Background: an optimization exercise with open tools, aiming at small area, a short achievable clock period and few clock cycles per item. Do not read the settings as production practice. In this exercise RTL edits were held to simulation tests only and were not proved equivalent to the original. The series may have gaps, and a smaller design here may also do less where the tests do not look. Power and IR drop assume default switching activity.

### Layout detail, run 1

Region (212, 122) to (237, 147) um. Cells in gray, sequential cells in the stronger gray; small squares are vias.
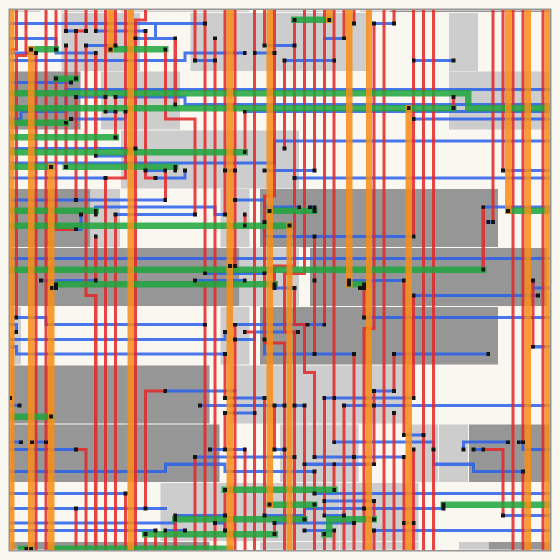
### Sequential cells colored by netlist name, run 1

Scale bar: 100 um. Other sequential cells in the stronger gray, the rest of the logic in the fainter gray.
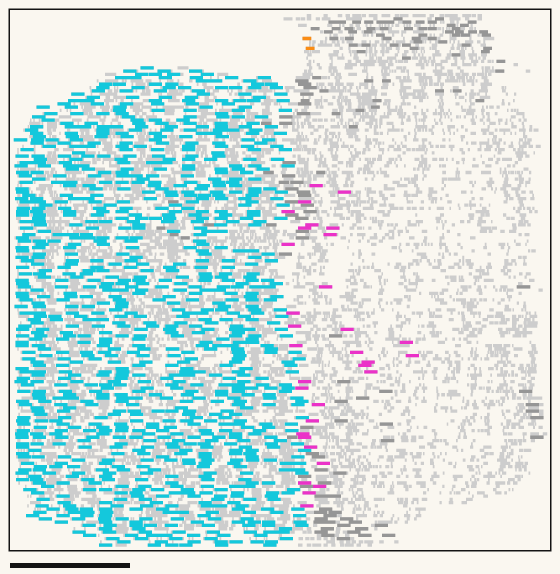
### Cells colored by class, run 1

Scale bar: 100 um.
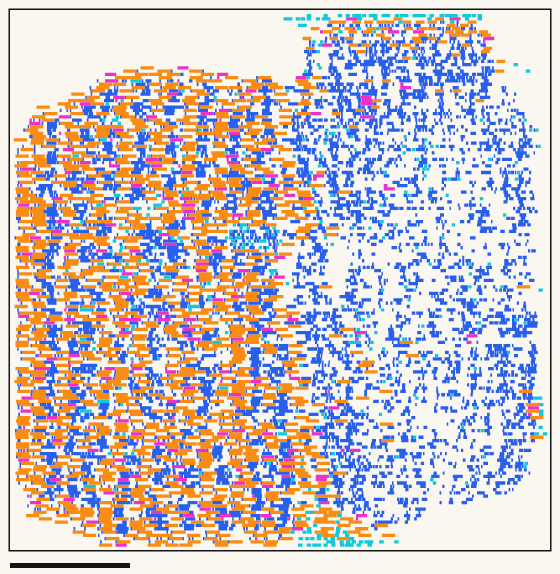
`flow/run.sh`:
```
#!/bin/bash
# synth_recipe.tcl (not shown) runs the flow's synth.tcl, then flattens the netlist and writes it again
# the make line also repeats each setting of config.mk as NAME=value (left out here)
make -C /OpenROAD-flow-scripts/flow DESIGN_CONFIG=/design/flow/config.mk WORK_HOME=/design/flow/orfs CLKGATE_MAP_FILE= SYNTH_SCRIPT=/design/flow/synth_recipe.tcl finish
```
`flow/config.mk`:
```
export PLATFORM = sky130hd
export DESIGN_NAME = core
export DESIGN_NICKNAME = core
export VERILOG_FILES = /design/flow/design.v
export SDC_FILE = /design/flow/constraint.sdc
export NUM_CORES = 4
export LEC_CHECK = 0
export CAP_MARGIN = 20
export CORE_MARGIN = 2
export CORE_UTILIZATION = 40
export SLEW_MARGIN = 20
```
`flow/constraint.sdc`:
```
create_clock -name core_clock -period 10.0 [get_ports {clk}]
set_input_delay 2.0000 -clock core_clock [delete_from_list [all_inputs] [get_ports {clk}]]
set_output_delay 2.0000 -clock core_clock [all_outputs]
set_load 0.01 [all_outputs]
```
`flow/design.v`:
```
module core(
            input wire        clk,
            input wire        rst,
            input wire        mem_ready,
            input wire [31:0] mem_read_data,
            output reg [31:0] mem_addr,
            output reg        mem_read_valid,
            output reg        mem_write_valid,
            output reg [31:0] mem_write_data,
            output reg [1:0]  mem_width,
            output reg        instruction_retired
);
   localparam MEM_B = 2'd0;
   localparam MEM_H = 2'd1;
   localparam MEM_W = 2'd2;
   reg [31:0] regfile [0:31];
   reg [31:0] pc;
   localparam STATE_FETCH = 0;
   localparam STATE_MEM = 1;
   localparam STATE_EXECUTE = 2;
   localparam STATE_WRITEBACK = 3;
   reg [1:0]  state;
   reg [31:0] instr;
   wire [6:0]  opcode = instr[6:0];  
   wire [4:0]  rd = instr[11:7];  
   wire [2:0]  funct3 = instr[14:12];  
   wire [4:0]  rs1 = instr[19:15];  
   wire [4:0]  rs2 = instr[24:20];  
   wire [6:0]  funct7 = instr[31:25];  
   wire        is_r_type = opcode == 7'b0110011;
   wire        is_i_type = opcode == 7'b0010011 || opcode == 7'b0000011 || opcode == 7'b1100111 || opcode == 7'b1110011;
   wire        is_s_type = opcode == 7'b0100011;
   wire        is_b_type = opcode == 7'b1100011;
   wire        is_u_type = opcode == 7'b0110111 || opcode == 7'b0010111;
   wire        is_j_type = opcode == 7'b1101111;
   wire        is_load   = opcode == 7'b0000011;
   wire        rd_valid = is_r_type || is_i_type || is_u_type || is_j_type;
   wire        is_mem = is_load || is_s_type;
   wire [31:0] imm = (is_i_type? {{20{instr[31]}}, instr[31:20]}:
                      is_s_type? {{20{instr[31]}}, instr[31:25], instr[11:7]}:
                      is_b_type? {{20{instr[31]}}, instr[7], instr[30:25], instr[11:8], 1'b0}:
                      is_u_type? {instr[31:12], 12'b0}:
                      is_j_type? {{12{instr[31]}}, instr[19:12], instr[20], instr[30:21], 1'b0}:
                      32'b0);
   wire signed [31:0] signed_rs1 = regfile[rs1];
   wire signed [31:0] signed_rs2 = regfile[rs2];
   wire signed [31:0] signed_imm = imm;
   wire        is_add   = is_r_type && funct3 == 3'h0 && funct7 == 7'h00;
   wire        is_sub   = is_r_type && funct3 == 3'h0 && funct7 == 7'h20;
   wire        is_xor   = is_r_type && funct3 == 3'h4 && funct7 == 7'h00;
   wire        is_or    = is_r_type && funct3 == 3'h6 && funct7 == 7'h00;
   wire        is_and   = is_r_type && funct3 == 3'h7 && funct7 == 7'h00;
   wire        is_sll   = is_r_type && funct3 == 3'h1 && funct7 == 7'h00;
   wire        is_srl   = is_r_type && funct3 == 3'h5 && funct7 == 7'h00;
   wire        is_sra   = is_r_type && funct3 == 3'h5 && funct7 == 7'h20;
   wire        is_slt   = is_r_type && funct3 == 3'h2 && funct7 == 7'h00;
   wire        is_sltu  = is_r_type && funct3 == 3'h3 && funct7 == 7'h00;
   wire        is_addi  = opcode == 7'b0010011 && funct3 == 3'h0;
   wire        is_xori  = opcode == 7'b0010011 && funct3 == 3'h4;
   wire        is_ori   = opcode == 7'b0010011 && funct3 == 3'h6;
   wire        is_andi  = opcode == 7'b0010011 && funct3 == 3'h7;
   wire        is_slli  = opcode == 7'b0010011 && funct3 == 3'h1 && imm[11:5] == 7'h00;  
   wire        is_srli  = opcode == 7'b0010011 && funct3 == 3'h5 && imm[11:5] == 7'h00;
   wire        is_srai  = opcode == 7'b0010011 && funct3 == 3'h5 && imm[11:5] == 7'h20;
   wire        is_slti  = opcode == 7'b0010011 && funct3 == 3'h2;
   wire        is_sltiu = opcode == 7'b0010011 && funct3 == 3'h3;
   wire        is_lb    = is_load && funct3 == 3'h0;
   wire        is_lh    = is_load && funct3 == 3'h1;
   wire        is_lw    = is_load && funct3 == 3'h2;
   wire        is_lbu   = is_load && funct3 == 3'h4;
   wire        is_lhu   = is_load && funct3 == 3'h5;
   wire        is_sb    = is_s_type && funct3 == 3'h0;
   wire        is_sh    = is_s_type && funct3 == 3'h1;
   wire        is_sw    = is_s_type && funct3 == 3'h2;
   wire        is_beq   = is_b_type && funct3 == 3'h0;
   wire        is_bne   = is_b_type && funct3 == 3'h1;
   wire        is_blt   = is_b_type && funct3 == 3'h4;
   wire        is_bge   = is_b_type && funct3 == 3'h5;
   wire        is_bltu  = is_b_type && funct3 == 3'h6;
   wire        is_bgeu  = is_b_type && funct3 == 3'h7;
   wire        is_jal   = is_j_type;
   wire        is_jalr  = opcode == 7'b1100111 && funct3 == 3'h0;
   wire        is_lui   = opcode == 7'b0110111;
   wire        is_auipc = opcode == 7'b0010111;
   integer     i;
   reg [31:0]  result;
   reg         branch_taken;
   wire [31:0] new_pc = (branch_taken? pc + imm:
                        is_jal?       pc + imm:
                        is_jalr?      (regfile[rs1] + imm) & 32'hfffffffe:
                                      pc + 32'd4);
   always @(posedge clk) begin
      mem_read_valid <= 1'b0;
      mem_write_valid <= 1'b0;
      branch_taken <= 1'b0;
      instruction_retired <= 1'b0;
      if (rst) begin
         pc <= 32'h0;
         mem_addr <= 32'h0;
         mem_width <= MEM_W;
         state <= STATE_FETCH;
         for (i = 0; i < 32; i = i+1) begin
            regfile[i] <= 32'h0;
         end
         mem_read_valid <= 1'b1;
      end
      else begin
         case (state)
           STATE_FETCH: begin
              if (mem_ready) begin
                 instr <= mem_read_data;
                 state <= STATE_EXECUTE;
              end
           end
           STATE_EXECUTE: begin
              result <= (is_add? regfile[rs1] + regfile[rs2]:
                         is_sub? regfile[rs1] - regfile[rs2]:
                         is_xor? regfile[rs1] ^ regfile[rs2]:
                         is_or?  regfile[rs1] | regfile[rs2]:
                         is_and? regfile[rs1] & regfile[rs2]:
                         is_sll? regfile[rs1] << regfile[rs2][4:0]:
                         is_srl? regfile[rs1] >> regfile[rs2][4:0]:
                         is_sra? $unsigned(signed_rs1 >>> regfile[rs2][4:0]):
                         is_slt? signed_rs1 < signed_rs2:
                         is_sltu? regfile[rs1] < regfile[rs2]:
                         is_addi? regfile[rs1] + imm:
                         is_xori? regfile[rs1] ^ imm:
                         is_ori?  regfile[rs1] | imm:
                         is_andi? regfile[rs1] & imm:
                         is_slli? regfile[rs1] << imm[4:0]:
                         is_srli? regfile[rs1] >> imm[4:0]:
                         is_srai? $unsigned(signed_rs1 >>> imm[4:0]):
                         is_slti? signed_rs1 < signed_imm:
                         is_sltiu? regfile[rs1] < imm:
                         is_jal? pc + 4:
                         is_jalr? pc + 4:
                         is_lui? imm:
                         is_auipc? pc + imm:
                         32'd0);
              branch_taken <= (is_beq?  regfile[rs1] == regfile[rs2]:
                               is_bne?  regfile[rs1] != regfile[rs2]:
                               is_blt?  signed_rs1 <  signed_rs2:
                               is_bge?  signed_rs1 >= signed_rs2:
                               is_bltu? regfile[rs1] <  regfile[rs2]:
                               is_bgeu? regfile[rs1] >= regfile[rs2]:
                               1'b0);
              if (is_load) begin
                 mem_addr <= regfile[rs1] + imm;
                 mem_read_valid <= 1'b1;
                 mem_width <= ((is_lb || is_lbu)? MEM_B:
                               (is_lh || is_lhu)? MEM_H:
                               MEM_W);
              end
              if (is_s_type) begin
                 mem_addr <= regfile[rs1] + imm;
                 mem_write_valid <= 1'b1;
                 mem_width <= (is_sb? MEM_B:
                               is_sh? MEM_H:
                               MEM_W);
                 mem_write_data <= regfile[rs2];
              end
              state <= STATE_WRITEBACK;
           end
           STATE_WRITEBACK: begin
              if (~is_mem || mem_ready) begin
                 if (rd_valid && rd != 0) begin
                    regfile[rd] <= (is_load? mem_read_data : result);
                 end
                 pc <= new_pc;
                 mem_read_valid <= 1'b1;
                 mem_addr <= new_pc;
                 mem_width <= MEM_W;
                 state <= STATE_FETCH;
                 instruction_retired <= 1'b1;
              end  
           end  
         endcase  
      end
   end
endmodule  
```
==> run summary, run 1 <==
Starting Density=40.2%; gp weighted congestion=1.07; fin crit share=85.3%; pins over their slew limit=0; CTS clk-pin slew, worst paths=0.06 ns; clock skew=0.0944 ns; prevailing post-synth register cell=edfxtp_1; Power Dens Cells=173 nW/um^2; global-route wire length before repair=560000 um; static leakage=33.1 nW; fillcell total=18400; core area=197000 sq um; Initial DRC Count=11800; gr ovfl total=0; hold-critical path depth=2; post-CTS setup buffer count=0; nets@finish=7802; CTS Buffer Depth=3; Layout area overhead=11.8%; # IOs=104; clk sink count=1202; min cycle time layout=8.53 ns; crit path launch type=flip-flop; top cells by area, synth=edfxtp_1 (42%), mux4_2 (9.8%), mux2i_1 (8.5%); CP arrival=9.05 ns; GR Layer Usage met1=46.8%; synth unique cells=104; count leader, synth=nor2_1; Post-DRT Antenna Nets=0; Worst VDD drop=0.000165 V; final wirelength=415000 um; f_max=117 MHz; via count=71100; fin util=45.0%; status=no timing/DRC/antenna violations; Crit path required time=10.52 ns; setup_tns=0 ns; Hold WS=0.459 ns; TritonRoute pass-1 iters=9; unrepaired setup endpoints after global routing=no; Setup Viol. Count Final=0; post-CTS sizing=0; die area=202000 sq um; DRC violations left=0; busiest grt layer=met2; Yosys top cell area share=42.4%; Via density=6.90; share of post-route cells with drive strength above 1=14.5%; Relative slew margins=13.9%; post-synthesis async set-or-reset flop share=0%; post-synthesis sequential area ratio=44.5%; mapped cell area=79400 sq um; WS Path Type=reg -> reg; actual slew at the worst max-slew pin=1.27 ns; Synth area leader=edfxtp_1; cts hold-fix bufs=0; power after layout=15.3 mW; Cells after DPL=10000; hold crit path type=reg -> reg; post-DR wirelength/cell=40.3 um; worst-skew pair later-pin latency=0.87 ns; largest net degree at the start of global routing=117; number of synthesized flops with an enable pin=1120; Mean Syn Cell Area=10.4 sq um; clock tree root driver cell=clkbuf_16; dpl hpwl=281000 um
Testbench counts for the RTL of run 1, summed over its fixed seeds: cycles 144,438, instrs 34,171.
About 'Layout detail':
| layer | color |
|---|---|
| metal 4 | orange |
| metal 3 | green |
| metal 2 | red |
| metal 1 | blue |
sequential cells in the window: 6
most frequent: edfxtp_1 (6)
netlist names of flops here include: regfile (6)
cells with their middle in the window: 22

About 'Sequential cells colored by netlist name':
| signal | color | flops |
|---|---|---|
| regfile | cyan | 1024 |
| state | orange | 2 |
| result | magenta | 32 |
not colored: 144
seq pwr: 5.85 mW
Seq/total area: 39.8%
register area: 35300 sq um

About 'Cells colored by class':
| class | color | cells | share of their area |
|---|---|---|---|
| combinational and other logic | blue | 5788 | 49% |
| sequential cells | orange | 1202 | 41% |
| clock drivers and dummy loads | magenta | 251 | 5.3% |
| remaining buffers and delay cells | cyan | 405 | 4.2% |

==> run 1: routing by layer <==
metal | wire, um | vias up
met1 | 142000 | 35200
met2 | 182000 | 5883
met5 | 67 | -
met3 | 51200 | 1513
li1 | - | 28500
met4 | 40200 | 12
==> run 1: worst paths after layout <==
kind	start	endpoint	slack [ns]
worst max-delay path	flip-flop	result[31]	1.47
worst max register to register	flip-flop	result[31]	1.47
worst min-delay path	mem_addr[0]	mem_addr[0]	0.46
worst min register to register	mem_addr[0]	mem_addr[0]	0.46
==> run 1: registers in the layout, indices dropped and copies added (netlist names), 2 cells and up, named ones only <==
signal / flops
instr: 32
mem_addr: 32
mem_width: 2
mem_write_data: 32
pc: 32
regfile: 1024
result: 32
state: 2
==> run 1: cell usage in the layout (no fill, tap or decap), drive strengths merged, types with 29 or more instances in the layout <==
cell type	netlist	final
nor2	1512	1512
edfxtp	1120	1120
mux2i	672	672
nand2	470	470
a21oi	360	360
mux4	346	346
buf	213	302
o21ai	289	289
ha	228	228
nand3	182	182
inv	176	182
a22oi	175	175
clkbuf	442	165
o22ai	146	146
nor3	114	114
clkdlybuf4s50	0	102
a211oi	102	102
dfxtp	82	82
o211ai	75	75
clkinv	2	70
xnor2	60	60
nand4	48	48
o221ai	45	45
nor4	42	42
a221oi	40	40
mux2	38	38
a21o	37	37
a31oi	36	36
xor2	36	36
o21a	33	33
and3	33	33
or3	32	32
conb	1	32
nor2b	31	31
nand2b	29	29
==> run 1: critical path, stage by stage (launching register included) <==
cell      delay (ns)
dfxtp_4         0.75
buf_4           0.66
mux4_2          0.60
a22o_1          0.26
a31oi_1         0.54
nand2_1         0.80
inv_2           0.36
ha_1            0.34
o21ai_0         0.17
nor2_1          0.22
a31oi_1         0.30
o21a_1          0.27
o31ai_1         0.74
a21oi_1         0.23
o21a_1          0.28
o21ai_0         0.24
mux2i_1         0.10
o21ai_0         0.37
nor4bb_1        0.75
o22ai_1         0.20
==> run 1: where the power goes <==
| part | switching [mW] | internal, mW | total [mW] |
|---|---|---|---|
| Clock | 2.33 | 2.82 | 5.14 |
| Combinational | 3.04 | 1.29 | 4.33 |
| Sequential | 0.171 | 5.68 | 5.85 |
==> run 1: stage by stage <==
stage,setup WS (ns),cell area [sq um]
floorplan,3.54,79500
global placement,2.03,83800
detailed placement,1.87,83900
CTS,1.83,88500
global route,1.43,88700
finish,1.47,88800
==> run 1: kinds of logic (layout without fill, tap and decap cells) <==
group | after synthesis | count (layout) | share of synthesized area [%]
AOI/OAI and AO/OA | 1598 | 1598 | 13.4
DFF | 1202 | 1202 | 44.5
other | 1 | 48 | 0.00473
adders and majority gates | 232 | 232 | 3.70
xor gates and xnor gates | 96 | 96 | 1.06
and+or+nand+nor | 2596 | 2596 | 14.1
buffers and inverters | 833 | 834 | 4.45
muxes | 1056 | 1056 | 18.8
==> run 1: area by class of cell <==
cell class                      instances  area [sq um]  area share (%)
Multi-Input combinational cell       5610         41400            46.6
Sequential cell                      1202         35300            39.8
Clock buffer                          164          3580            4.04
Timing Repair Buffer                  405          3570            4.03
Tap cell                             2640          3300            3.72
Clock inverter                         87           933            1.05
Inverter                              178           671           0.756
Antenna cell                           16          40.0          0.0451
--- run 2 (changed files replaced; the others as in run 1) ---
==> flow/design.v <==
module core(
            input wire        clk,
            input wire        rst,
            input wire        mem_ready,
            input wire [31:0] mem_read_data,
            output reg [31:0] mem_addr,
            output reg        mem_read_valid,
            output reg        mem_write_valid,
            output wire [31:0] mem_write_data,
            output reg [1:0]  mem_width,
            output reg        instruction_retired
);
   reg [31:0]  rf [1:31];
   reg [31:1]  rf_v;
   reg         ob;       
   reg         ob_ld;    
   reg         ob_st;    
   reg         ob_k;     
   reg         pd;       
   reg         pt;       
   reg         sp;       
   reg         ld_pend;  
   reg [4:0]   ld_rd;
   reg [31:0]  ir;
   reg [31:2]  pc;
   reg [1:0]   st;       
   reg [31:0]  op1, op2;
   reg [1:0]   rc;       
   assign mem_write_data = op2;
   wire [4:0]  opc = ir[6:2];
   wire [4:0]  rd  = ir[11:7];
   wire [2:0]  f3  = ir[14:12];
   wire [4:0]  rs1 = ir[19:15];
   wire [4:0]  rs2 = ir[24:20];
   wire        is_lui   = opc == 5'b01101;
   wire        is_auipc = opc == 5'b00101;
   wire        is_jal   = opc == 5'b11011;
   wire        is_jalr  = opc == 5'b11001;
   wire        is_br    = opc == 5'b11000;
   wire        is_ld    = opc == 5'b00000;
   wire        is_st    = opc == 5'b01000;
   wire        is_opi   = opc == 5'b00100;
   wire        is_op    = opc == 5'b01100;
   wire        is_mem   = is_ld | is_st;
   wire        wr_x2    = (is_lui | is_auipc | is_jal | is_jalr | is_opi | is_op) & (rd != 5'd0);
   wire [31:0] imm_i = {{20{ir[31]}}, ir[31:20]};
   wire [31:0] imm_s = {{20{ir[31]}}, ir[31:25], ir[11:7]};
   wire [31:0] imm_b = {{20{ir[31]}}, ir[7], ir[30:25], ir[11:8], 1'b0};
   wire [31:0] imm_u = {ir[31:12], 12'b0};
   wire [31:0] imm_j = {{12{ir[31]}}, ir[19:12], ir[20], ir[30:21], 1'b0};
   wire [31:0] rv1 = (rs1 != 5'd0 && rf_v[rs1]) ? rf[rs1] : 32'd0;
   wire [31:0] rv2 = (rs2 != 5'd0 && rf_v[rs2]) ? rf[rs2] : 32'd0;
   wire        haz = ld_pend && ld_rd != 5'd0 && (ld_rd == rs1 || ld_rd == rs2 || ld_rd == rd);
   wire        alt = ir[30] & (is_op | (is_opi & f3 == 3'd5));  
   wire        eq  = op1 == op2;
   wire        ltu = op1 < op2;
   wire        lt  = (op1[31] ^ op2[31]) ? op1[31] : ltu;
   wire [31:0] addsub = alt ? op1 - op2 : op1 + op2;
   wire        shl = ~f3[2];
   reg  [31:0] op1r;
   reg  [31:0] shr_r;
   integer     k;
   always @* begin
      for (k = 0; k < 32; k = k + 1) op1r[k] = op1[31-k];
   end
   wire [31:0] shin = shl ? op1r : op1;
   wire signed [32:0] shx = {alt & op1[31] & ~shl, shin};
   wire signed [32:0] shr = shx >>> op2[4:0];
   always @* begin
      for (k = 0; k < 32; k = k + 1) shr_r[k] = shr[31-k];
   end
   reg  [31:0] alu;
   always @* begin
      case (f3)
        3'd0: alu = addsub;
        3'd1: alu = shr_r;
        3'd2: alu = {31'd0, lt};
        3'd3: alu = {31'd0, ltu};
        3'd4: alu = op1 ^ op2;
        3'd5: alu = shr[31:0];
        3'd6: alu = op1 | op2;
        default: alu = op1 & op2;
      endcase
   end
   wire [31:0] agen  = op1 + (is_st ? imm_s : imm_i);
   wire [31:0] pcimm = {pc, 2'b00} + (is_jal ? imm_j : is_br ? imm_b : imm_u);
   wire [31:2] pc4   = pc + 30'd1;
   wire        cond  = (f3[2] ? (f3[1] ? ltu : lt) : eq) ^ f3[0];
   wire        redir = is_jal | is_jalr | (is_br & cond);
   wire [31:2] tgt   = is_jalr ? agen[31:2] : pcimm[31:2];
   wire [31:0] wd = is_lui ? imm_u :
                    is_auipc ? pcimm :
                    (is_jal | is_jalr) ? {pc4, 2'b00} : alu;
   wire        x1      = st == 2'd1 && !haz;
   wire        x2      = st == 2'd2;
   wire        wbs     = st == 2'd3;
   wire        bus_free = ~ob | mem_ready;
   wire        ob_f    = ~ob_ld & ~ob_st;
   wire        ld_ans  = ob & ob_ld & mem_ready;
   wire        st_ans  = ob & ob_st & mem_ready;
   wire        x2_redir = x2 & redir;
   wire        arr     = ob & ob_f & ~ob_k & mem_ready;
   wire        acc     = arr & ~x2_redir;
   wire        wb_late = x2 & wr_x2 & ld_ans;
   wire        rf_we_x = (x2 & wr_x2 & ~ld_ans) | wbs;
   wire        dreq    = (x2 & is_mem) | pd;
   wire        treq    = x2_redir | pt;
   wire        sreq    = (sp | acc) & ~treq;
   wire        iss_d   = dreq & bus_free;
   wire        iss_t   = treq & bus_free;
   wire        iss_s   = sreq & bus_free & ~dreq;
   wire        iss     = iss_d | iss_t | iss_s;
   wire [31:2] seq_a   = (arr ? mem_addr[31:2] : pc) + 30'd1;
   wire        ev_x    = (x2 & ~is_mem & ~wb_late) | wbs;
   wire        ev_m    = ld_ans | st_ans;
   wire [1:0]  rc_all  = rc + {1'b0, ev_x} + {1'b0, ev_m};
   always @(posedge clk) begin
      if (ld_ans && ld_rd != 5'd0) rf[ld_rd] <= mem_read_data;
      else if (rf_we_x) rf[rd] <= wd;
      if (rst) rf_v <= 31'd0;
      else if (ld_ans && ld_rd != 5'd0) rf_v[ld_rd] <= 1'b1;
      else if (rf_we_x) rf_v[rd] <= 1'b1;
      if (x1) begin
         op1 <= rv1;
         op2 <= is_opi ? imm_i : rv2;
      end
      if (acc) begin
         ir <= mem_read_data;
         pc <= mem_addr[31:2];
      end
      if (rst) st <= 2'd0;
      else if (acc) st <= 2'd1;
      else if (x1) st <= 2'd2;
      else if (x2) st <= wb_late ? 2'd3 : 2'd0;
      else if (wbs) st <= 2'd0;
      if (rst) begin
         mem_addr <= 32'd0;
         mem_width <= 2'd2;
         mem_read_valid <= 1'b1;
         mem_write_valid <= 1'b0;
         ob <= 1'b1;
         ob_ld <= 1'b0;
         ob_st <= 1'b0;
         ob_k <= 1'b0;
         pd <= 1'b0;
         pt <= 1'b0;
         sp <= 1'b0;
         ld_pend <= 1'b0;
      end else begin
         mem_read_valid <= iss & ~(iss_d & is_st);
         mem_write_valid <= iss_d & is_st;
         if (iss_d) begin
            mem_addr <= agen;
            mem_width <= {f3[1], f3[0] & ~f3[1]};
         end else if (iss_t) begin
            mem_addr <= {tgt, 2'b00};
            mem_width <= 2'd2;
         end else if (iss_s) begin
            mem_addr <= {seq_a, 2'b00};
            mem_width <= 2'd2;
         end
         if (iss) begin
            ob <= 1'b1;
            ob_ld <= iss_d & is_ld;
            ob_st <= iss_d & is_st;
            ob_k <= 1'b0;
         end else begin
            if (mem_ready) ob <= 1'b0;
            if (x2_redir) ob_k <= 1'b1;
         end
         pd <= dreq & ~bus_free;
         pt <= treq & ~bus_free;
         sp <= sreq & ~iss_s;
         if (iss_d & is_ld) begin
            ld_pend <= 1'b1;
            ld_rd <= rd;
         end else if (ld_ans) begin
            ld_pend <= 1'b0;
         end
      end
      if (rst) begin
         rc <= 2'd0;
         instruction_retired <= 1'b0;
      end else begin
         instruction_retired <= rc_all != 2'd0;
         rc <= rc_all - {1'b0, rc_all != 2'd0};
      end
   end
endmodule  
### Layout detail, run 2

Region (198, 114) to (223, 139) um. Cells in gray, sequential cells in the stronger gray; small squares are vias.
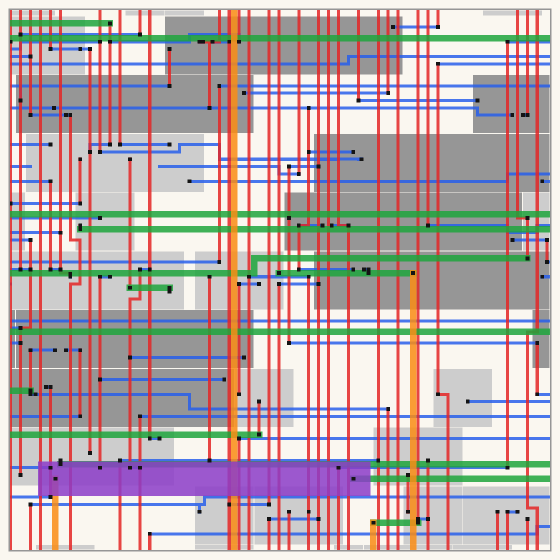
| layer | color |
|---|---|
| metal 2 | red |
| metal 4 | orange |
| metal 1 | blue |
| metal 5 | purple |
| metal 3 | green |
netlist names of flops here include: rf (7)
cells with their middle in the window: 20
most frequent: edfxtp_1 (7), buf_4 (5), nor2_4 (4)
sequential cells in the window: 7

### Sequential cells colored by netlist name, run 2

Scale bar: 100 um. Other sequential cells in the stronger gray, the rest of the logic in the fainter gray.
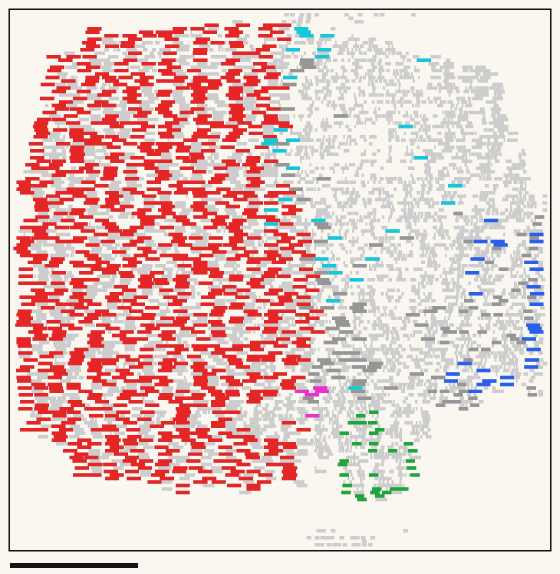
| signal | color | flops |
|---|---|---|
| ld_rd | magenta | 5 |
| rf | red | 992 |
| op2 | cyan | 32 |
| pc | blue | 30 |
| rf_v | green | 31 |
fin util: 45.2%
seq pwr: 5.75 mW
Seq/total area: 45.1%
register area: 35400 sq um

==> run summary, run 2 <==
status=no timing/DRC/antenna violations; via count=49900; Starting Density=40.2%; actual slew at the worst max-slew pin=1.27 ns; Mean Syn Cell Area=13.7 sq um; TritonRoute pass-1 iters=5; clock skew=0.0452 ns; Hold WS=0.485 ns; largest register by flop count=rf; pins over their slew limit=0; final wirelength=251000 um; global-route wire length before repair=356000 um; r2r startpoint=ir[3]; crit path launch type=flip-flop; synth unique cells=91; post-synthesis sequential area ratio=50.8%; fin crit share=63.1%; power after layout=13.0 mW; CP arrival=6.79 ns; post-placement cell area=73800 sq um; worst reg2reg endpoint=rf[28][31]; Power Dens Cells=166 nW/um^2; DRC violations left=0; gr ovfl total=0; Finished Cell Area=78400 sq um; largest net degree at the start of global routing=127; clk sink count=1206; Worst VDD drop=0.000194 V; nets@finish=5327; Cells after DPL=7296; CTS clk-pin slew, worst paths=0.07 ns; reg2reg setup slack=3.69 ns; share of post-route cells with drive strength above 1=21.7%; cts hold-fix bufs=0; setup_tns=0 ns; # IOs=104; Largest register FFs=992; count leader, synth=edfxtp_1; hold crit path type=reg -> reg; Layout area overhead=12.5%; number of synthesized flops with an enable pin=1121; post-CTS setup buffer count=0
Testbench counts for the RTL of run 2, summed over its fixed seeds: cycles 91,170, instrs 34,171.
### Cells colored by class, run 2

Scale bar: 100 um.
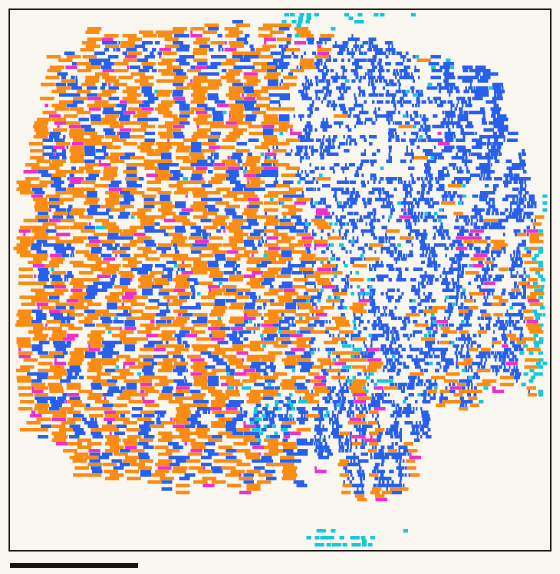
| class | color | cells | share of their area |
|---|---|---|---|
| remaining buffers and delay cells | cyan | 253 | 3.0% |
| clock drivers and dummy loads | magenta | 243 | 5.9% |
| combinational and other logic | blue | 3515 | 44% |
| sequential cells | orange | 1206 | 47% |

[run 2: area by class of cell]
cell class                 count  share of cell area (%)
sequential                  1206                    45.1
inverter                     139                   0.666
antenna                        4                  0.0128
timing repair buffer         253                    2.88
tap                         2325                    3.71
multi-input combinational   3376                    41.9
clock inverter                72                    1.07
clock buffer                 171                    4.62
[run 2: kinds of logic (layout without fill, tap and decap cells)]
family | Yosys count | count (layout) | synth area share [%]
buffers and inverters | 512 | 635 | 2.83
XOR/XNOR | 170 | 170 | 2.14
AND/OR/NAND/NOR | 1088 | 1088 | 7.20
AO/OA/AOI/OAI | 1077 | 1077 | 9.83
multiplexers | 858 | 858 | 23.9
other | 0 | 4 | 0
flip-flops | 1206 | 1206 | 50.8
adder cells (fa/ha/maj) | 183 | 183 | 3.34
[run 2: power breakdown]
part           internal [mW]  switching, mW
Clock                   2.92           2.12
Combinational          0.880           1.35
Sequential              5.60          0.151
[run 2: worst min-delay path by stage]
stage / startpoint / endpoint / slack [ns] / cells after the start
after detailed placement: mem_width[1] / mem_width[1] / 0.47 / 2
after floorplan: ir[10] / ld_rd[3] / 0.42 / 0
after global routing: rf_v[26] / rf_v[26] / 0.53 / 2
after global placement: rf_v[10] / rf_v[10] / 0.46 / 2
final: mem_width[1] / mem_width[1] / 0.49 / 2
after CTS: mem_width[1] / mem_width[1] / 0.49 / 2
[run 2: worst max-delay path, cell delays in order, from the launching register on]
cell and delay (ns):
edfxtp_1 0.57, nor4_1 0.77, a21oi_1 0.13, nor2b_1 0.76, a21o_1 0.14, ha_1 0.32, a21oi_1 0.25, nor4b_1 0.45
o21bai_1 0.19, o41ai_1 0.62, o2111ai_1 0.25, a21oi_1 0.21, xnor2_1 0.34, o21ai_0 0.30, o21ba_2 0.70
[run 2: metal layers]
metal / vias to the layer above / global-route usage [%] / routed length (um)
met3: 562 / 4.31 / 23300
met5: - / 0 / 27
met1: 25800 / 38.1 / 98200
met2: 3056 / 42.9 / 115000
met4: 4 / 14.0 / 14600
li1: 20500 / - / -
## Run 3: what changed since run 2
--- a/flow/config.mk
+++ b/flow/config.mk
@@ -7,2 +7,3 @@
 export LEC_CHECK = 0
+export ABC_CLOCK_PERIOD_IN_PS = 2500
 export CAP_MARGIN = 20
@@ -10,2 +11,3 @@
 export CORE_UTILIZATION = 40
+export SETUP_SLACK_MARGIN = 5
 export SLEW_MARGIN = 20
### Cells colored by class, run 3

Scale bar: 100 um.
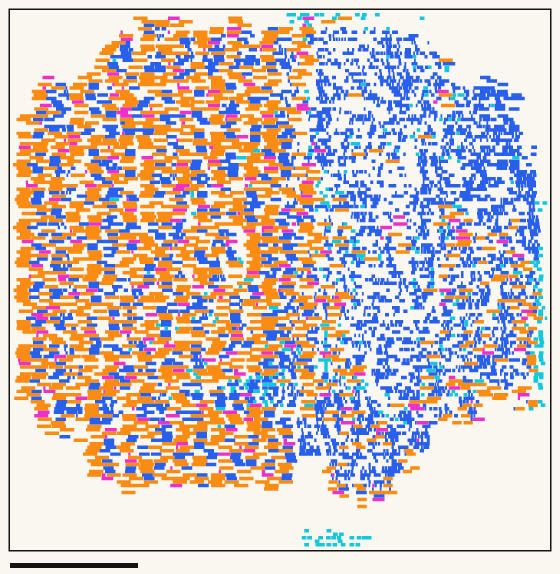
| class | color | cells | share of their area |
|---|---|---|---|
| combinational and other logic | blue | 3523 | 44% |
| remaining buffers and delay cells | cyan | 313 | 3.8% |
| sequential cells | orange | 1206 | 46% |
| clock drivers and dummy loads | magenta | 245 | 5.7% |

### Sequential cells colored by netlist name, run 3

Scale bar: 100 um. Other sequential cells in the stronger gray, the rest of the logic in the fainter gray.
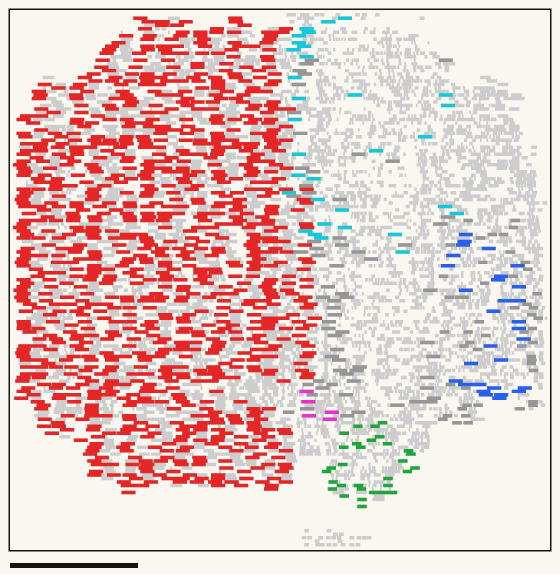
| signal | color | flops |
|---|---|---|
| rf | red | 992 |
| op2 | cyan | 32 |
| rf_v | green | 31 |
| pc | blue | 30 |
| ld_rd | magenta | 5 |
not colored: 116

==> run summary, run 3 <==
status=failed layout checks; violated checks=max-capacitance violations, max-slew violations; # IOs=104; TritonCTS clock tree=done; width of the die=421 um; TritonRoute pass-1 iters=6; Starting Density=40.2%; Setup crit end kind=flip-flop; die area=177000 sq um; CTS buffer count=135; Yosys warning count=1; vias in the first global route=48100; Via density=6.58; Post-DRT Antenna Nets=0; global-route wire length before repair=363000 um; input/output buffers=103; critical-path cell list=dlygate4sd2_1 > nand3_1 > nand2b_1 > buf_4 > nand2_2 > buf_4 > nor2_4 > o311ai_0 > o22ai_4; family with the most delay on the worst path=simple AND/OR/NAND/NOR gates; CP arrival=5.54 ns; Power Dens Cells=164 nW/um^2; nets@finish=5397; number of synthesized flops with an enable pin=1121; Largest register FFs=992; clock tree root driver cell=clkbuf_16; Yosys top cell area share=48.3%; buffers plus inverters on the worst setup path=3; worst-skew pair later-pin latency=0.80 ns; clk sink count=1206; cts hold-fix bufs=0; post-DR wirelength/cell=34.0 um; unrepaired setup endpoints after global routing=yes; Hold WS=0.493 ns; H-tree depth=4; Synth area leader=edfxtp_1; CTS Buffer Depth=3; largest net degree at the start of global routing=135; gp weighted congestion=1.03; WS Path Type=in -> reg; most common cell after layout, fill and taps aside=edfxtp_1; synth unique cells=91; commonest non-fill, non-tap cells in the layout=edfxtp_1 (1121), mux4_2 (641), nor2_1 (339), a21oi_1 (311), nand2_1 (293); Initial DRC Count=6702; Crit-path slowest cell=o22ai_4; CTS clk-pin slew, worst paths=0.06 ns; fin crit share=50.2%; Mean Syn Cell Area=13.7 sq um; gr ovfl total=0; worst-path fanout max=35; Internal=9.30 mW; Crit path required time=10.51 ns; via count=50100; CP dominant cell by count=buf_4; Synth top cells by count=edfxtp_1 (1121), mux4_2 (641), nor2_1 (375), a21oi_1 (321), nand2_1 (300); setup_tns=0 ns; mapped cell area=69700 sq um; Seq pwr share=44.0%; post-synthesis async set-or-reset flop share=0%; Seq cells post-synth=1206; count leader, synth=edfxtp_1; clock skew=0.0423 ns; core area=173000 sq um; DRC violations left=0; f_max=199 MHz; dpl hpwl=168000 um; Layout area overhead=14.3%; Worst VDD drop=0.000152 V; antenna violations before repair=16; Setup Viol. Count Final=0; Relative slew margins=-3.60%; Core Rows=153; Hold Fails Final Rpt=0; Max Cap Viol=1; crit path launch type=input port; prevailing post-synth register cell=edfxtp_1; share of post-route cells with drive strength above 1=24.3%; Comb pwr share=18.1%; largest register by flop count=rf; post-synthesis sequential area ratio=50.8%; pins over their slew limit=3; Net Sw Frac=28.8%; min cycle time layout=5.02 ns; static leakage=26.6 nW; top cells by area, synth=edfxtp_1 (48%), mux4_2 (21%), ha_1 (3.2%); die height=421 um; total net switching power=3.76 mW; hold crit path type=reg -> reg; clock share of power=37.9%; actual slew at the worst max-slew pin=1.53 ns; CP max stage delay=0.61 ns; final wirelength=259000 um; global-route usage over all layers=28.4%; Synth Instances=5094
### Layout detail, run 3

Region (198, 114) to (223, 139) um. Cells in gray, sequential cells in the stronger gray; small squares are vias.
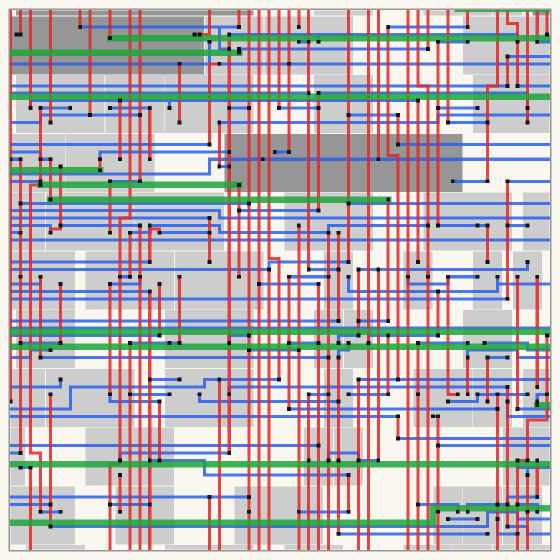
| layer | color |
|---|---|
| metal 3 | green |
| metal 1 | blue |
| metal 2 | red |
most frequent: nor2_4 (16), nand2_1 (11), buf_4 (7)
cells with their middle in the window: 46
netlist names of flops here include: rf (2)
sequential cells in the window: 2

## run 3: metal layers
layer | GRT usage [%] | vias to the layer above | wire length [um]
li1 | - | 20600 | -
met1 | 37.7 | 25900 | 99100
met2 | 44.0 | 2957 | 119000
met3 | 6.19 | 599 | 25500
met4 | 15.0 | 10 | 15900
met5 | 0 | - | 71
## run 3: cell families (layout without fill, tap and decap cells)
logic type | after synthesis | after routing | synth area share, %
simple gates | 1088 | 1088 | 7.20
flops | 1206 | 1206 | 50.8
xor+xnor | 170 | 170 | 2.14
compound gates | 1077 | 1085 | 9.83
other cells | 0 | 4 | 0
buf+inv | 512 | 697 | 2.83
fa+ha+maj | 183 | 183 | 3.34
mux | 858 | 858 | 23.9
## run 3: worst paths after layout
kind	from	end	slack, ns	cells after the start
max	mem_ready	rf[22][6]	4.98	9
min	rf_v[3]	rf_v[3]	0.49	2
max reg2reg	ir[14]	rf[9][24]	5.04	12
min reg2reg	rf_v[3]	rf_v[3]	0.49	2
## run 3: final cells by class
cell class | count | area [sq um]
Fill cell | 15400 | 93800
Sequential cell | 1206 | 35400
Multi-Input combinational cell | 3384 | 33500
Clock buffer | 159 | 3520
Timing Repair Buffer | 313 | 2920
Tap cell | 2325 | 2910
Clock inverter | 86 | 872
Inverter | 139 | 533
Antenna cell | 4 | 10.0
## run 3: power groups by stage
| stage | logic, mW | registers (mW) | clock network [mW] |
|---|---|---|---|
| 3_5_place_dp | 2.20 | 5.85 | 0 |
| 5_1_grt | 2.46 | 5.75 | 5.21 |
| 3_3_place_gp | 2.20 | 5.85 | 0 |
| 2_1_floorplan | 1.45 | 5.76 | 0 |
| 6_report | 2.36 | 5.75 | 4.95 |
| 4_1_cts | 2.26 | 5.74 | 5.01 |
## run 3: timing repair
item / CTS / global route
setup buffers: 26 / 34
endpoints found under the setup margin: 1240 / 943
cloned: 4 / 4
hold endpoints to repair: 0 / 0
pin swaps: 18 / 10
gates resized for setup: 92 / 66
## run 3: stage by stage
stage,power (mW),worst slack [ns],instances,area (sq um),utilization (%)
2_1_floorplan,7.21,4.58,5094,69900,-
3_3_place_gp,8.06,3.18,7294,73900,42.6
3_5_place_dp,8.06,3.08,7296,73900,42.6
4_1_cts,13.0,5.00,7571,79000,45.5
5_1_grt,13.4,4.93,7612,79600,45.9
6_report,13.1,4.98,7616,79600,45.9
## run 3: tightest hold or removal path, delay by kind of cell, from the launching register on
kind,cells,cell delay (ns)
simple gates,1,0.07
compound gates,1,0.05
flops,1,0.34
## Run 4: files that changed since run 3, shown whole
removed: flow/run.sh
==> flow/design.v <==
module core(
            input wire        clk,
            input wire        rst,
            input wire        mem_ready,
            input wire [31:0] mem_read_data,
            output reg [31:0] mem_addr,
            output reg        mem_read_valid,
            output reg        mem_write_valid,
            output reg [31:0] mem_write_data,
            output reg [1:0]  mem_width,
            output reg        instruction_retired
);
   reg [31:0]  rf [1:31];
   reg [31:0]  rf_v;     
   reg         ob;       
   reg         ob_ld;    
   reg         ob_st;    
   reg         ob_k;     
   reg         pd;       
   reg         pt;       
   reg         sp;       
   reg         ld_pend;  
   reg [4:0]   ld_rd;
   reg [31:0]  ir;
   reg [31:2]  pc;
   reg [1:0]   st;       
   reg [31:0]  op1, op2;
   reg         w_v;      
   reg [4:0]   w_rd;
   reg [31:0]  w_d;
   reg [1:0]   rc;
   reg         a1;       
   reg         f2;       
   wire [4:0]  opc = ir[6:2];
   wire [4:0]  rd  = ir[11:7];
   wire [2:0]  f3  = ir[14:12];
   wire [4:0]  rs1 = ir[19:15];
   wire [4:0]  rs2 = ir[24:20];
   function [11:0] classify(input [31:0] w);
      reg [4:0] o;
      begin
         o = w[6:2];
         classify = {o == 5'b01100 && w[30] && w[14:12] == 3'd0,
                     (o == 5'b01100 || o == 5'b00100) && w[30] && w[14:12] == 3'd5,
                     o == 5'b01101, o == 5'b00101, o == 5'b11011, o == 5'b11001,
                     o == 5'b11000, o == 5'b00000, o == 5'b01000, o == 5'b00100,
                     o == 5'b01100,
                     (o == 5'b01101 || o == 5'b00101 || o == 5'b11011 || o == 5'b11001 ||
                      o == 5'b00100 || o == 5'b01100) && w[11:7] != 5'd0};
      end
   endfunction
   function classify_opi(input [31:0] w);
      classify_opi = w[6:2] == 5'b00100;
   endfunction
   function [9:0] rsel(input [31:0] w);
      reg alu;
      begin
         alu = w[6:2] == 5'b01100 || w[6:2] == 5'b00100;
         rsel = {alu && w[14:12] == 3'd0, alu && w[14:12] == 3'd1,
                 alu && w[14:12] == 3'd2, alu && w[14:12] == 3'd3,
                 alu && w[14:12] == 3'd4, alu && w[14:12] == 3'd5,
                 alu && w[14:12] == 3'd6, alu && w[14:12] == 3'd7,
                 w[6:2] == 5'b01101 || w[6:2] == 5'b00101 || w[6:2] == 5'b11011,
                 w[6:2] == 5'b11001};
      end
   endfunction
   reg  [9:0]  rs;
   reg  [11:0] cls;
   wire        is_sub   = cls[11];
   wire        is_sra   = cls[10];
   wire        is_lui   = cls[9];
   wire        is_auipc = cls[8];
   wire        is_jal   = cls[7];
   wire        is_jalr  = cls[6];
   wire        is_br    = cls[5];
   wire        is_ld    = cls[4];
   wire        is_st    = cls[3];
   wire        is_opi   = cls[2];
   wire        is_op    = cls[1];
   wire        wr_x2    = cls[0];
   wire        is_mem   = is_ld | is_st;
   wire [31:0] imm_i = {{20{ir[31]}}, ir[31:20]};
   wire [31:0] imm_s = {{20{ir[31]}}, ir[31:25], ir[11:7]};
   wire [31:0] imm_b = {{20{ir[31]}}, ir[7], ir[30:25], ir[11:8], 1'b0};
   wire [31:0] imm_u = {ir[31:12], 12'b0};
   wire [31:0] imm_j = {{12{ir[31]}}, ir[19:12], ir[20], ir[30:21], 1'b0};
   wire [4:0]  in_rs2 = mem_read_data[24:20];
   wire [4:0]  ra = (st == 2'd1) ? rs1 : in_rs2;
   reg  [31:0] rv;
   integer     j;
   always @* begin
      rv = 32'd0;
      for (j = 1; j < 32; j = j + 1)
         rv = rv | (rf[j] & {32{ra == j && rf_v[j]}});
   end
   wire        haz1 = ld_pend && ld_rd != 5'd0 && (ld_rd == rs1 || ld_rd == rd);
   wire        haz2 = ld_pend && ld_rd != 5'd0 && ld_rd == rs2;
   wire [31:0] addsub = op1 + (op2 ^ {32{is_sub}}) + {31'd0, is_sub};
   wire        eq  = op1 == op2;
   wire        ltu = op1 < op2;
   wire        lt  = (op1[31] ^ op2[31]) ? op1[31] : ltu;
   wire        shl = rs[8];
   reg  [31:0] op1r;
   reg  [31:0] shr_r;
   integer     k;
   always @* begin
      for (k = 0; k < 32; k = k + 1) op1r[k] = op1[31-k];
   end
   wire [31:0] shin = shl ? op1r : op1;
   wire signed [32:0] shx = {is_sra & op1[31], shin};
   wire signed [32:0] shr = shx >>> op2[4:0];
   always @* begin
      for (k = 0; k < 32; k = k + 1) shr_r[k] = shr[31-k];
   end
   wire        use_rs1 = is_ld | is_st | is_jalr;
   wire [31:0] aimm  = is_st ? imm_s : (is_ld | is_jalr) ? imm_i :
                       is_jal ? imm_j : is_br ? imm_b : imm_u;
   wire [31:0] asum  = (use_rs1 ? op1 : {pc, 2'b00}) + aimm;
   wire [31:0] agen  = asum;
   wire [31:0] pcimm = asum;
   wire [31:2] pc4   = pc + 30'd1;
   wire        cond  = (f3[2] ? (f3[1] ? ltu : lt) : eq) ^ f3[0];
   wire        redir = is_jalr | (is_br & cond);
   wire [31:2] tgt   = is_jalr ? agen[31:2] : pcimm[31:2];
   wire [31:0] wd = ({32{rs[9]}} & addsub) | ({32{rs[8]}} & shr_r) |
                    {31'd0, rs[7] & lt} | {31'd0, rs[6] & ltu} |
                    ({32{rs[5]}} & (op1 ^ op2)) | ({32{rs[4]}} & shr[31:0]) |
                    ({32{rs[3]}} & (op1 | op2)) | ({32{rs[2]}} & op1 & op2) |
                    ({32{rs[1]}} & op1) | ({32{rs[0]}} & {pc4, 2'b00});
   wire        x1      = st == 2'd1 && !haz1 && !haz2;
   wire        x2      = st == 2'd2;
   wire        wbs     = st == 2'd3;
   wire        bus_free = ~ob | mem_ready;
   wire        ob_f    = ~ob_ld & ~ob_st;
   wire        ld_ans  = ob & ob_ld & mem_ready;
   wire        st_ans  = ob & ob_st & mem_ready;
   wire        x2_redir = x2 & redir;
   wire        arr     = ob & ob_f & ~ob_k & mem_ready;
   wire        acc     = arr & ~x2_redir;
   wire        wb_late = x2 & wr_x2 & ld_ans;
   wire        rf_we_x = (x2 & wr_x2 & ~ld_ans) | wbs;
   wire        dreq    = (x2 & is_mem) | pd;
   wire        in_jal  = mem_read_data[6:2] == 5'b11011;
   wire        jreq    = a1 & is_jal;
   wire        treq    = x2_redir | pt | jreq;
   wire        sreq    = (sp | (acc & ~in_jal)) & ~treq;
   wire        freq    = pt | jreq | (x2 & is_jalr) | sp | (arr & ~in_jal) | x2_redir;
   wire        iss_d   = dreq & bus_free;
   wire        iss_f   = freq & bus_free & ~dreq;
   wire        iss     = iss_d | iss_f;
   wire [31:2] ma4     = mem_addr[31:2] + 30'd1;
   wire [31:2] seq_a   = arr ? ma4 : pc4;
   wire        ev_x    = (x2 & ~is_mem & ~wb_late) | wbs;
   wire        ev_m    = ld_ans | st_ans;
   wire [1:0]  rc_all  = rc + {1'b0, ev_x} + {1'b0, ev_m};
   always @(posedge clk) begin
      if (w_v) rf[w_rd] <= w_d;
      if (rst) rf_v <= 32'd0;
      else if (w_v) rf_v[w_rd] <= 1'b1;
      w_v <= ~rst & ((ld_ans & ld_rd != 5'd0) | rf_we_x);
      w_rd <= ld_ans ? ld_rd : rd;
      w_d <= ld_ans ? mem_read_data : wd;
      if (arr) begin
         if (classify_opi(mem_read_data)) op2 <= {{20{mem_read_data[31]}}, mem_read_data[31:20]};
         else if (w_v && w_rd == in_rs2) op2 <= w_d;
         else op2 <= rv;
      end else if (a1 && f2) begin
         op2 <= w_d;
      end else if (st == 2'd1 && haz2 && ld_ans && !is_opi) begin
         op2 <= mem_read_data;
      end
      f2 <= x2 && wr_x2 && rd == in_rs2 && !classify_opi(mem_read_data);
      if (x1) op1 <= is_lui ? imm_u :
                     is_auipc ? asum :
                     is_jal ? {pc4, 2'b00} :
                     (w_v && w_rd == rs1) ? w_d : rv;
      a1 <= acc & ~rst;
      if (arr) begin
         ir <= mem_read_data;
         cls <= classify(mem_read_data);
         rs <= rsel(mem_read_data);
         pc <= mem_addr[31:2];
      end
      if (rst) st <= 2'd0;
      else if (acc) st <= 2'd1;
      else if (x1) st <= 2'd2;
      else if (x2) st <= wb_late ? 2'd3 : 2'd0;
      else if (wbs) st <= 2'd0;
      if (rst) begin
         mem_addr <= 32'd0;
         mem_width <= 2'd2;
         mem_read_valid <= 1'b1;
         mem_write_valid <= 1'b0;
         ob <= 1'b1;
         ob_ld <= 1'b0;
         ob_st <= 1'b0;
         ob_k <= 1'b0;
         pd <= 1'b0;
         pt <= 1'b0;
         sp <= 1'b0;
         ld_pend <= 1'b0;
      end else begin
         mem_read_valid <= iss & ~(iss_d & is_st);
         mem_write_valid <= iss_d & is_st;
         if (iss) begin
            mem_addr <= dreq ? agen : treq ? {tgt, 2'b00} : {seq_a, 2'b00};
            mem_width <= dreq ? {f3[1], f3[0] & ~f3[1]} : 2'd2;
         end
         if (iss_d) mem_write_data <= op2;
         if (iss) begin
            ob <= 1'b1;
            ob_ld <= iss_d & is_ld;
            ob_st <= iss_d & is_st;
            ob_k <= 1'b0;
         end else begin
            if (mem_ready) ob <= 1'b0;
            if (x2_redir) ob_k <= 1'b1;
         end
         pd <= dreq & ~bus_free;
         pt <= treq & ~iss_f;
         sp <= sreq & ~iss_f;
         if (iss_d & is_ld) begin
            ld_pend <= 1'b1;
            ld_rd <= rd;
         end else if (ld_ans) begin
            ld_pend <= 1'b0;
         end
      end
      if (rst) begin
         rc <= 2'd0;
         instruction_retired <= 1'b0;
      end else begin
         instruction_retired <= rc_all != 2'd0;
         rc <= rc_all - {1'b0, rc_all != 2'd0};
      end
   end
endmodule  
==> flow/flow/run.sh <==
#!/bin/bash
set -uo pipefail
bash standard.sh SETUP_SLACK_MARGIN=6.0 cts > make_to_cts.log 2>&1 || exit 1
bash standard.sh SETUP_SLACK_MARGIN=5.0 finish > make_finish.log 2>&1
==> flow/standard.sh <==
#!/bin/bash
# synth_recipe.tcl (not shown) runs the flow's synth.tcl, then flattens the netlist and writes it again
# the make line also repeats each setting of config.mk as NAME=value (left out here)
make -C /OpenROAD-flow-scripts/flow DESIGN_CONFIG=/design/flow/config.mk WORK_HOME=/design/flow/orfs CLKGATE_MAP_FILE= SYNTH_SCRIPT=/design/flow/synth_recipe.tcl "${@:-finish}"
==> flow/config.mk <==
export PLATFORM = sky130hd
export DESIGN_NAME = core
export DESIGN_NICKNAME = core
export VERILOG_FILES = /design/flow/design.v
export SDC_FILE = /design/flow/constraint.sdc
export NUM_CORES = 4
export LEC_CHECK = 0
export ABC_CLOCK_PERIOD_IN_PS = 3000
export CAP_MARGIN = 20
export CORE_MARGIN = 2
export CORE_UTILIZATION = 50
export CTS_CLUSTER_DIAMETER = 60
export CTS_CLUSTER_SIZE = 30
export SLEW_MARGIN = 20
### Signal metal coverage by tile, run 4

35 x 35 tiles, from white (low) to dark blue (high), scaled to the fullest tile. Values are wire area over tile area, all layers added.
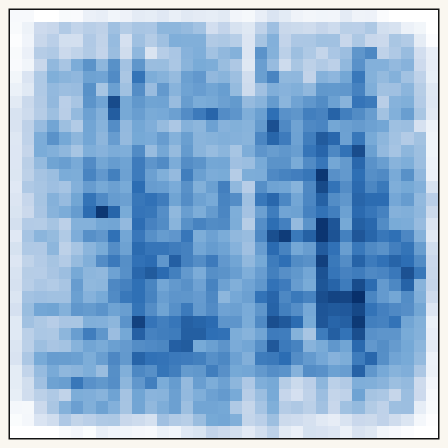
fullest tile: 0.80
mean over tiles: 0.37
tiles over half the peak: 46%
nearly empty tiles: 1.4%

### The routed nets, run 4

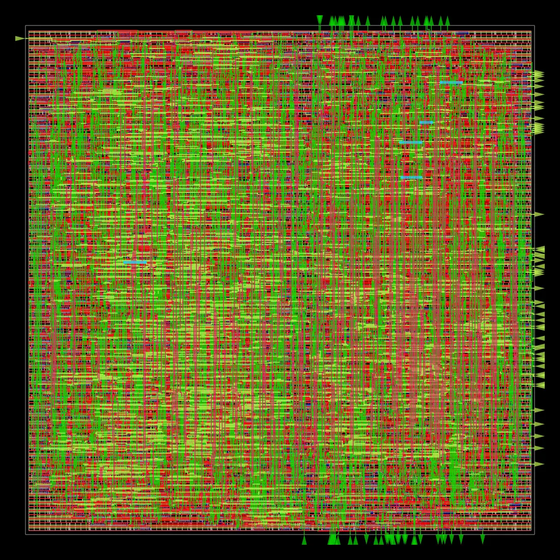
global-route usage over all layers: 41.4%
met2 wire len: 114000 um
via count: 44200
final wirelength: 252000 um

==> run summary, run 4 <==
status=no timing/DRC/antenna violations; die area=120000 sq um; vias in the first global route=41900; worst r2r path cells=15; cts hold-fix bufs=0; Comb pwr share=17.5%; WS Path Type=reg -> reg; Synth Instances=4489; Starting Density=50.5%; commonest non-fill, non-tap cells in the layout=edfxtp_1 (1168), nand2_1 (359), a22oi_1 (235), nor2_1 (218), a21oi_1 (206); family with the most delay on the worst path=compound AO/OA/AOI/OAI gates; post-placement cell area=62300 sq um; setup_tns=0 ns; critical path endpoint=op1[17]; DRC violations left=0; Hold Fails Final Rpt=0; nets@finish=4909; Relative slew margins=9.70%; Layout area overhead=19.4%; post-synthesis async set-or-reset flop share=0%; Synth top cells by count=edfxtp_1 (1168), nand2_1 (361), a22oi_1 (248), nor2_1 (244), a21oi_1 (232); actual slew at the worst max-slew pin=1.34 ns; synth unique cells=87; largest net degree at the start of global routing=61; width of the die=346 um; GR Layer Usage met1=51.5%; Worst VDD drop=0.000196 V; Via density=6.96; critical-path cell list=inv_1 > nand2_4 > o31ai_2 > a22o_2 > ha_1 > a211oi_4 > o21ai_2 > a21o_1 > a311o_1 > a41o_1 > a41oi_2 > xnor2_4 > nor2_4 > a31oi_1 > mux2_2; Seq pwr share=49.2%; worst-path fanout max=11; Largest register FFs=992; Yosys top cell area share=59.8%; CTS clk-pin slew, worst paths=0.08 ns; Crit-path slowest cell=edfxtp_1; Setup Viol. Count Final=0; TritonRoute pass-1 iters=6; global-route wire length before repair=342000 um; crit path launch type=flip-flop; prevailing post-synth register cell=edfxtp_1; Mean Syn Cell Area=13.1 sq um; crit path launch=cls[7]; f_max=232 MHz; Initial DRC Count=6774; total net switching power=4.13 mW; Synth area leader=edfxtp_1; Crit path required time=10.48 ns; Seq cells post-synth=1288; Yosys warning count=1; share of post-route cells with drive strength above 1=18.9%; H-tree depth=3; input/output buffers=103; static leakage=24.3 nW; clock tree root driver cell=clkbuf_16; post-synthesis sequential area ratio=63.9%; top cells by area, synth=edfxtp_1 (60%), dfxtp_1 (4.1%), a22oi_1 (3.2%); reg2reg setup slack=5.68 ns; Post-DRT Antenna Nets=0; Worst Slack Setup Final=5.68 ns; # IOs=104; critical path depth in cells=15; CTS Buffer Depth=3; unrepaired setup endpoints after global routing=no; clock skew=0.0672 ns; dpl hpwl=143000 um; CP arrival=4.80 ns; met3 Track Usage GR=7.91%; r2r startpoint=cls[7]; CTS buffer count=104; pins over their slew limit=0; CP max stage delay=0.42 ns; Setup crit end kind=flip-flop; clk sink count=1288; die height=346 um; number of synthesized flops with an enable pin=1168; clock share of power=33.3%; worst-skew pair later-pin latency=0.76 ns; post-DR wirelength/cell=39.7 um; worst reg2reg endpoint=op1[17]; TritonCTS clock tree=done; count leader, synth=edfxtp_1; gp weighted congestion=1.08; fillcell total=9076; fin crit share=43.2%; mapped cell area=58600 sq um; Net Sw Frac=30.6%; busiest grt layer=met2; core area=116000 sq um; gr ovfl total=0; Power Dens Cells=193 nW/um^2; most common cell after layout, fill and taps aside=edfxtp_1; pre-CTS WS=3.55 ns; hold crit path type=reg -> reg; largest register by flop count=rf; Internal=9.38 mW; Max Cap Viol=0; met2 usage in global routing=64.9%; antenna violations before repair=9; min cycle time layout=4.32 ns
Testbench counts for the RTL of run 4, summed over its fixed seeds: cycles 89,831, instrs 34,171.
### Cells colored by class, run 4

Scale bar: 100 um.
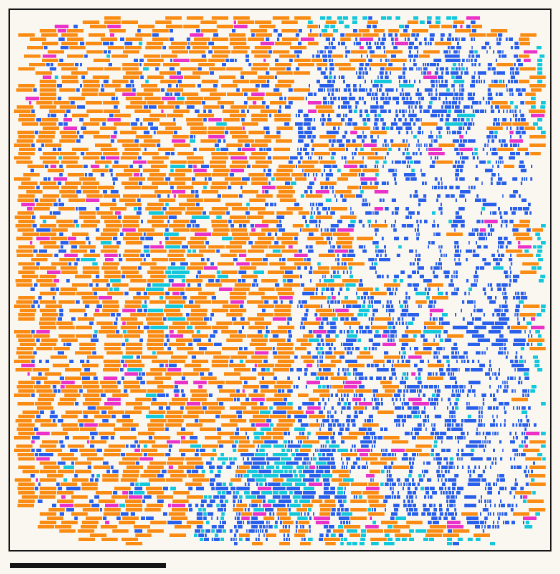
| class | color | cells | share of their area |
|---|---|---|---|
| sequential cells | orange | 1288 | 55% |
| remaining buffers and delay cells | cyan | 424 | 7.2% |
| combinational and other logic | blue | 2922 | 32% |
| clock drivers and dummy loads | magenta | 196 | 5.5% |
Seq/total area: 53.6%
Core Rows: 125
Finished Cell Area: 70000 sq um
fin util: 60.3%

run 4: cell families after synthesis:
| family | share of synthesized area, % |
|---|---|
| flops | 63.9 |
| compound gates | 15.4 |
| simple gates | 9.06 |
| buf+inv | 2.81 |
| xor+xnor | 2.51 |
| mux | 3.38 |
| fa+ha+maj | 2.90 |
run 4: tightest hold or removal path, stage by stage, from the launching register on:
cell and delay [ns]:
dfxtp_1 0.32, inv_1 0.05, a21oi_1 0.05
run 4: worst min path at each step:
stage               slack (ns)    startpoint  depth (start not counted)                end
CTS                       0.47  mem_width[1]                          2       mem_width[1]
detailed placement        0.46      rf_v[11]                          2           rf_v[11]
floorplan                 0.42        op2[1]                          0  mem_write_data[1]
finish                    0.46  mem_width[1]                          2       mem_width[1]
global placement          0.44  mem_width[1]                          2       mem_width[1]
global route              0.50   mem_addr[1]                          1        mem_addr[1]
run 4: power groups by stage:
stage                     clock (mW)  sequential, mW  combinational, mW
after detailed placement           0            6.78               1.98
final                           4.50            6.65               2.36
after floorplan                    0            6.62               1.15
after CTS                       4.52            6.62               2.27
after global placement             0            6.77               1.98
after global routing            4.71            6.66               2.45
run 4: area by class of cell:
| cell class | count | area, sq um | share of cell area (%) |
|---|---|---|---|
| Clock buffer | 115 | 2710 | 3.86 |
| Inverter | 137 | 564 | 0.806 |
| Timing Repair Buffer | 424 | 4880 | 6.97 |
| Clock inverter | 81 | 1040 | 1.48 |
| Antenna cell | 2 | 5.00 | 0.00715 |
| Multi-Input combinational cell | 2785 | 21400 | 30.6 |
| Sequential cell | 1288 | 37500 | 53.6 |
| Tap cell | 1524 | 1910 | 2.72 |
run 4: metrics by stage:
step           total power [mW]  std cells  hold slack, ns
6_report                   13.5       6356           0.461
5_1_grt                    13.8       6354           0.497
4_1_cts                    13.4       6354           0.469
3_5_place_dp               8.75       5970           0.456
3_3_place_gp               8.75       5970           0.442
2_1_floorplan              7.78       4489           0.424
run 4: timing repair:
item | 4_1_cts | 5_1_grt
buffers inserted | 162 | 0
setup endpoints to repair | 235 | 0
resized for setup | 453 | 0
endpoints found under the hold margin | 0 | 0
run 4: routing by layer:
layer | up-vias | routed length [um]
met1 | 22200 | 89300
met2 | 3073 | 114000
met5 | - | 61
met3 | 820 | 25800
met4 | 10 | 22800
li1 | 18100 | -
## Run 5: what changed since run 4
--- a/flow/design.v
+++ b/flow/design.v
@@ -58,3 +58,5 @@
          alu = w[6:2] == 5'b01100 || w[6:2] == 5'b00100;
-         rsel = {alu && w[14:12] == 3'd0, alu && w[14:12] == 3'd1,
+         rsel = {(alu && w[14:12] == 3'd0) || w[6:2] == 5'b01101 || w[6:2] == 5'b00101 ||
+                 w[6:2] == 5'b11011,
+                 alu && w[14:12] == 3'd1,
                  alu && w[14:12] == 3'd2, alu && w[14:12] == 3'd3,
@@ -62,4 +64,3 @@
                  alu && w[14:12] == 3'd6, alu && w[14:12] == 3'd7,
-                 w[6:2] == 5'b01101 || w[6:2] == 5'b00101 || w[6:2] == 5'b11011,
-                 w[6:2] == 5'b11001};
+                 1'b0, w[6:2] == 5'b11001};
       end
@@ -88,8 +89,18 @@
    wire [4:0]  ra = (st == 2'd1) ? rs1 : in_rs2;
+   wire [4:0]  in_op  = mem_read_data[6:2];
+   wire        in_opi = in_op == 5'b00100;
+   wire        in_u   = in_op == 5'b01101 || in_op == 5'b00101;
+   wire        in_j   = in_op == 5'b11011;
+   wire        in_rs2u = in_op == 5'b01100 || in_op == 5'b11000 || in_op == 5'b01000;
+   wire [31:0] imm_in = in_opi ? {{20{mem_read_data[31]}}, mem_read_data[31:20]} :
+                        in_u ? {mem_read_data[31:12], 12'b0} : 32'd4;
    reg  [31:0] rv;
    integer     j;
+   wire        x1st   = st == 2'd1;
+   wire        o_pc   = x1st & (is_auipc | is_jal);
+   wire        o_any  = x1st & (is_auipc | is_jal | is_lui);
    always @* begin
-      rv = 32'd0;
+      rv = (w_d & {32{w_v && w_rd == ra && !o_any}}) | ({pc, 2'b00} & {32{o_pc}});
       for (j = 1; j < 32; j = j + 1)
-         rv = rv | (rf[j] & {32{ra == j && rf_v[j]}});
+         rv = rv | (rf[j] & {32{ra == j && rf_v[j] && !(w_v && w_rd == j) && !o_any}});
    end
@@ -106,5 +117,5 @@
    always @* begin
-      for (k = 0; k < 32; k = k + 1) op1r[k] = op1[31-k];
-   end
-   wire [31:0] shin = shl ? op1r : op1;
+      for (k = 0; k < 32; k = k + 1) op1r[k] = rv[31-k];
+   end
+   wire [31:0] shin = op1;
    wire signed [32:0] shx = {is_sra & op1[31], shin};
@@ -128,3 +139,3 @@
                     ({32{rs[3]}} & (op1 | op2)) | ({32{rs[2]}} & op1 & op2) |
-                    ({32{rs[1]}} & op1) | ({32{rs[0]}} & {pc4, 2'b00});
+                    ({32{rs[0]}} & {pc4, 2'b00});
    wire        x1      = st == 2'd1 && !haz1 && !haz2;
@@ -163,15 +174,12 @@
       if (arr) begin
-         if (classify_opi(mem_read_data)) op2 <= {{20{mem_read_data[31]}}, mem_read_data[31:20]};
-         else if (w_v && w_rd == in_rs2) op2 <= w_d;
-         else op2 <= rv;
+         op2 <= rv;
+      end else if (a1 && (is_opi | is_lui | is_auipc | is_jal)) begin
+         op2 <= is_opi ? imm_i : is_jal ? 32'd4 : imm_u;
       end else if (a1 && f2) begin
          op2 <= w_d;
-      end else if (st == 2'd1 && haz2 && ld_ans && !is_opi) begin
+      end else if (st == 2'd1 && haz2 && ld_ans && (is_op | is_br | is_st)) begin
          op2 <= mem_read_data;
       end
-      f2 <= x2 && wr_x2 && rd == in_rs2 && !classify_opi(mem_read_data);
-      if (x1) op1 <= is_lui ? imm_u :
-                     is_auipc ? asum :
-                     is_jal ? {pc4, 2'b00} :
-                     (w_v && w_rd == rs1) ? w_d : rv;
+      f2 <= x2 && wr_x2 && rd == in_rs2 && in_rs2u;
+      if (x1) op1 <= rs[8] ? op1r : rv;
       a1 <= acc & ~rst;
==> flow/flow/run.sh (replaced) <==
#!/bin/bash
set -uo pipefail
bash standard.sh SETUP_SLACK_MARGIN=6.2 cts > make_to_cts.log 2>&1 || exit 1
bash standard.sh SETUP_SLACK_MARGIN=5.5 finish > make_finish.log 2>&1
### The routed nets, run 5

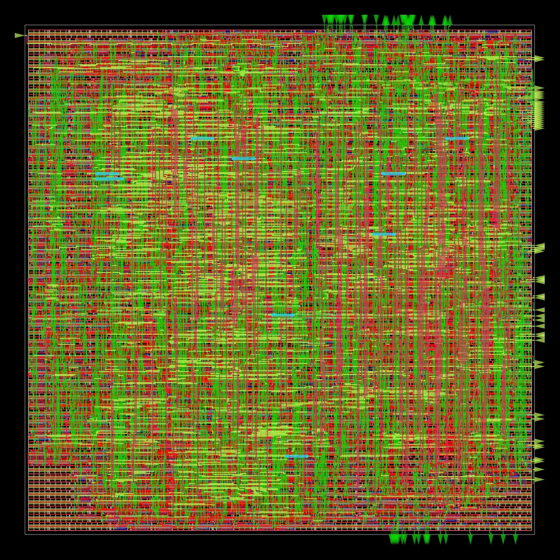
post-DR wirelength/cell: 37.8 um
met2 wire len: 108000 um
global-route usage over all layers: 39.6%
top sig layer: met5
via count: 43000

### Signal metal coverage by tile, run 5

34 x 34 tiles, from white (low) to dark blue (high), scaled to the fullest tile. Values are wire area over tile area, all layers added.
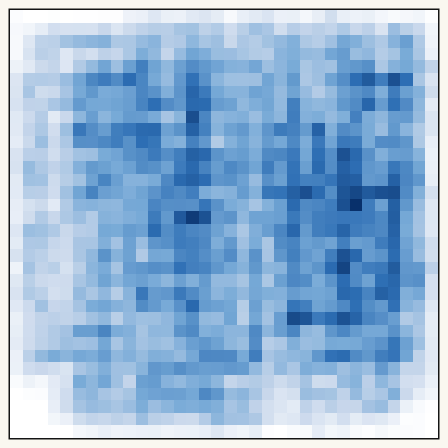
final wirelength: 236000 um

==> run summary, run 5 <==
clock tree root driver cell=clkbuf_16; nets@finish=4805; vias in the first global route=40100; largest register by flop count=rf; status=no timing/DRC/antenna violations; CTS clk-pin slew, worst paths=0.07 ns; setup_tns=0 ns; Worst VDD drop=0.000188 V; Relative slew margins=21.4%; TritonRoute pass-1 iters=7; Initial DRC Count=5624; Seq cells post-synth=1288; die area=118000 sq um; unrepaired setup endpoints after global routing=no; worst-path fanout max=32; post-placement cell area=61400 sq um; global-route wire length before repair=322000 um; synth unique cells=98; fin util=59.8%; die height=343 um; register area=37500 sq um; Yosys top cell area share=60.9%; most common cell after layout, fill and taps aside=edfxtp_1; Synth top cells by count=edfxtp_1 (1168), nand2_1 (357), a22oi_1 (312), nor2_1 (276), clkbuf_1 (186); Setup crit end kind=flip-flop; worst-skew pair later-pin latency=0.76 ns; Largest register FFs=992; pins over their slew limit=0; total net switching power=4.42 mW; antenna violations before repair=16; critical-path cell list=buf_2 > inv_2 > o31ai_2 > nand2_2 > nor4b_2 > buf_12 > a22oi_1 > nand4_1 > or4_4 > nor2_1 > a31oi_1; Post-DRT Antenna Nets=0; commonest non-fill, non-tap cells in the layout=edfxtp_1 (1168), nand2_1 (346), a22oi_1 (298), nor2_1 (247), buf_4 (174); CP max stage delay=0.45 ns; Cells after DPL=5886; hold_sp=mem_width[0]; mapped cell area=57600 sq um; Synth Instances=4399; actual slew at the worst max-slew pin=1.18 ns; Non-Filler Instances=6243; WS Path Type=in -> reg; cts hold-fix bufs=0; Seq pwr share=49.9%; crit path launch type=input port; gr ovfl total=0; top cells by area, synth=edfxtp_1 (61%), dfxtp_1 (4.2%), a22oi_1 (4.1%); count leader, synth=edfxtp_1; buffers plus inverters on the worst setup path=3; CTS buffer count=103; post-synthesis async set-or-reset flop share=0%; largest net degree at the start of global routing=76; min cycle time layout=4.14 ns; clock skew=0.0756 ns; share of post-route cells with drive strength above 1=17.7%; fin crit share=41.4%; Synth area leader=edfxtp_1; width of the die=343 um; gp weighted congestion=1.04; prevailing post-synth register cell=edfxtp_1; Starting Density=50.3%; Power Dens Cells=202 nW/um^2; Internal=9.37 mW; dpl hpwl=141000 um; power after layout=13.8 mW; H-tree depth=3; static leakage=23.6 nW
Testbench counts for the RTL of run 5, summed over its fixed seeds: cycles 89,831, instrs 34,171.
### Layout detail, run 5

Region (159, 90) to (184, 115) um. Cells in gray, sequential cells in the stronger gray; small squares are vias.
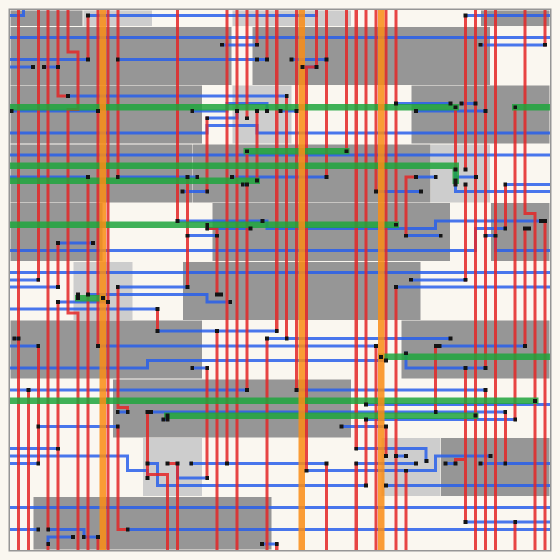

## run 5: what timing repair did
action,CTS,global route
setup buffers,128,0
endpoints found under the setup margin,185,0
resized for setup,381,0
hold endpoints to repair,0,0
## run 5: worst register-to-register path, delay by kind of cell (launching register included)
kind	cells	cell delay, ns
adder cells (fa/ha/maj)	1	0.31
AO/OA/AOI/OAI	9	2.09
flip-flops	1	0.41
AND/OR/NAND/NOR	3	0.38
buffers and inverters	5	0.84
## run 5: cells by family (layout without fill, tap and decap cells)
family	Yosys count	after routing	synth area share, %
DFF	1288	1288	65.1
AOI/OAI and AO/OA	1217	1220	15.3
and+or+nand+nor	1130	1133	9.64
buffers and inverters	366	686	2.54
xor gates and xnor gates	169	169	2.57
adders and majority gates	135	135	2.97
muxes	94	94	1.93
other	0	6	0
## run 5: area by class of cell
cell class | instances | area share [%]
antenna | 6 | 0.0220
clock buffer | 109 | 3.87
clock inverter | 86 | 1.54
inverter | 106 | 0.619
multi-input combinational | 2751 | 30.0
sequential | 1288 | 54.9
tap | 1512 | 2.77
timing repair buffer | 383 | 6.31
timing repair inverter | 2 | 0.0256
## run 5: metal layers
| metal | global-route usage, % | wire length, um | up-vias |
|---|---|---|---|
| met3 | 7.58 | 24100 | 713 |
| met5 | 0 | 127 | - |
| li1 | - | - | 17800 |
| met2 | 62.1 | 108000 | 2945 |
| met4 | 26.6 | 18900 | 18 |
| met1 | 50.3 | 85200 | 21500 |
## run 5: power by group through the flow
stage / logic (mW) / clock network (mW) / registers, mW
after floorplan: 1.22 / 0 / 6.85
after global placement: 2.18 / 0 / 6.99
after detailed placement: 2.18 / 0 / 6.99
after CTS: 2.42 / 4.43 / 6.84
after global routing: 2.62 / 4.62 / 6.88
final: 2.51 / 4.41 / 6.88
## run 5: final timing paths
path | slack, ns | to | cells past startpoint
max reg2reg | 5.93 | mem_addr[31] | 18
min reg2reg | 0.47 | mem_width[0] | 2
min | 0.47 | mem_width[0] | 2
max | 5.86 | op1[2] | 11
## Run 6: what changed since run 5
--- a/flow/design.v
+++ b/flow/design.v
@@ -212,4 +212,6 @@
          mem_write_valid <= iss_d & is_st;
-         if (iss) begin
-            mem_addr <= dreq ? agen : treq ? {tgt, 2'b00} : {seq_a, 2'b00};
+         if (bus_free) begin
+            mem_addr <= (x2 & is_br & cond) ? {pcimm[31:2], 2'b00} :
+                        dreq ? agen :
+                        (pt | jreq | (x2 & is_jalr)) ? {tgt, 2'b00} : {seq_a, 2'b00};
             mem_width <= dreq ? {f3[1], f3[0] & ~f3[1]} : 2'd2;
==> flow/flow/run.sh (replaced) <==
#!/bin/bash
set -uo pipefail
bash standard.sh SETUP_SLACK_MARGIN=6.0 cts > make_to_cts.log 2>&1 || exit 1
bash standard.sh SETUP_SLACK_MARGIN=5.8 finish > make_finish.log 2>&1
### Sequential cells colored by netlist name, run 6

Scale bar: 100 um. Other sequential cells in the stronger gray, the rest of the logic in the fainter gray.
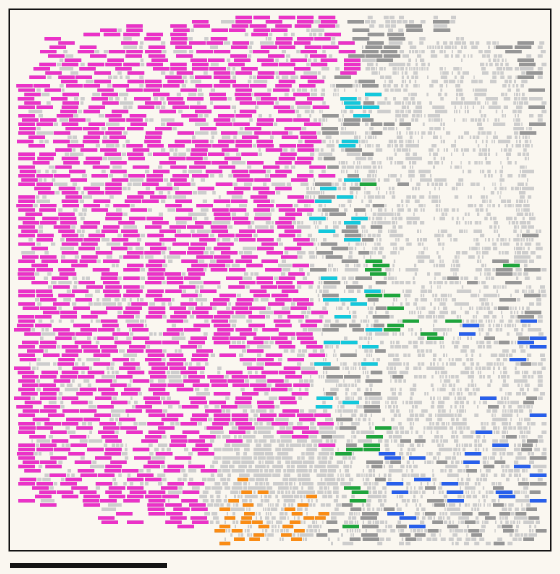
| signal | color | flops |
|---|---|---|
| ir | green | 25 |
| rf_v | orange | 31 |
| op2 | cyan | 32 |
| pc | blue | 30 |
| rf | magenta | 992 |
not colored: 178
fin util: 58.8%
seq pwr: 6.96 mW
Seq/total area: 55.8%

### Signal metal coverage by tile, run 6

34 x 34 tiles, from white (low) to dark blue (high), scaled to the fullest tile. Values are wire area over tile area, all layers added.
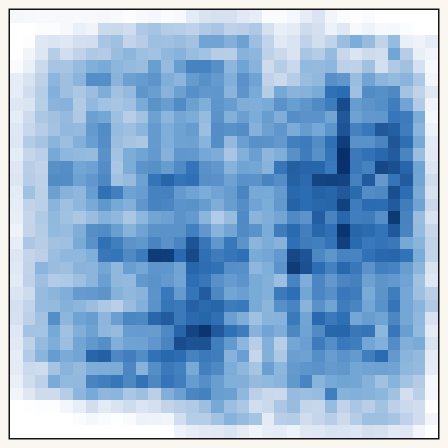
global-route usage over all layers: 40.3%
via count: 43200

==> run summary, run 6 <==
status=no timing/DRC/antenna violations; TritonCTS clock tree=done; fin crit share=41.8%; Simple-Gate Fraction of Synth Area=9.27%; Starting Density=50.4%; global-route wire length before repair=327000 um; cts hold-fix bufs=0; unrepaired setup endpoints after global routing=yes; Metal-1 WL=85800 um; Crit path required time=10.64 ns; Multi-input gate area=20200 sq um; DRC violations left=0; clock tree root driver cell=clkbuf_16; reg2reg setup slack=5.82 ns; Synth Area in Adders=2.97%; largest family of logic cells by synthesized area=compound AO/OA/AOI/OAI gates; die height=343 um; fillcell total=9040; mapped cell area=57600 sq um; r2r startpoint=op1[12]; H-tree depth=3; f_max=239 MHz; mux share of post-synthesis cell area=1.90%; CP max stage delay=0.59 ns; actual slew at the worst max-slew pin=1.37 ns; worst hold endpoint=mem_width[0]; Seq cells post-synth=1288; hold crit path type=reg -> reg; pins over their slew limit=0; commonest non-fill, non-tap cells in the layout=edfxtp_1 (1168), nand2_1 (360), nor2_1 (244), a22o_1 (192), a221oi_1 (171); top sig layer=met5; static leakage=23.1 nW; top cells by area, synth=edfxtp_1 (61%), dfxtp_1 (4.2%), a221oi_1 (3.3%); nets@finish=4724; Synth Instances=4390; Setup crit end kind=flip-flop; Synth area leader=edfxtp_1; min cycle time layout=4.18 ns; Mean Syn Cell Area=13.1 sq um; TritonRoute pass-1 iters=6; post-DR wirelength/cell=38.9 um; CTS clk-pin slew, worst paths=0.08 ns; Initial DRC Count=6399; worst reg2reg endpoint=mem_addr[29]; Setup Viol. Count Final=0; CTS buffer count=102; WS Path Type=reg -> reg; synth unique cells=81; Hold WS=0.463 ns
Testbench counts for the RTL of run 6, summed over its fixed seeds: cycles 89,831, instrs 34,171.
### Layout detail, run 6

Region (159, 91) to (184, 116) um. Cells in gray, sequential cells in the stronger gray; small squares are vias.
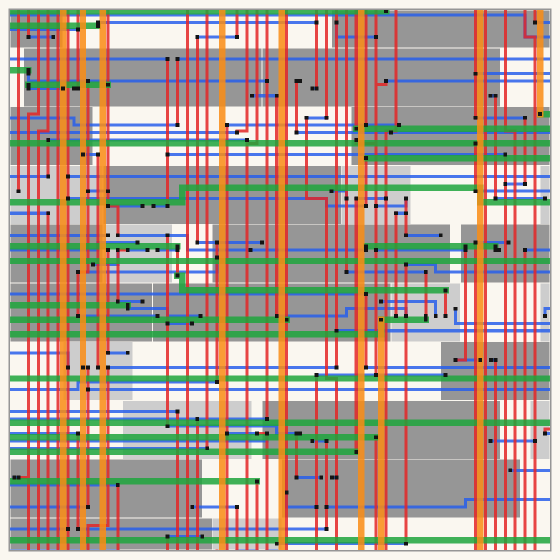

[run 6: cell count changes after synthesis, sizes merged, moves of 10 or more]
| cell | change |
|---|---|
| nand2 | +18 |
| xnor2 | -10 |
| a221oi | +74 |
| nor3 | +12 |
| buf | -36 |
| mux2i | -15 |
| a21oi | +17 |
| a211o | +14 |
| or4 | -20 |
| o21ai | -47 |
| nand3 | -36 |
| a22oi | -154 |
| a22o | +87 |
| clkbuf | +37 |
[run 6: timing repair]
action / in CTS / in global routing
setup endpoints to repair: 131 / 32
resized for setup: 278 / 16
pin swaps: 63 / 2
cloned: 10 / 0
setup buffers: 84 / 1
[run 6: where the power goes]
group	internal [mW]	switching, mW	total (mW)
Combinational	0.833	1.64	2.47
Sequential	6.43	0.534	6.96
Clock	2.18	2.24	4.43
[run 6: how the worst max path moves through the flow]
stage / cells after the start / startpoint / slack [ns] / endpoint
finish: 11 / op1[12] / 5.82 / mem_addr[29]
global route: 16 / cls[6] / 5.76 / mem_addr[26]
CTS: 15 / mem_read_data[23] / 5.96 / op1[25]
detailed placement: 11 / mem_read_data[23] / 3.97 / op2[22]
global placement: 12 / mem_read_data[23] / 4.04 / op1[9]
floorplan: 11 / mem_read_data[21] / 5.77 / op1[28]
[run 6: kinds of logic after synthesis]
family,Yosys count
flops,1288
xor+xnor,163
fa+ha+maj,135
buf+inv,369
compound gates,1227
mux,87
simple gates,1121
[run 6: layout make-up]
cell class / instances / area share (%)
Sequential cell: 1288 / 55.8
Multi-Input combinational cell: 2733 / 30.1
Clock buffer: 109 / 3.88
Inverter: 108 / 0.644
Tap cell: 1512 / 2.81
Antenna cell: 13 / 0.0484
Timing Repair Buffer: 321 / 5.23
Clock inverter: 84 / 1.56
[run 6: worst reg2reg max path: cells and delay by family, from the launching register on]
kind | cells | cell delay [ns]
compound gates | 3 | 0.82
mux | 1 | 0.36
simple gates | 4 | 1.50
fa+ha+maj | 1 | 0.31
flops | 1 | 0.56
buf+inv | 2 | 0.55
[run 6: stage by stage]
step	cells	worst slack, ns	power, mW	instance area, sq um
6_report	6168	5.82	13.9	67300
5_1_grt	6156	5.76	14.2	67200
4_1_cts	6154	5.96	13.7	67100
3_5_place_dp	5867	3.97	9.29	61300
3_3_place_gp	5867	4.04	9.28	61300
2_1_floorplan	4390	5.77	8.17	58300
[run 6: layer usage]
metal  up-vias  GRT usage, %
met5         -             0
met4         6          26.0
met3       713          8.85
met2      3173          62.8
met1     21600          51.1
li1      17700             -
## Run 7: what changed since run 6
--- a/flow/config.mk
+++ b/flow/config.mk
@@ -10,3 +10,3 @@
 export CORE_MARGIN = 2
-export CORE_UTILIZATION = 50
+export CORE_UTILIZATION = 60
 export CTS_CLUSTER_DIAMETER = 60
### Cells colored by class, run 7

Scale bar: 100 um.
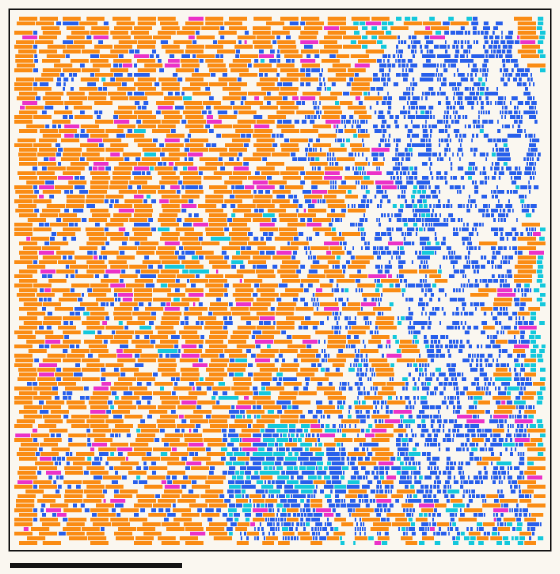
| class | color | cells | share of their area |
|---|---|---|---|
| sequential cells | orange | 1288 | 57% |
| remaining buffers and delay cells | cyan | 354 | 5.9% |
| clock drivers and dummy loads | magenta | 173 | 5.3% |
| combinational and other logic | blue | 2841 | 32% |

### Layout detail, run 7

Region (144, 82) to (169, 107) um. Cells in gray, sequential cells in the stronger gray; small squares are vias.
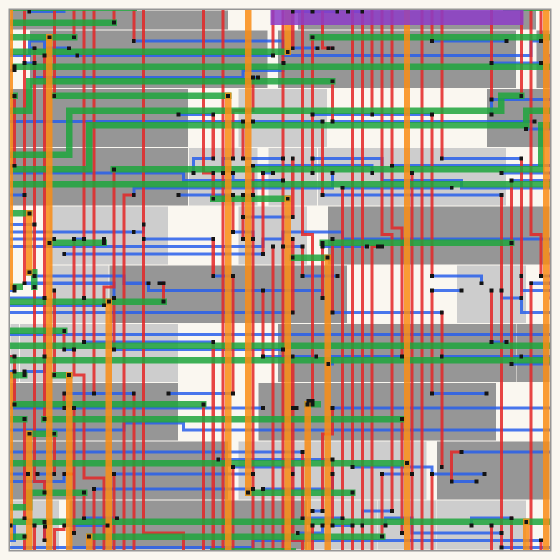
| layer | color |
|---|---|
| metal 2 | red |
| metal 3 | green |
| metal 4 | orange |
| metal 1 | blue |
| metal 5 | purple |
cells with their middle in the window: 25
sequential cells in the window: 11
most frequent: edfxtp_1 (11), a221oi_1 (3)
netlist names of flops here include: rf (11)

==> run summary, run 7 <==
status=no timing/DRC/antenna violations; vias in the first global route=40600; worst hold endpoint=mem_width[0]; actual slew at the worst max-slew pin=1.22 ns; most common cell after layout, fill and taps aside=edfxtp_1; Via density=7.42; dpl hpwl=136000 um; Yosys top cell area share=60.9%; prevailing post-synth register cell=edfxtp_1; TritonRoute pass-1 iters=8; unrepaired setup endpoints after global routing=yes; Starting Density=60.6%; reg2reg setup slack=5.75 ns; Post-DRT Antenna Nets=0; Yosys warning count=1; CP max stage delay=0.62 ns; largest net degree at the start of global routing=74; Synth top cells by count=edfxtp_1 (1168), nand2_1 (375), nor2_1 (278), clkbuf_1 (222), a221oi_1 (216); Synth Instances=4390; mapped cell area=57600 sq um; input/output buffers=103; Worst VDD drop=0.000208 V; clk sink count=1288; via count=44000; worst-skew pair later-pin latency=0.74 ns; Mean Syn Cell Area=13.1 sq um; gp weighted congestion=1.07; hold-critical path depth=2; global-route usage over all layers=46.6%; DRC violations left=0; share of post-route cells with drive strength above 1=15.4%; Relative slew margins=18.4%; width of the die=314 um; Synth area leader=edfxtp_1; global-route wire length before repair=317000 um; Hold Fails Final Rpt=0; post-synthesis async set-or-reset flop share=0%; cts hold-fix bufs=0; CTS buffer count=93; static leakage=23.2 nW; post-DR wirelength/cell=39.0 um; post-synthesis sequential area ratio=65.1%; clock tree root driver cell=clkbuf_16; buffers plus inverters on the worst setup path=4; critical-path cell list=inv_1 > ha_1 > or4_1 > a21oi_1 > nor3_1 > o22a_4 > a21oi_4 > buf_12 > mux2i_4 > nor3_4 > buf_12 > buf_16 > or3_1 > a311oi_1; pins over their slew limit=0; top cells by area, synth=edfxtp_1 (61%), dfxtp_1 (4.2%), a221oi_1 (3.3%); count leader, synth=edfxtp_1; number of synthesized flops with an enable pin=1168; r2r startpoint=op1[14]; worst r2r path cells=14; CTS Buffer Depth=3; min cycle time layout=4.25 ns; family with the most delay on the worst path=simple AND/OR/NAND/NOR gates; nets@finish=4748; f_max=235 MHz; synth unique cells=81; WS Path Type=reg -> reg; Setup Viol. Count Final=0; crit path launch type=flip-flop; Hold WS=0.461 ns; CP arrival=4.84 ns; Layout area overhead=16.7%; Core Rows=113; Crit-path slowest cell=edfxtp_1; worst reg2reg endpoint=mem_addr[29]; commonest non-fill, non-tap cells in the layout=edfxtp_1 (1168), nand2_1 (364), nor2_1 (242), a22o_1 (191), a221oi_1 (170); die area=98500 sq um; fin crit share=42.5%; Power Dens Cells=203 nW/um^2; die height=314 um; setup_tns=0 ns; CP dominant cell by count=buf_12
### Signal metal coverage by tile, run 7

31 x 31 tiles, from white (low) to dark blue (high), scaled to the fullest tile. Values are wire area over tile area, all layers added.
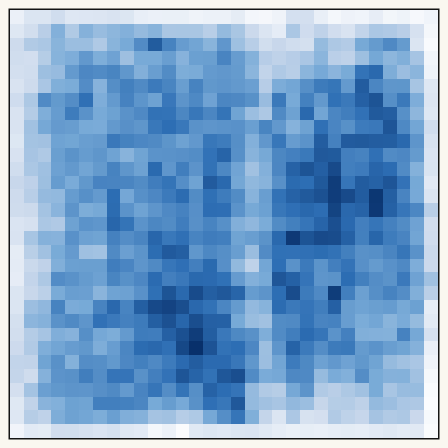
mean over tiles: 0.43
tiles over half the peak: 61%
fullest tile: 0.83
nearly empty tiles: 0.10%

run 7: cell counts after synthesis:
No cell type changed its count.
run 7: layer usage:
| metal | up-vias | part of all wire, % | track usage [%] |
|---|---|---|---|
| met3 | 968 | 14 | 12.7 |
| li1 | 17700 | - | - |
| met5 | - | 0.010 | 0 |
| met2 | 3973 | 44 | 69.9 |
| met1 | 21300 | 33 | 59.1 |
| met4 | 4 | 8.9 | 32.6 |
run 7: final cells by class:
type	count	area (sq um)
fill	6465	27800
tap	1265	1580
inverter	108	428
clock inverter	74	1090
timing repair buffer	354	3840
multi-input combinational	2733	20400
antenna	7	17.5
sequential	1288	37500
clock buffer	99	2360
run 7: kinds of logic after synthesis:
family	after synthesis	synth area share, %
buffers and inverters	369	2.47
AOI/OAI and AO/OA	1227	15.8
DFF	1288	65.1
xor gates and xnor gates	163	2.48
muxes	87	1.90
adders and majority gates	135	2.97
and+or+nand+nor	1121	9.27
run 7: worst max-delay path by stage:
| stage | from | to | slack [ns] | cells past startpoint |
|---|---|---|---|---|
| 6_report | op1[14] | mem_addr[29] | 5.75 | 14 |
| 5_1_grt | op1[28] | mem_addr[29] | 5.68 | 15 |
| 4_1_cts | op1[28] | mem_addr[10] | 5.77 | 15 |
| 3_5_place_dp | mem_read_data[23] | op1[20] | 4.08 | 11 |
| 3_3_place_gp | mem_read_data[24] | op1[8] | 4.08 | 12 |
| 2_1_floorplan | mem_read_data[21] | op1[28] | 5.77 | 11 |
run 7: per-stage QoR:
stage               setup WS (ns)  instances  cell area, sq um
floorplan                    5.77       4390             58300
detailed placement           4.08       5622             61000
finish                       5.75       5928             67200
global placement             4.08       5622             61000
CTS                          5.77       5903             66800
global route                 5.68       5921             67200
run 7: where the power goes:
part | leakage (nW) | total (mW) | internal [mW] | switching, mW
clock network | 1.65 | 4.26 | 2.14 | 2.11
logic | 10.1 | 2.42 | 0.855 | 1.57
registers | 11.5 | 6.98 | 6.43 | 0.547
total | 23.2 | 13.7 | 9.43 | 4.23
run 7: what timing repair did:
| action | CTS | global route |
|---|---|---|
| endpoints found under the setup margin | 111 | 64 |
| resized for setup | 274 | 32 |
| pin swaps | 73 | 13 |
| cloned | 10 | 2 |
| buffers inserted | 98 | 16 |
run 7: worst min-delay path, stage by stage (launching register included):
cell	delay, ns
dfxtp_1	0.31
nand2_1	0.05
a21oi_1	0.05
## Run 8: what changed since run 7
==> flow/flow/run.sh (replaced) <==
#!/bin/bash
set -uo pipefail
bash standard.sh SETUP_SLACK_MARGIN=6.0 cts > make_to_cts.log 2>&1 || exit 1
bash standard.sh SETUP_SLACK_MARGIN=6.0 finish > make_finish.log 2>&1
--- a/flow/config.mk
+++ b/flow/config.mk
@@ -10,3 +10,3 @@
 export CORE_MARGIN = 2
-export CORE_UTILIZATION = 60
+export CORE_UTILIZATION = 50
 export CTS_CLUSTER_DIAMETER = 60
### Signal metal coverage by tile, run 8

34 x 34 tiles, from white (low) to dark blue (high), scaled to the fullest tile. Values are wire area over tile area, all layers added.
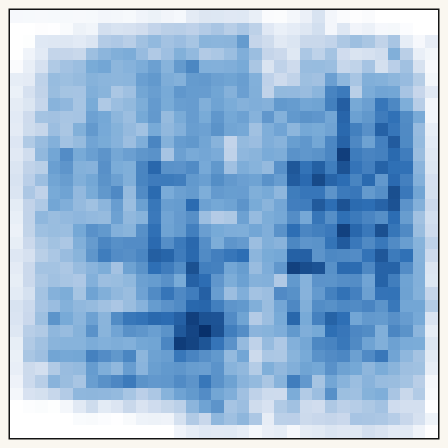
via count: 44000
post-DR wirelength/cell: 39.2 um
final wirelength: 244000 um

### Sequential cells colored by netlist name, run 8

Scale bar: 100 um. Other sequential cells in the stronger gray, the rest of the logic in the fainter gray.
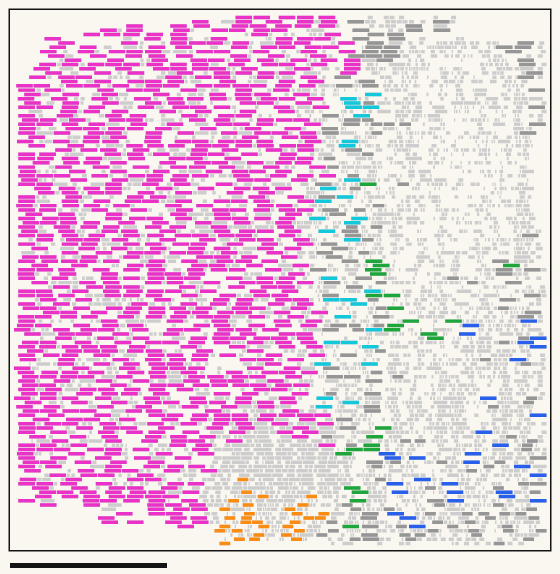
Seq/total area: 54.6%
register area: 37500 sq um
fin util: 60.1%

==> run summary, run 8 <==
status=no timing/DRC/antenna violations; vias in the first global route=39900; min cycle time layout=4.08 ns; DRC violations left=0; Post-DRT Antenna Nets=0; die height=343 um; mapped cell area=57600 sq um; worst-path fanout max=7; die area=118000 sq um; Via density=7.06; critical path depth in cells=12; # IOs=104; worst r2r path cells=12; Metal-1 WL=86400 um; Starting Density=50.4%; Crit path required time=10.64 ns; Max Cap Viol=0; Initial DRC Count=6889; buffers plus inverters on the worst setup path=2; global-route wire length before repair=327000 um; dpl hpwl=141000 um; clock skew=0.0705 ns; width of the die=343 um; actual slew at the worst max-slew pin=1.36 ns; Setup crit end kind=flip-flop; global-route usage over all layers=40.3%; cts hold-fix bufs=0; TritonCTS clock tree=done; Setup Viol. Count Final=0; fin crit share=40.8%; CP max stage delay=0.71 ns; post-placement cell area=61300 sq um; Hold Fails Final Rpt=0; core area=114000 sq um; worst reg2reg endpoint=mem_addr[29]; commonest non-fill, non-tap cells in the layout=edfxtp_1 (1168), nand2_1 (359), nor2_1 (234), a22o_1 (192), buf_4 (182); synth unique cells=81; crit path launch=op1[24]; top cells by area, synth=edfxtp_1 (61%), dfxtp_1 (4.2%), a221oi_1 (3.3%); top sig layer=met5; post-synthesis async set-or-reset flop share=0%; Met3 Wirelength=28500 um; largest register by flop count=rf; Cells after DPL=5867; post-synthesis sequential area ratio=65.1%; Hold WS=0.464 ns; Mean Syn Cell Area=13.1 sq um; critical path endpoint=mem_addr[29]; pins over their slew limit=0; Layout area overhead=19.3%; Seq cells post-synth=1288; input/output buffers=103; static leakage=23.7 nW; H-tree depth=3; Crit-path slowest cell=edfxtp_1; r2r startpoint=op1[24]; Power Dens Cells=203 nW/um^2; antenna violations before repair=10; Synth Instances=4390; Finished Cell Area=68700 sq um; gr ovfl total=0; Worst VDD drop=0.000173 V; WS Path Type=reg -> reg; largest net degree at the start of global routing=108; clk sink count=1288; Non-Filler Instances=6237; hold crit path type=reg -> reg; gp weighted congestion=1.09; Largest register FFs=992; CP arrival=4.73 ns; clock tree root driver cell=clkbuf_16; count leader, synth=edfxtp_1; CTS Buffer Depth=3; hold_sp=mem_width[0]; critical-path cell list=inv_1 > ha_1 > nor4b_4 > nand3_1 > or3_4 > o22a_1 > a21oi_4 > mux2i_4 > nor3_4 > buf_12 > or3_1 > a311oi_2; Yosys warning count=1; crit path launch type=flip-flop; reg2reg setup slack=5.92 ns; share of post-route cells with drive strength above 1=17.8%; Synth top cells by count=edfxtp_1 (1168), nand2_1 (375), nor2_1 (278), clkbuf_1 (222), a221oi_1 (216); most common cell after layout, fill and taps aside=edfxtp_1
### Layout detail, run 8

Region (159, 91) to (184, 116) um. Cells in gray, sequential cells in the stronger gray; small squares are vias.
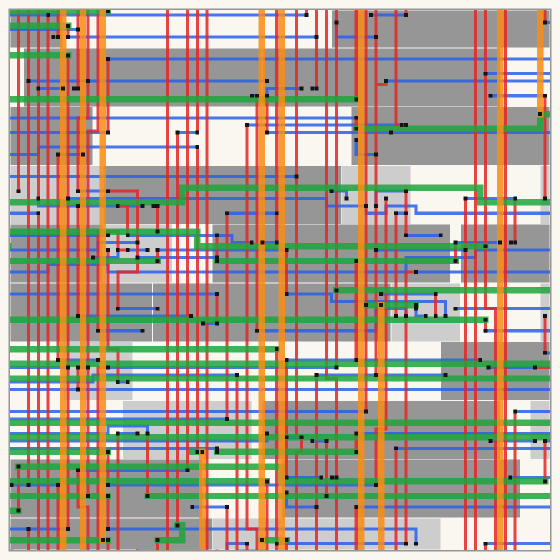
| layer | color |
|---|---|
| metal 2 | red |
| metal 4 | orange |
| metal 3 | green |
| metal 1 | blue |
netlist names of flops here include: rf (12)
most frequent: edfxtp_1 (12), a221oi_1 (3)
cells with their middle in the window: 20
sequential cells in the window: 12

## run 8: through the flow
step / setup WS (ns) / power, mW
final: 5.92 / 14.0
after global routing: 5.89 / 14.3
after CTS: 5.96 / 13.7
after detailed placement: 3.97 / 9.29
after global placement: 4.04 / 9.28
after floorplan: 5.77 / 8.17
## run 8: worst min path at each step
stage / to / cells past startpoint
after detailed placement: mem_width[0] / 2
after global placement: mem_width[0] / 2
final: mem_width[0] / 2
after floorplan: mem_write_data[1] / 0
after CTS: mem_width[0] / 2
after global routing: mem_width[0] / 2
## run 8: per-layer routing
metal	vias to the layer above	global-route usage (%)
met1	22000	51.1
met3	850	8.85
met4	6	26.0
met2	3355	62.8
met5	-	0
li1	17900	-
## run 8: worst min-delay path, cell delays in order (launching register included)
cell	delay (ns)
dfxtp_1	0.32
nand2_1	0.05
a21oi_1	0.05
## run 8: cells by family after synthesis
group	share of synthesized area (%)
AO/OA/AOI/OAI	15.8
XOR/XNOR	2.48
adder cells (fa/ha/maj)	2.97
buffers and inverters	2.47
flip-flops	65.1
multiplexers	1.90
AND/OR/NAND/NOR	9.27
## run 8: final cells by class
cell class              instances  area [sq um]
diodes                         11          27.5
clock buffers                 109          2610
clock inverters                84          1050
fillers                      8878         45700
inverters                     108           437
multi-input cells            2733         20800
flip-flops and latches       1288         37500
well taps                    1512          1890
repair buffers                392          4350
## run 8: where the power goes
group / total, mW / switching, mW / internal, mW
combinational: 2.58 / 1.69 / 0.890
sequential: 6.96 / 0.529 / 6.43
clock: 4.44 / 2.25 / 2.18
total: 14.0 / 4.47 / 9.50
## run 8: repair_timing
item | CTS | global route
buffers inserted | 84 | 62
pin swaps | 63 | 89
cloned | 10 | 10
gates resized for setup | 278 | 183
setup endpoints to repair | 131 | 113
## Run 9: what changed since run 8
--- a/flow/design.v
+++ b/flow/design.v
@@ -30,3 +30,3 @@
    reg [31:0]  w_d;
-   reg [1:0]   rc;
+   reg [1:0]   rc;       
    reg         a1;       
@@ -50,5 +50,2 @@
       end
-   endfunction
-   function classify_opi(input [31:0] w);
-      classify_opi = w[6:2] == 5'b00100;
    endfunction
@@ -90,8 +87,3 @@
    wire [4:0]  in_op  = mem_read_data[6:2];
-   wire        in_opi = in_op == 5'b00100;
-   wire        in_u   = in_op == 5'b01101 || in_op == 5'b00101;
-   wire        in_j   = in_op == 5'b11011;
    wire        in_rs2u = in_op == 5'b01100 || in_op == 5'b11000 || in_op == 5'b01000;
-   wire [31:0] imm_in = in_opi ? {{20{mem_read_data[31]}}, mem_read_data[31:20]} :
-                        in_u ? {mem_read_data[31:12], 12'b0} : 32'd4;
    reg  [31:0] rv;
### Cells colored by class, run 9

Scale bar: 100 um.
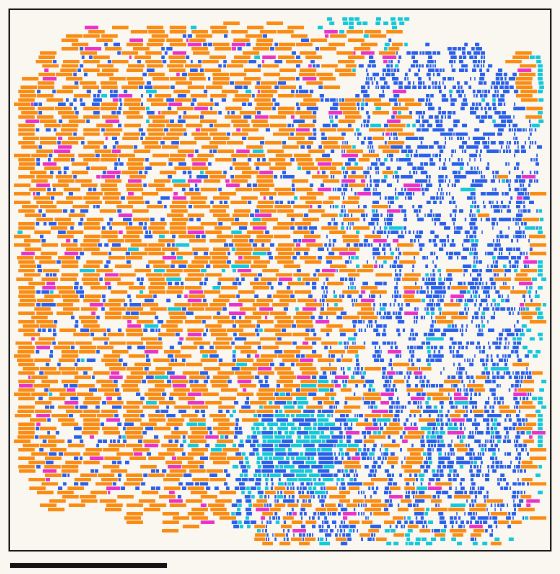
Seq/total area: 54.4%
Core Rows: 124
Finished Cell Area: 69000 sq um
fin util: 60.2%

### Sequential cells colored by netlist name, run 9

Scale bar: 100 um. Other sequential cells in the stronger gray, the rest of the logic in the fainter gray.
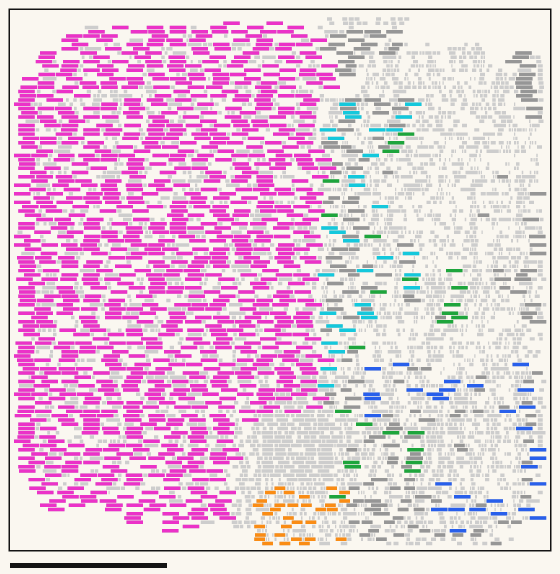
| signal | color | flops |
|---|---|---|
| op2 | cyan | 32 |
| pc | blue | 30 |
| ir | green | 25 |
| rf | magenta | 992 |
| rf_v | orange | 31 |
not colored: 178
seq pwr: 6.75 mW
register area: 37500 sq um

==> run summary, run 9 <==
worst-skew pair later-pin latency=0.77 ns; clock skew=0.0996 ns; Comb pwr share=17.1%; unrepaired setup endpoints after global routing=yes; total net switching power=4.17 mW; CTS Buffer Depth=3; Layout area overhead=19.1%; synth unique cells=100; WS Path Type=in -> reg; prevailing post-synth register cell=edfxtp_1; Setup crit end kind=flip-flop; status=no timing/DRC/antenna violations; top cells by area, synth=edfxtp_1 (61%), dfxtp_1 (4.1%), a22oi_1 (3.0%); input/output buffers=103; gr ovfl total=0; width of the die=344 um; Via density=7.05; Seq pwr share=49.8%; antenna violations before repair=11; fin crit share=41.1%; gp weighted congestion=1.00; Post-DRT Antenna Nets=0; largest register by flop count=rf; cts hold-fix bufs=0; Internal=9.39 mW; Power Dens Cells=197 nW/um^2; CP max stage delay=0.42 ns; Yosys top cell area share=60.6%; f_max=243 MHz; core area=115000 sq um; commonest non-fill, non-tap cells in the layout=edfxtp_1 (1168), nand2_1 (360), a22oi_1 (227), buf_4 (225), nor2_1 (204); number of synthesized flops with an enable pin=1168; share of post-route cells with drive strength above 1=18.3%; most common cell after layout, fill and taps aside=edfxtp_1; Synth Instances=4361; Net Sw Frac=30.7%; vias in the first global route=39900; global-route wire length before repair=320000 um; clock share of power=33.1%; mapped cell area=57900 sq um; clk sink count=1288; die area=119000 sq um; die height=344 um; power after layout=13.6 mW; Crit-path slowest cell=a211o_1; setup_tns=0 ns; Largest register FFs=992; largest net degree at the start of global routing=65
Testbench counts for the RTL of run 9, summed over its fixed seeds: cycles 89,831, instrs 34,171.
### The routed nets, run 9

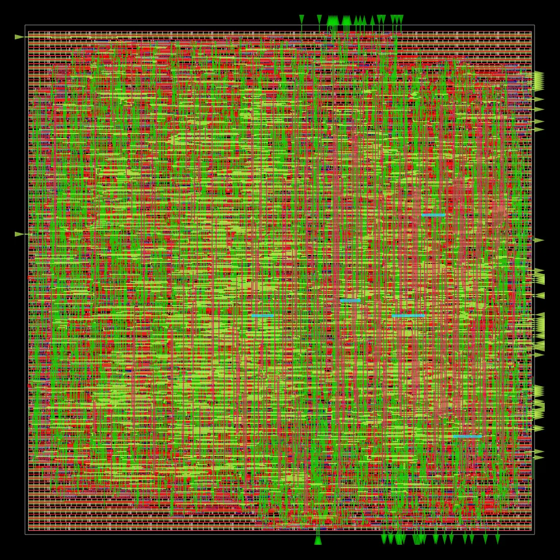
global-route usage over all layers: 39.1%
Metal-1 WL: 84400 um
post-DR wirelength/cell: 38.5 um
via count: 44100

-- run 9: cell types whose count changed in the layout (fill, tap and decap cells not counted), moves of 11 or more --
| cell | before | now |
|---|---|---|
| buf_4 | 182 | 225 |
| a211oi_1 | 39 | 15 |
| a22o_1 | 192 | 147 |
| o21ai_0 | 130 | 154 |
| a31oi_1 | 55 | 71 |
| nor2_1 | 234 | 204 |
| nor4b_4 | 11 | 0 |
| a22oi_1 | 155 | 227 |
| a21o_1 | 70 | 56 |
| a221oi_2 | 82 | 58 |
| nor4_4 | 10 | 39 |
-- run 9: per-layer routing --
metal  wire length, um  vias to the layer above  share of wire, %  track usage, %
met5                76                        -             0.032               0
met4             19700                       10               8.2            24.7
met3             29700                      768                12            8.53
met2            107000                     3397                44            60.0
met1             84400                    22000                35            50.6
li1                  -                    17900                 -               -
-- run 9: stage by stage --
step	instances	hold slack, ns	cell area (sq um)	setup slack (ns)
global route	6253	0.484	69000	5.88
finish	6259	0.462	69000	5.89
CTS	6139	0.465	67000	5.81
detailed placement	5852	0.451	61400	3.69
global placement	5852	0.444	61400	3.76
floorplan	4361	0.421	58100	5.96
-- run 9: critical path: cells and delay by family --
| family | cells | cell delay (ns) |
|---|---|---|
| buffers and inverters | 5 | 0.72 |
| AOI/OAI and AO/OA | 4 | 1.18 |
| and+or+nand+nor | 2 | 0.38 |
| muxes | 1 | 0.28 |
-- run 9: area by class of cell --
cell class | count | area, sq um
tap | 1512 | 1890
clock inverter | 89 | 1070
sequential | 1288 | 37500
multi-input combinational | 2715 | 20600
fill | 8953 | 45700
timing repair buffer | 436 | 4770
clock buffer | 111 | 2680
inverter | 101 | 404
antenna | 7 | 17.5
-- run 9: path summary, 6_finish.rpt --
kind | startpoint | end | slack, ns | cells past startpoint
worst min register to register | mem_width[0] | mem_width[0] | 0.46 | 2
worst max register to register | op1[6] | mem_addr[20] | 6.01 | 11
worst min-delay path | mem_width[0] | mem_width[0] | 0.46 | 2
worst max-delay path | mem_read_data[20] | op1[19] | 5.89 | 12
-- run 9: power groups by stage --
stage	Sequential, mW	Clock [mW]	Combinational (mW)
after floorplan	6.77	0	1.12
after global placement	6.86	0	1.99
after detailed placement	6.86	0	2.00
after CTS	6.73	4.50	2.13
after global routing	6.75	4.70	2.42
final	6.75	4.48	2.32
-- run 9: cells by family after synthesis --
| kind of cell | after synthesis | share of synthesized area, % |
|---|---|---|
| xor+xnor | 157 | 2.37 |
| mux | 97 | 2.26 |
| fa+ha+maj | 135 | 2.96 |
| flops | 1288 | 64.7 |
| simple gates | 1086 | 9.33 |
| buf+inv | 362 | 2.59 |
| compound gates | 1236 | 15.8 |
-- run 9: timing repair --
item | 4_1_cts | 5_1_grt
buffers inserted | 80 | 98
cloned | 7 | 15
endpoints found under the setup margin | 234 | 133
resized for setup | 227 | 183
pin swaps | 51 | 92
## Run 10: what changed since run 9
==> flow/flow/run.sh (replaced) <==
#!/bin/bash
set -uo pipefail
bash standard.sh SETUP_SLACK_MARGIN=6.0 cts > make_to_cts.log 2>&1 || exit 1
bash standard.sh SETUP_SLACK_MARGIN=5.8 finish > make_finish.log 2>&1
### The routed nets, run 10

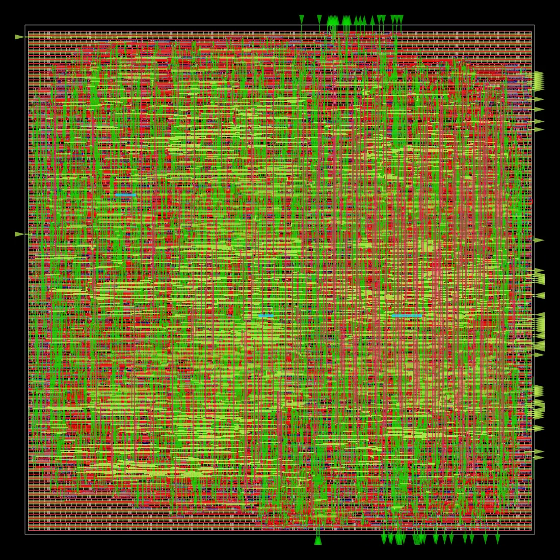
post-DR wirelength/cell: 38.0 um
Metal-1 WL: 83600 um
via count: 43400
final wirelength: 234000 um

### Cells colored by class, run 10

Scale bar: 100 um.
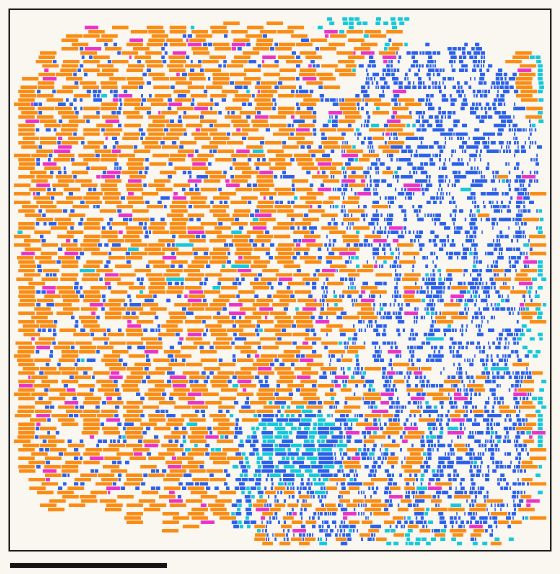
Seq/total area: 55.9%
core area: 115000 sq um
Finished Cell Area: 67100 sq um
fin util: 58.5%

==> run summary, run 10 <==
Mean Syn Cell Area=13.3 sq um; CTS buffer count=105; pins over their slew limit=0; # IOs=104; input/output buffers=103; synth unique cells=100; pre-CTS WS=3.69 ns; CP arrival=4.72 ns; Net Sw Frac=30.6%; CTS Buffer Depth=3; share of post-route cells with drive strength above 1=14.8%; Max Cap Viol=0; Comb pwr share=16.5%; Relative slew margins=28.7%; critical-path cell list=clkdlybuf4s50_1 > nor3b_2 > nor2b_2 > nand2b_1 > o311ai_0; clk sink count=1288; Yosys warning count=1; clock share of power=33.3%; reg2reg setup slack=5.91 ns; Synth area leader=edfxtp_1; prevailing post-synth register cell=edfxtp_1; hold crit path type=reg -> reg; mapped cell area=57900 sq um; worst-skew pair later-pin latency=0.77 ns; count leader, synth=edfxtp_1; Crit-path slowest cell=clkdlybuf4s50_1; f_max=238 MHz; crit path launch type=input port; H-tree depth=3; number of synthesized flops with an enable pin=1168; Setup crit end kind=flip-flop; width of the die=344 um; nets@finish=4711; Yosys top cell area share=60.6%; DRC violations left=0; vias in the first global route=39900; actual slew at the worst max-slew pin=1.05 ns; most common cell after layout, fill and taps aside=edfxtp_1; family with the most delay on the worst path=simple AND/OR/NAND/NOR gates; post-synthesis sequential area ratio=64.7%; r2r startpoint=op2[2]; total net switching power=4.12 mW; die height=344 um; gr ovfl total=0; Setup Viol. Count Final=0; die area=119000 sq um; Starting Density=50.5%; hold_sp=mem_width[0]; setup_tns=0 ns; clock tree root driver cell=clkbuf_16; TritonCTS clock tree=done; Hold Fails Final Rpt=0; Power Dens Cells=201 nW/um^2; fin crit share=41.9%; CP max stage delay=0.95 ns; Synth Instances=4361; static leakage=22.9 nW; hold-critical path depth=2; Largest register FFs=992; status=no timing/DRC/antenna violations; Non-Filler Instances=6156; Crit path required time=10.53 ns; unrepaired setup endpoints after global routing=yes; Synth Area in Adders=2.96%; commonest non-fill, non-tap cells in the layout=edfxtp_1 (1168), nand2_1 (362), a22oi_1 (232), nor2_1 (209), buf_4 (161); dpl hpwl=141000 um; Synth top cells by count=edfxtp_1 (1168), nand2_1 (374), nor2_1 (244), a22oi_1 (232), a221oi_1 (178); TritonRoute pass-1 iters=6; largest register by flop count=rf; Core Rows=124; worst hold endpoint=mem_width[0]; buffers plus inverters on the worst setup path=1; largest family of logic cells by synthesized area=compound AO/OA/AOI/OAI gates; cts hold-fix bufs=0; CTS clk-pin slew, worst paths=0.06 ns; min cycle time layout=4.19 ns; Simple-Gate Fraction of Synth Area=9.33%; top cells by area, synth=edfxtp_1 (61%), dfxtp_1 (4.1%), a22oi_1 (3.0%); antenna violations before repair=12; global-route usage over all layers=39.1%; Initial DRC Count=6685; Worst VDD drop=0.000185 V; worst r2r path cells=13; Synth Area in XOR/XNOR=2.37%; fillcell total=9160; Seq cells post-synth=1288; largest net degree at the start of global routing=65; Via density=7.05; post-synthesis async set-or-reset flop share=0%; Cells after DPL=5852; Worst Slack Setup Final=5.81 ns; Seq pwr share=50.3%; worst reg2reg endpoint=mem_addr[20]; Post-DRT Antenna Nets=0; gp weighted congestion=1.00; WS Path Type=in -> reg; Compound-Gate Fraction of Synth Area=15.8%; clock skew=0.0936 ns; global-route wire length before repair=320000 um; Layout area overhead=15.8%; worst-path fanout max=6; Internal=9.33 mW; mux share of post-synthesis cell area=2.26%
### Signal metal coverage by tile, run 10

34 x 34 tiles, from white (low) to dark blue (high), scaled to the fullest tile. Values are wire area over tile area, all layers added.
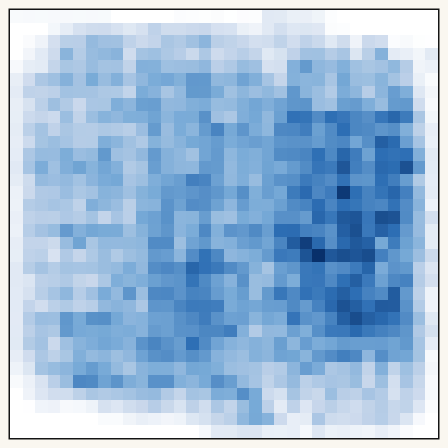
nearly empty tiles: 5.8%
mean over tiles: 0.35
fullest tile: 0.86

-- run 10: cell types whose count changed in the layout (fill, tap and decap cells not counted), sizes merged --
| cell | change |
|---|---|
| buf | -92 |
| bufbuf | +2 |
| clkbuf | -15 |
| clkdlybuf4s50 | +2 |
| clkinv | +1 |
| diode | +3 |
| dlymetal6s2s | -2 |
| inv | -1 |
| nor2 | -1 |
-- run 10: cells by family (layout without fill, tap and decap cells) --
logic type      Yosys count  after routing
flops                  1288           1288
compound gates         1236           1236
simple gates           1086           1089
buf+inv                 362            632
xor+xnor                157            157
fa+ha+maj               135            135
mux                      97             97
other cells               0             10
-- run 10: layout make-up --
cell class / count / area, sq um / area share [%]
inverter: 101 / 397 / 0.591
timing repair buffer: 331 / 3420 / 5.10
clock buffer: 111 / 2680 / 4.00
tap: 1512 / 1890 / 2.82
multi-input combinational: 2714 / 20100 / 30.0
sequential: 1288 / 37500 / 55.9
clock inverter: 89 / 1070 / 1.60
antenna: 10 / 25.0 / 0.0373
-- run 10: through the flow --
stage | area, sq um | util (%) | hold WS, ns | total power, mW
after CTS | 67000 | 58.4 | 0.465 | 13.4
after global placement | 61400 | 53.6 | 0.444 | 8.85
final | 67100 | 58.5 | 0.462 | 13.5
after global routing | 67100 | 58.5 | 0.481 | 13.8
after floorplan | 58100 | - | 0.421 | 7.88
after detailed placement | 61400 | 53.6 | 0.451 | 8.87
-- run 10: worst max-delay path by stage --
stage,slack [ns],startpoint,cells after the start,to
finish,5.81,mem_read_data[6],5,rs[9]
global route,5.75,w_rd[3],12,op1[1]
CTS,5.81,mem_ready,6,ld_rd[3]
detailed placement,3.69,mem_read_data[20],11,op1[29]
global placement,3.76,mem_read_data[20],11,op1[29]
floorplan,5.96,mem_read_data[21],9,op1[27]
-- run 10: worst register-to-register path, stage by stage (launching register included) --
cell and delay (ns):
edfxtp_1 0.33, buf_4 0.36, inv_1 0.12, buf_4 0.26
ha_1 0.38, nor2_1 0.04, o21ai_0 0.12, a21oi_1 0.15
o41ai_1 0.56, nand3_1 0.36, a41oi_4 0.38, nor2_4 0.16
or4_1 0.61, a31oi_1 0.17
-- run 10: metal layers --
metal | part of all wire [%] | vias up | GRT usage (%)
li1 | - | 17700 | -
met4 | 7.6 | 6 | 24.7
met3 | 12 | 719 | 8.53
met2 | 45 | 3185 | 60.0
met1 | 36 | 21800 | 50.6
met5 | 0.016 | - | 0
-- run 10: power groups by stage --
stage,sequential [mW],combinational (mW),clock (mW)
final,6.76,2.22,4.48
after global routing,6.76,2.32,4.70
after CTS,6.73,2.13,4.50
after detailed placement,6.86,2.00,0
after global placement,6.86,1.99,0
after floorplan,6.77,1.12,0
-- run 10: what timing repair did --
item / CTS / global route
setup endpoints to repair: 234 / 24
pin swaps: 51 / 7
hold endpoints to repair: 0 / 0
cloned: 7 / 1
buffers inserted: 80 / 6
gates resized for setup: 227 / 11

[static timing again, ports no longer ideal]
Ports are ideal in the flow. The routed layouts listed here were re-timed in OpenROAD. Step 1 sets driving cells, clkbuf_16 on the clock port and buf_2 on the other inputs (assumed; they add their load-dependent delay and slew). Step 2 times the ports against the registers' clock, not the clock port: input delays grow and output delays shrink by t, the midpoint of the rising clock arrivals with the driver on. Three values: no drivers, after step 1, after step 2; two values: the first two.
run | shift t [ns] | setup slack, ns | clock arrival spread, ns | worst slew at a driven data input, ns
run 1 | 0.911 | 1.467 / 1.467 / 1.467 | 0.095 / 0.095 | 0.06
run 2 | 0.837 | 3.688 / 3.688 / 3.234 | 0.045 / 0.045 | 0.06
run 3 | 0.861 | 4.977 / 5.007 / 4.147 | 0.047 / 0.047 | 0.07
run 4 | 0.813 | 5.681 / 5.681 / 4.897 | 0.070 / 0.070 | 0.08
run 5 | 0.807 | 5.861 / 5.919 / 5.112 | 0.078 / 0.078 | 0.06
run 6 | 0.797 | 5.821 / 5.821 / 5.072 | 0.086 / 0.086 | 0.06
run 7 | 0.778 | 5.746 / 5.746 / 4.997 | 0.077 / 0.077 | 0.14
run 8 | 0.798 | 5.917 / 5.917 / 5.150 | 0.090 / 0.090 | 0.06
run 9 | 0.799 | 5.890 / 5.861 / 5.062 | 0.101 / 0.100 | 0.14
run 10 | 0.804 | 5.806 / 5.781 / 4.977 | 0.095 / 0.094 | 0.16
For run 3, which loses most, drivers alone change the setup slack by +0.030 ns; drivers and shift together by -0.830 ns.
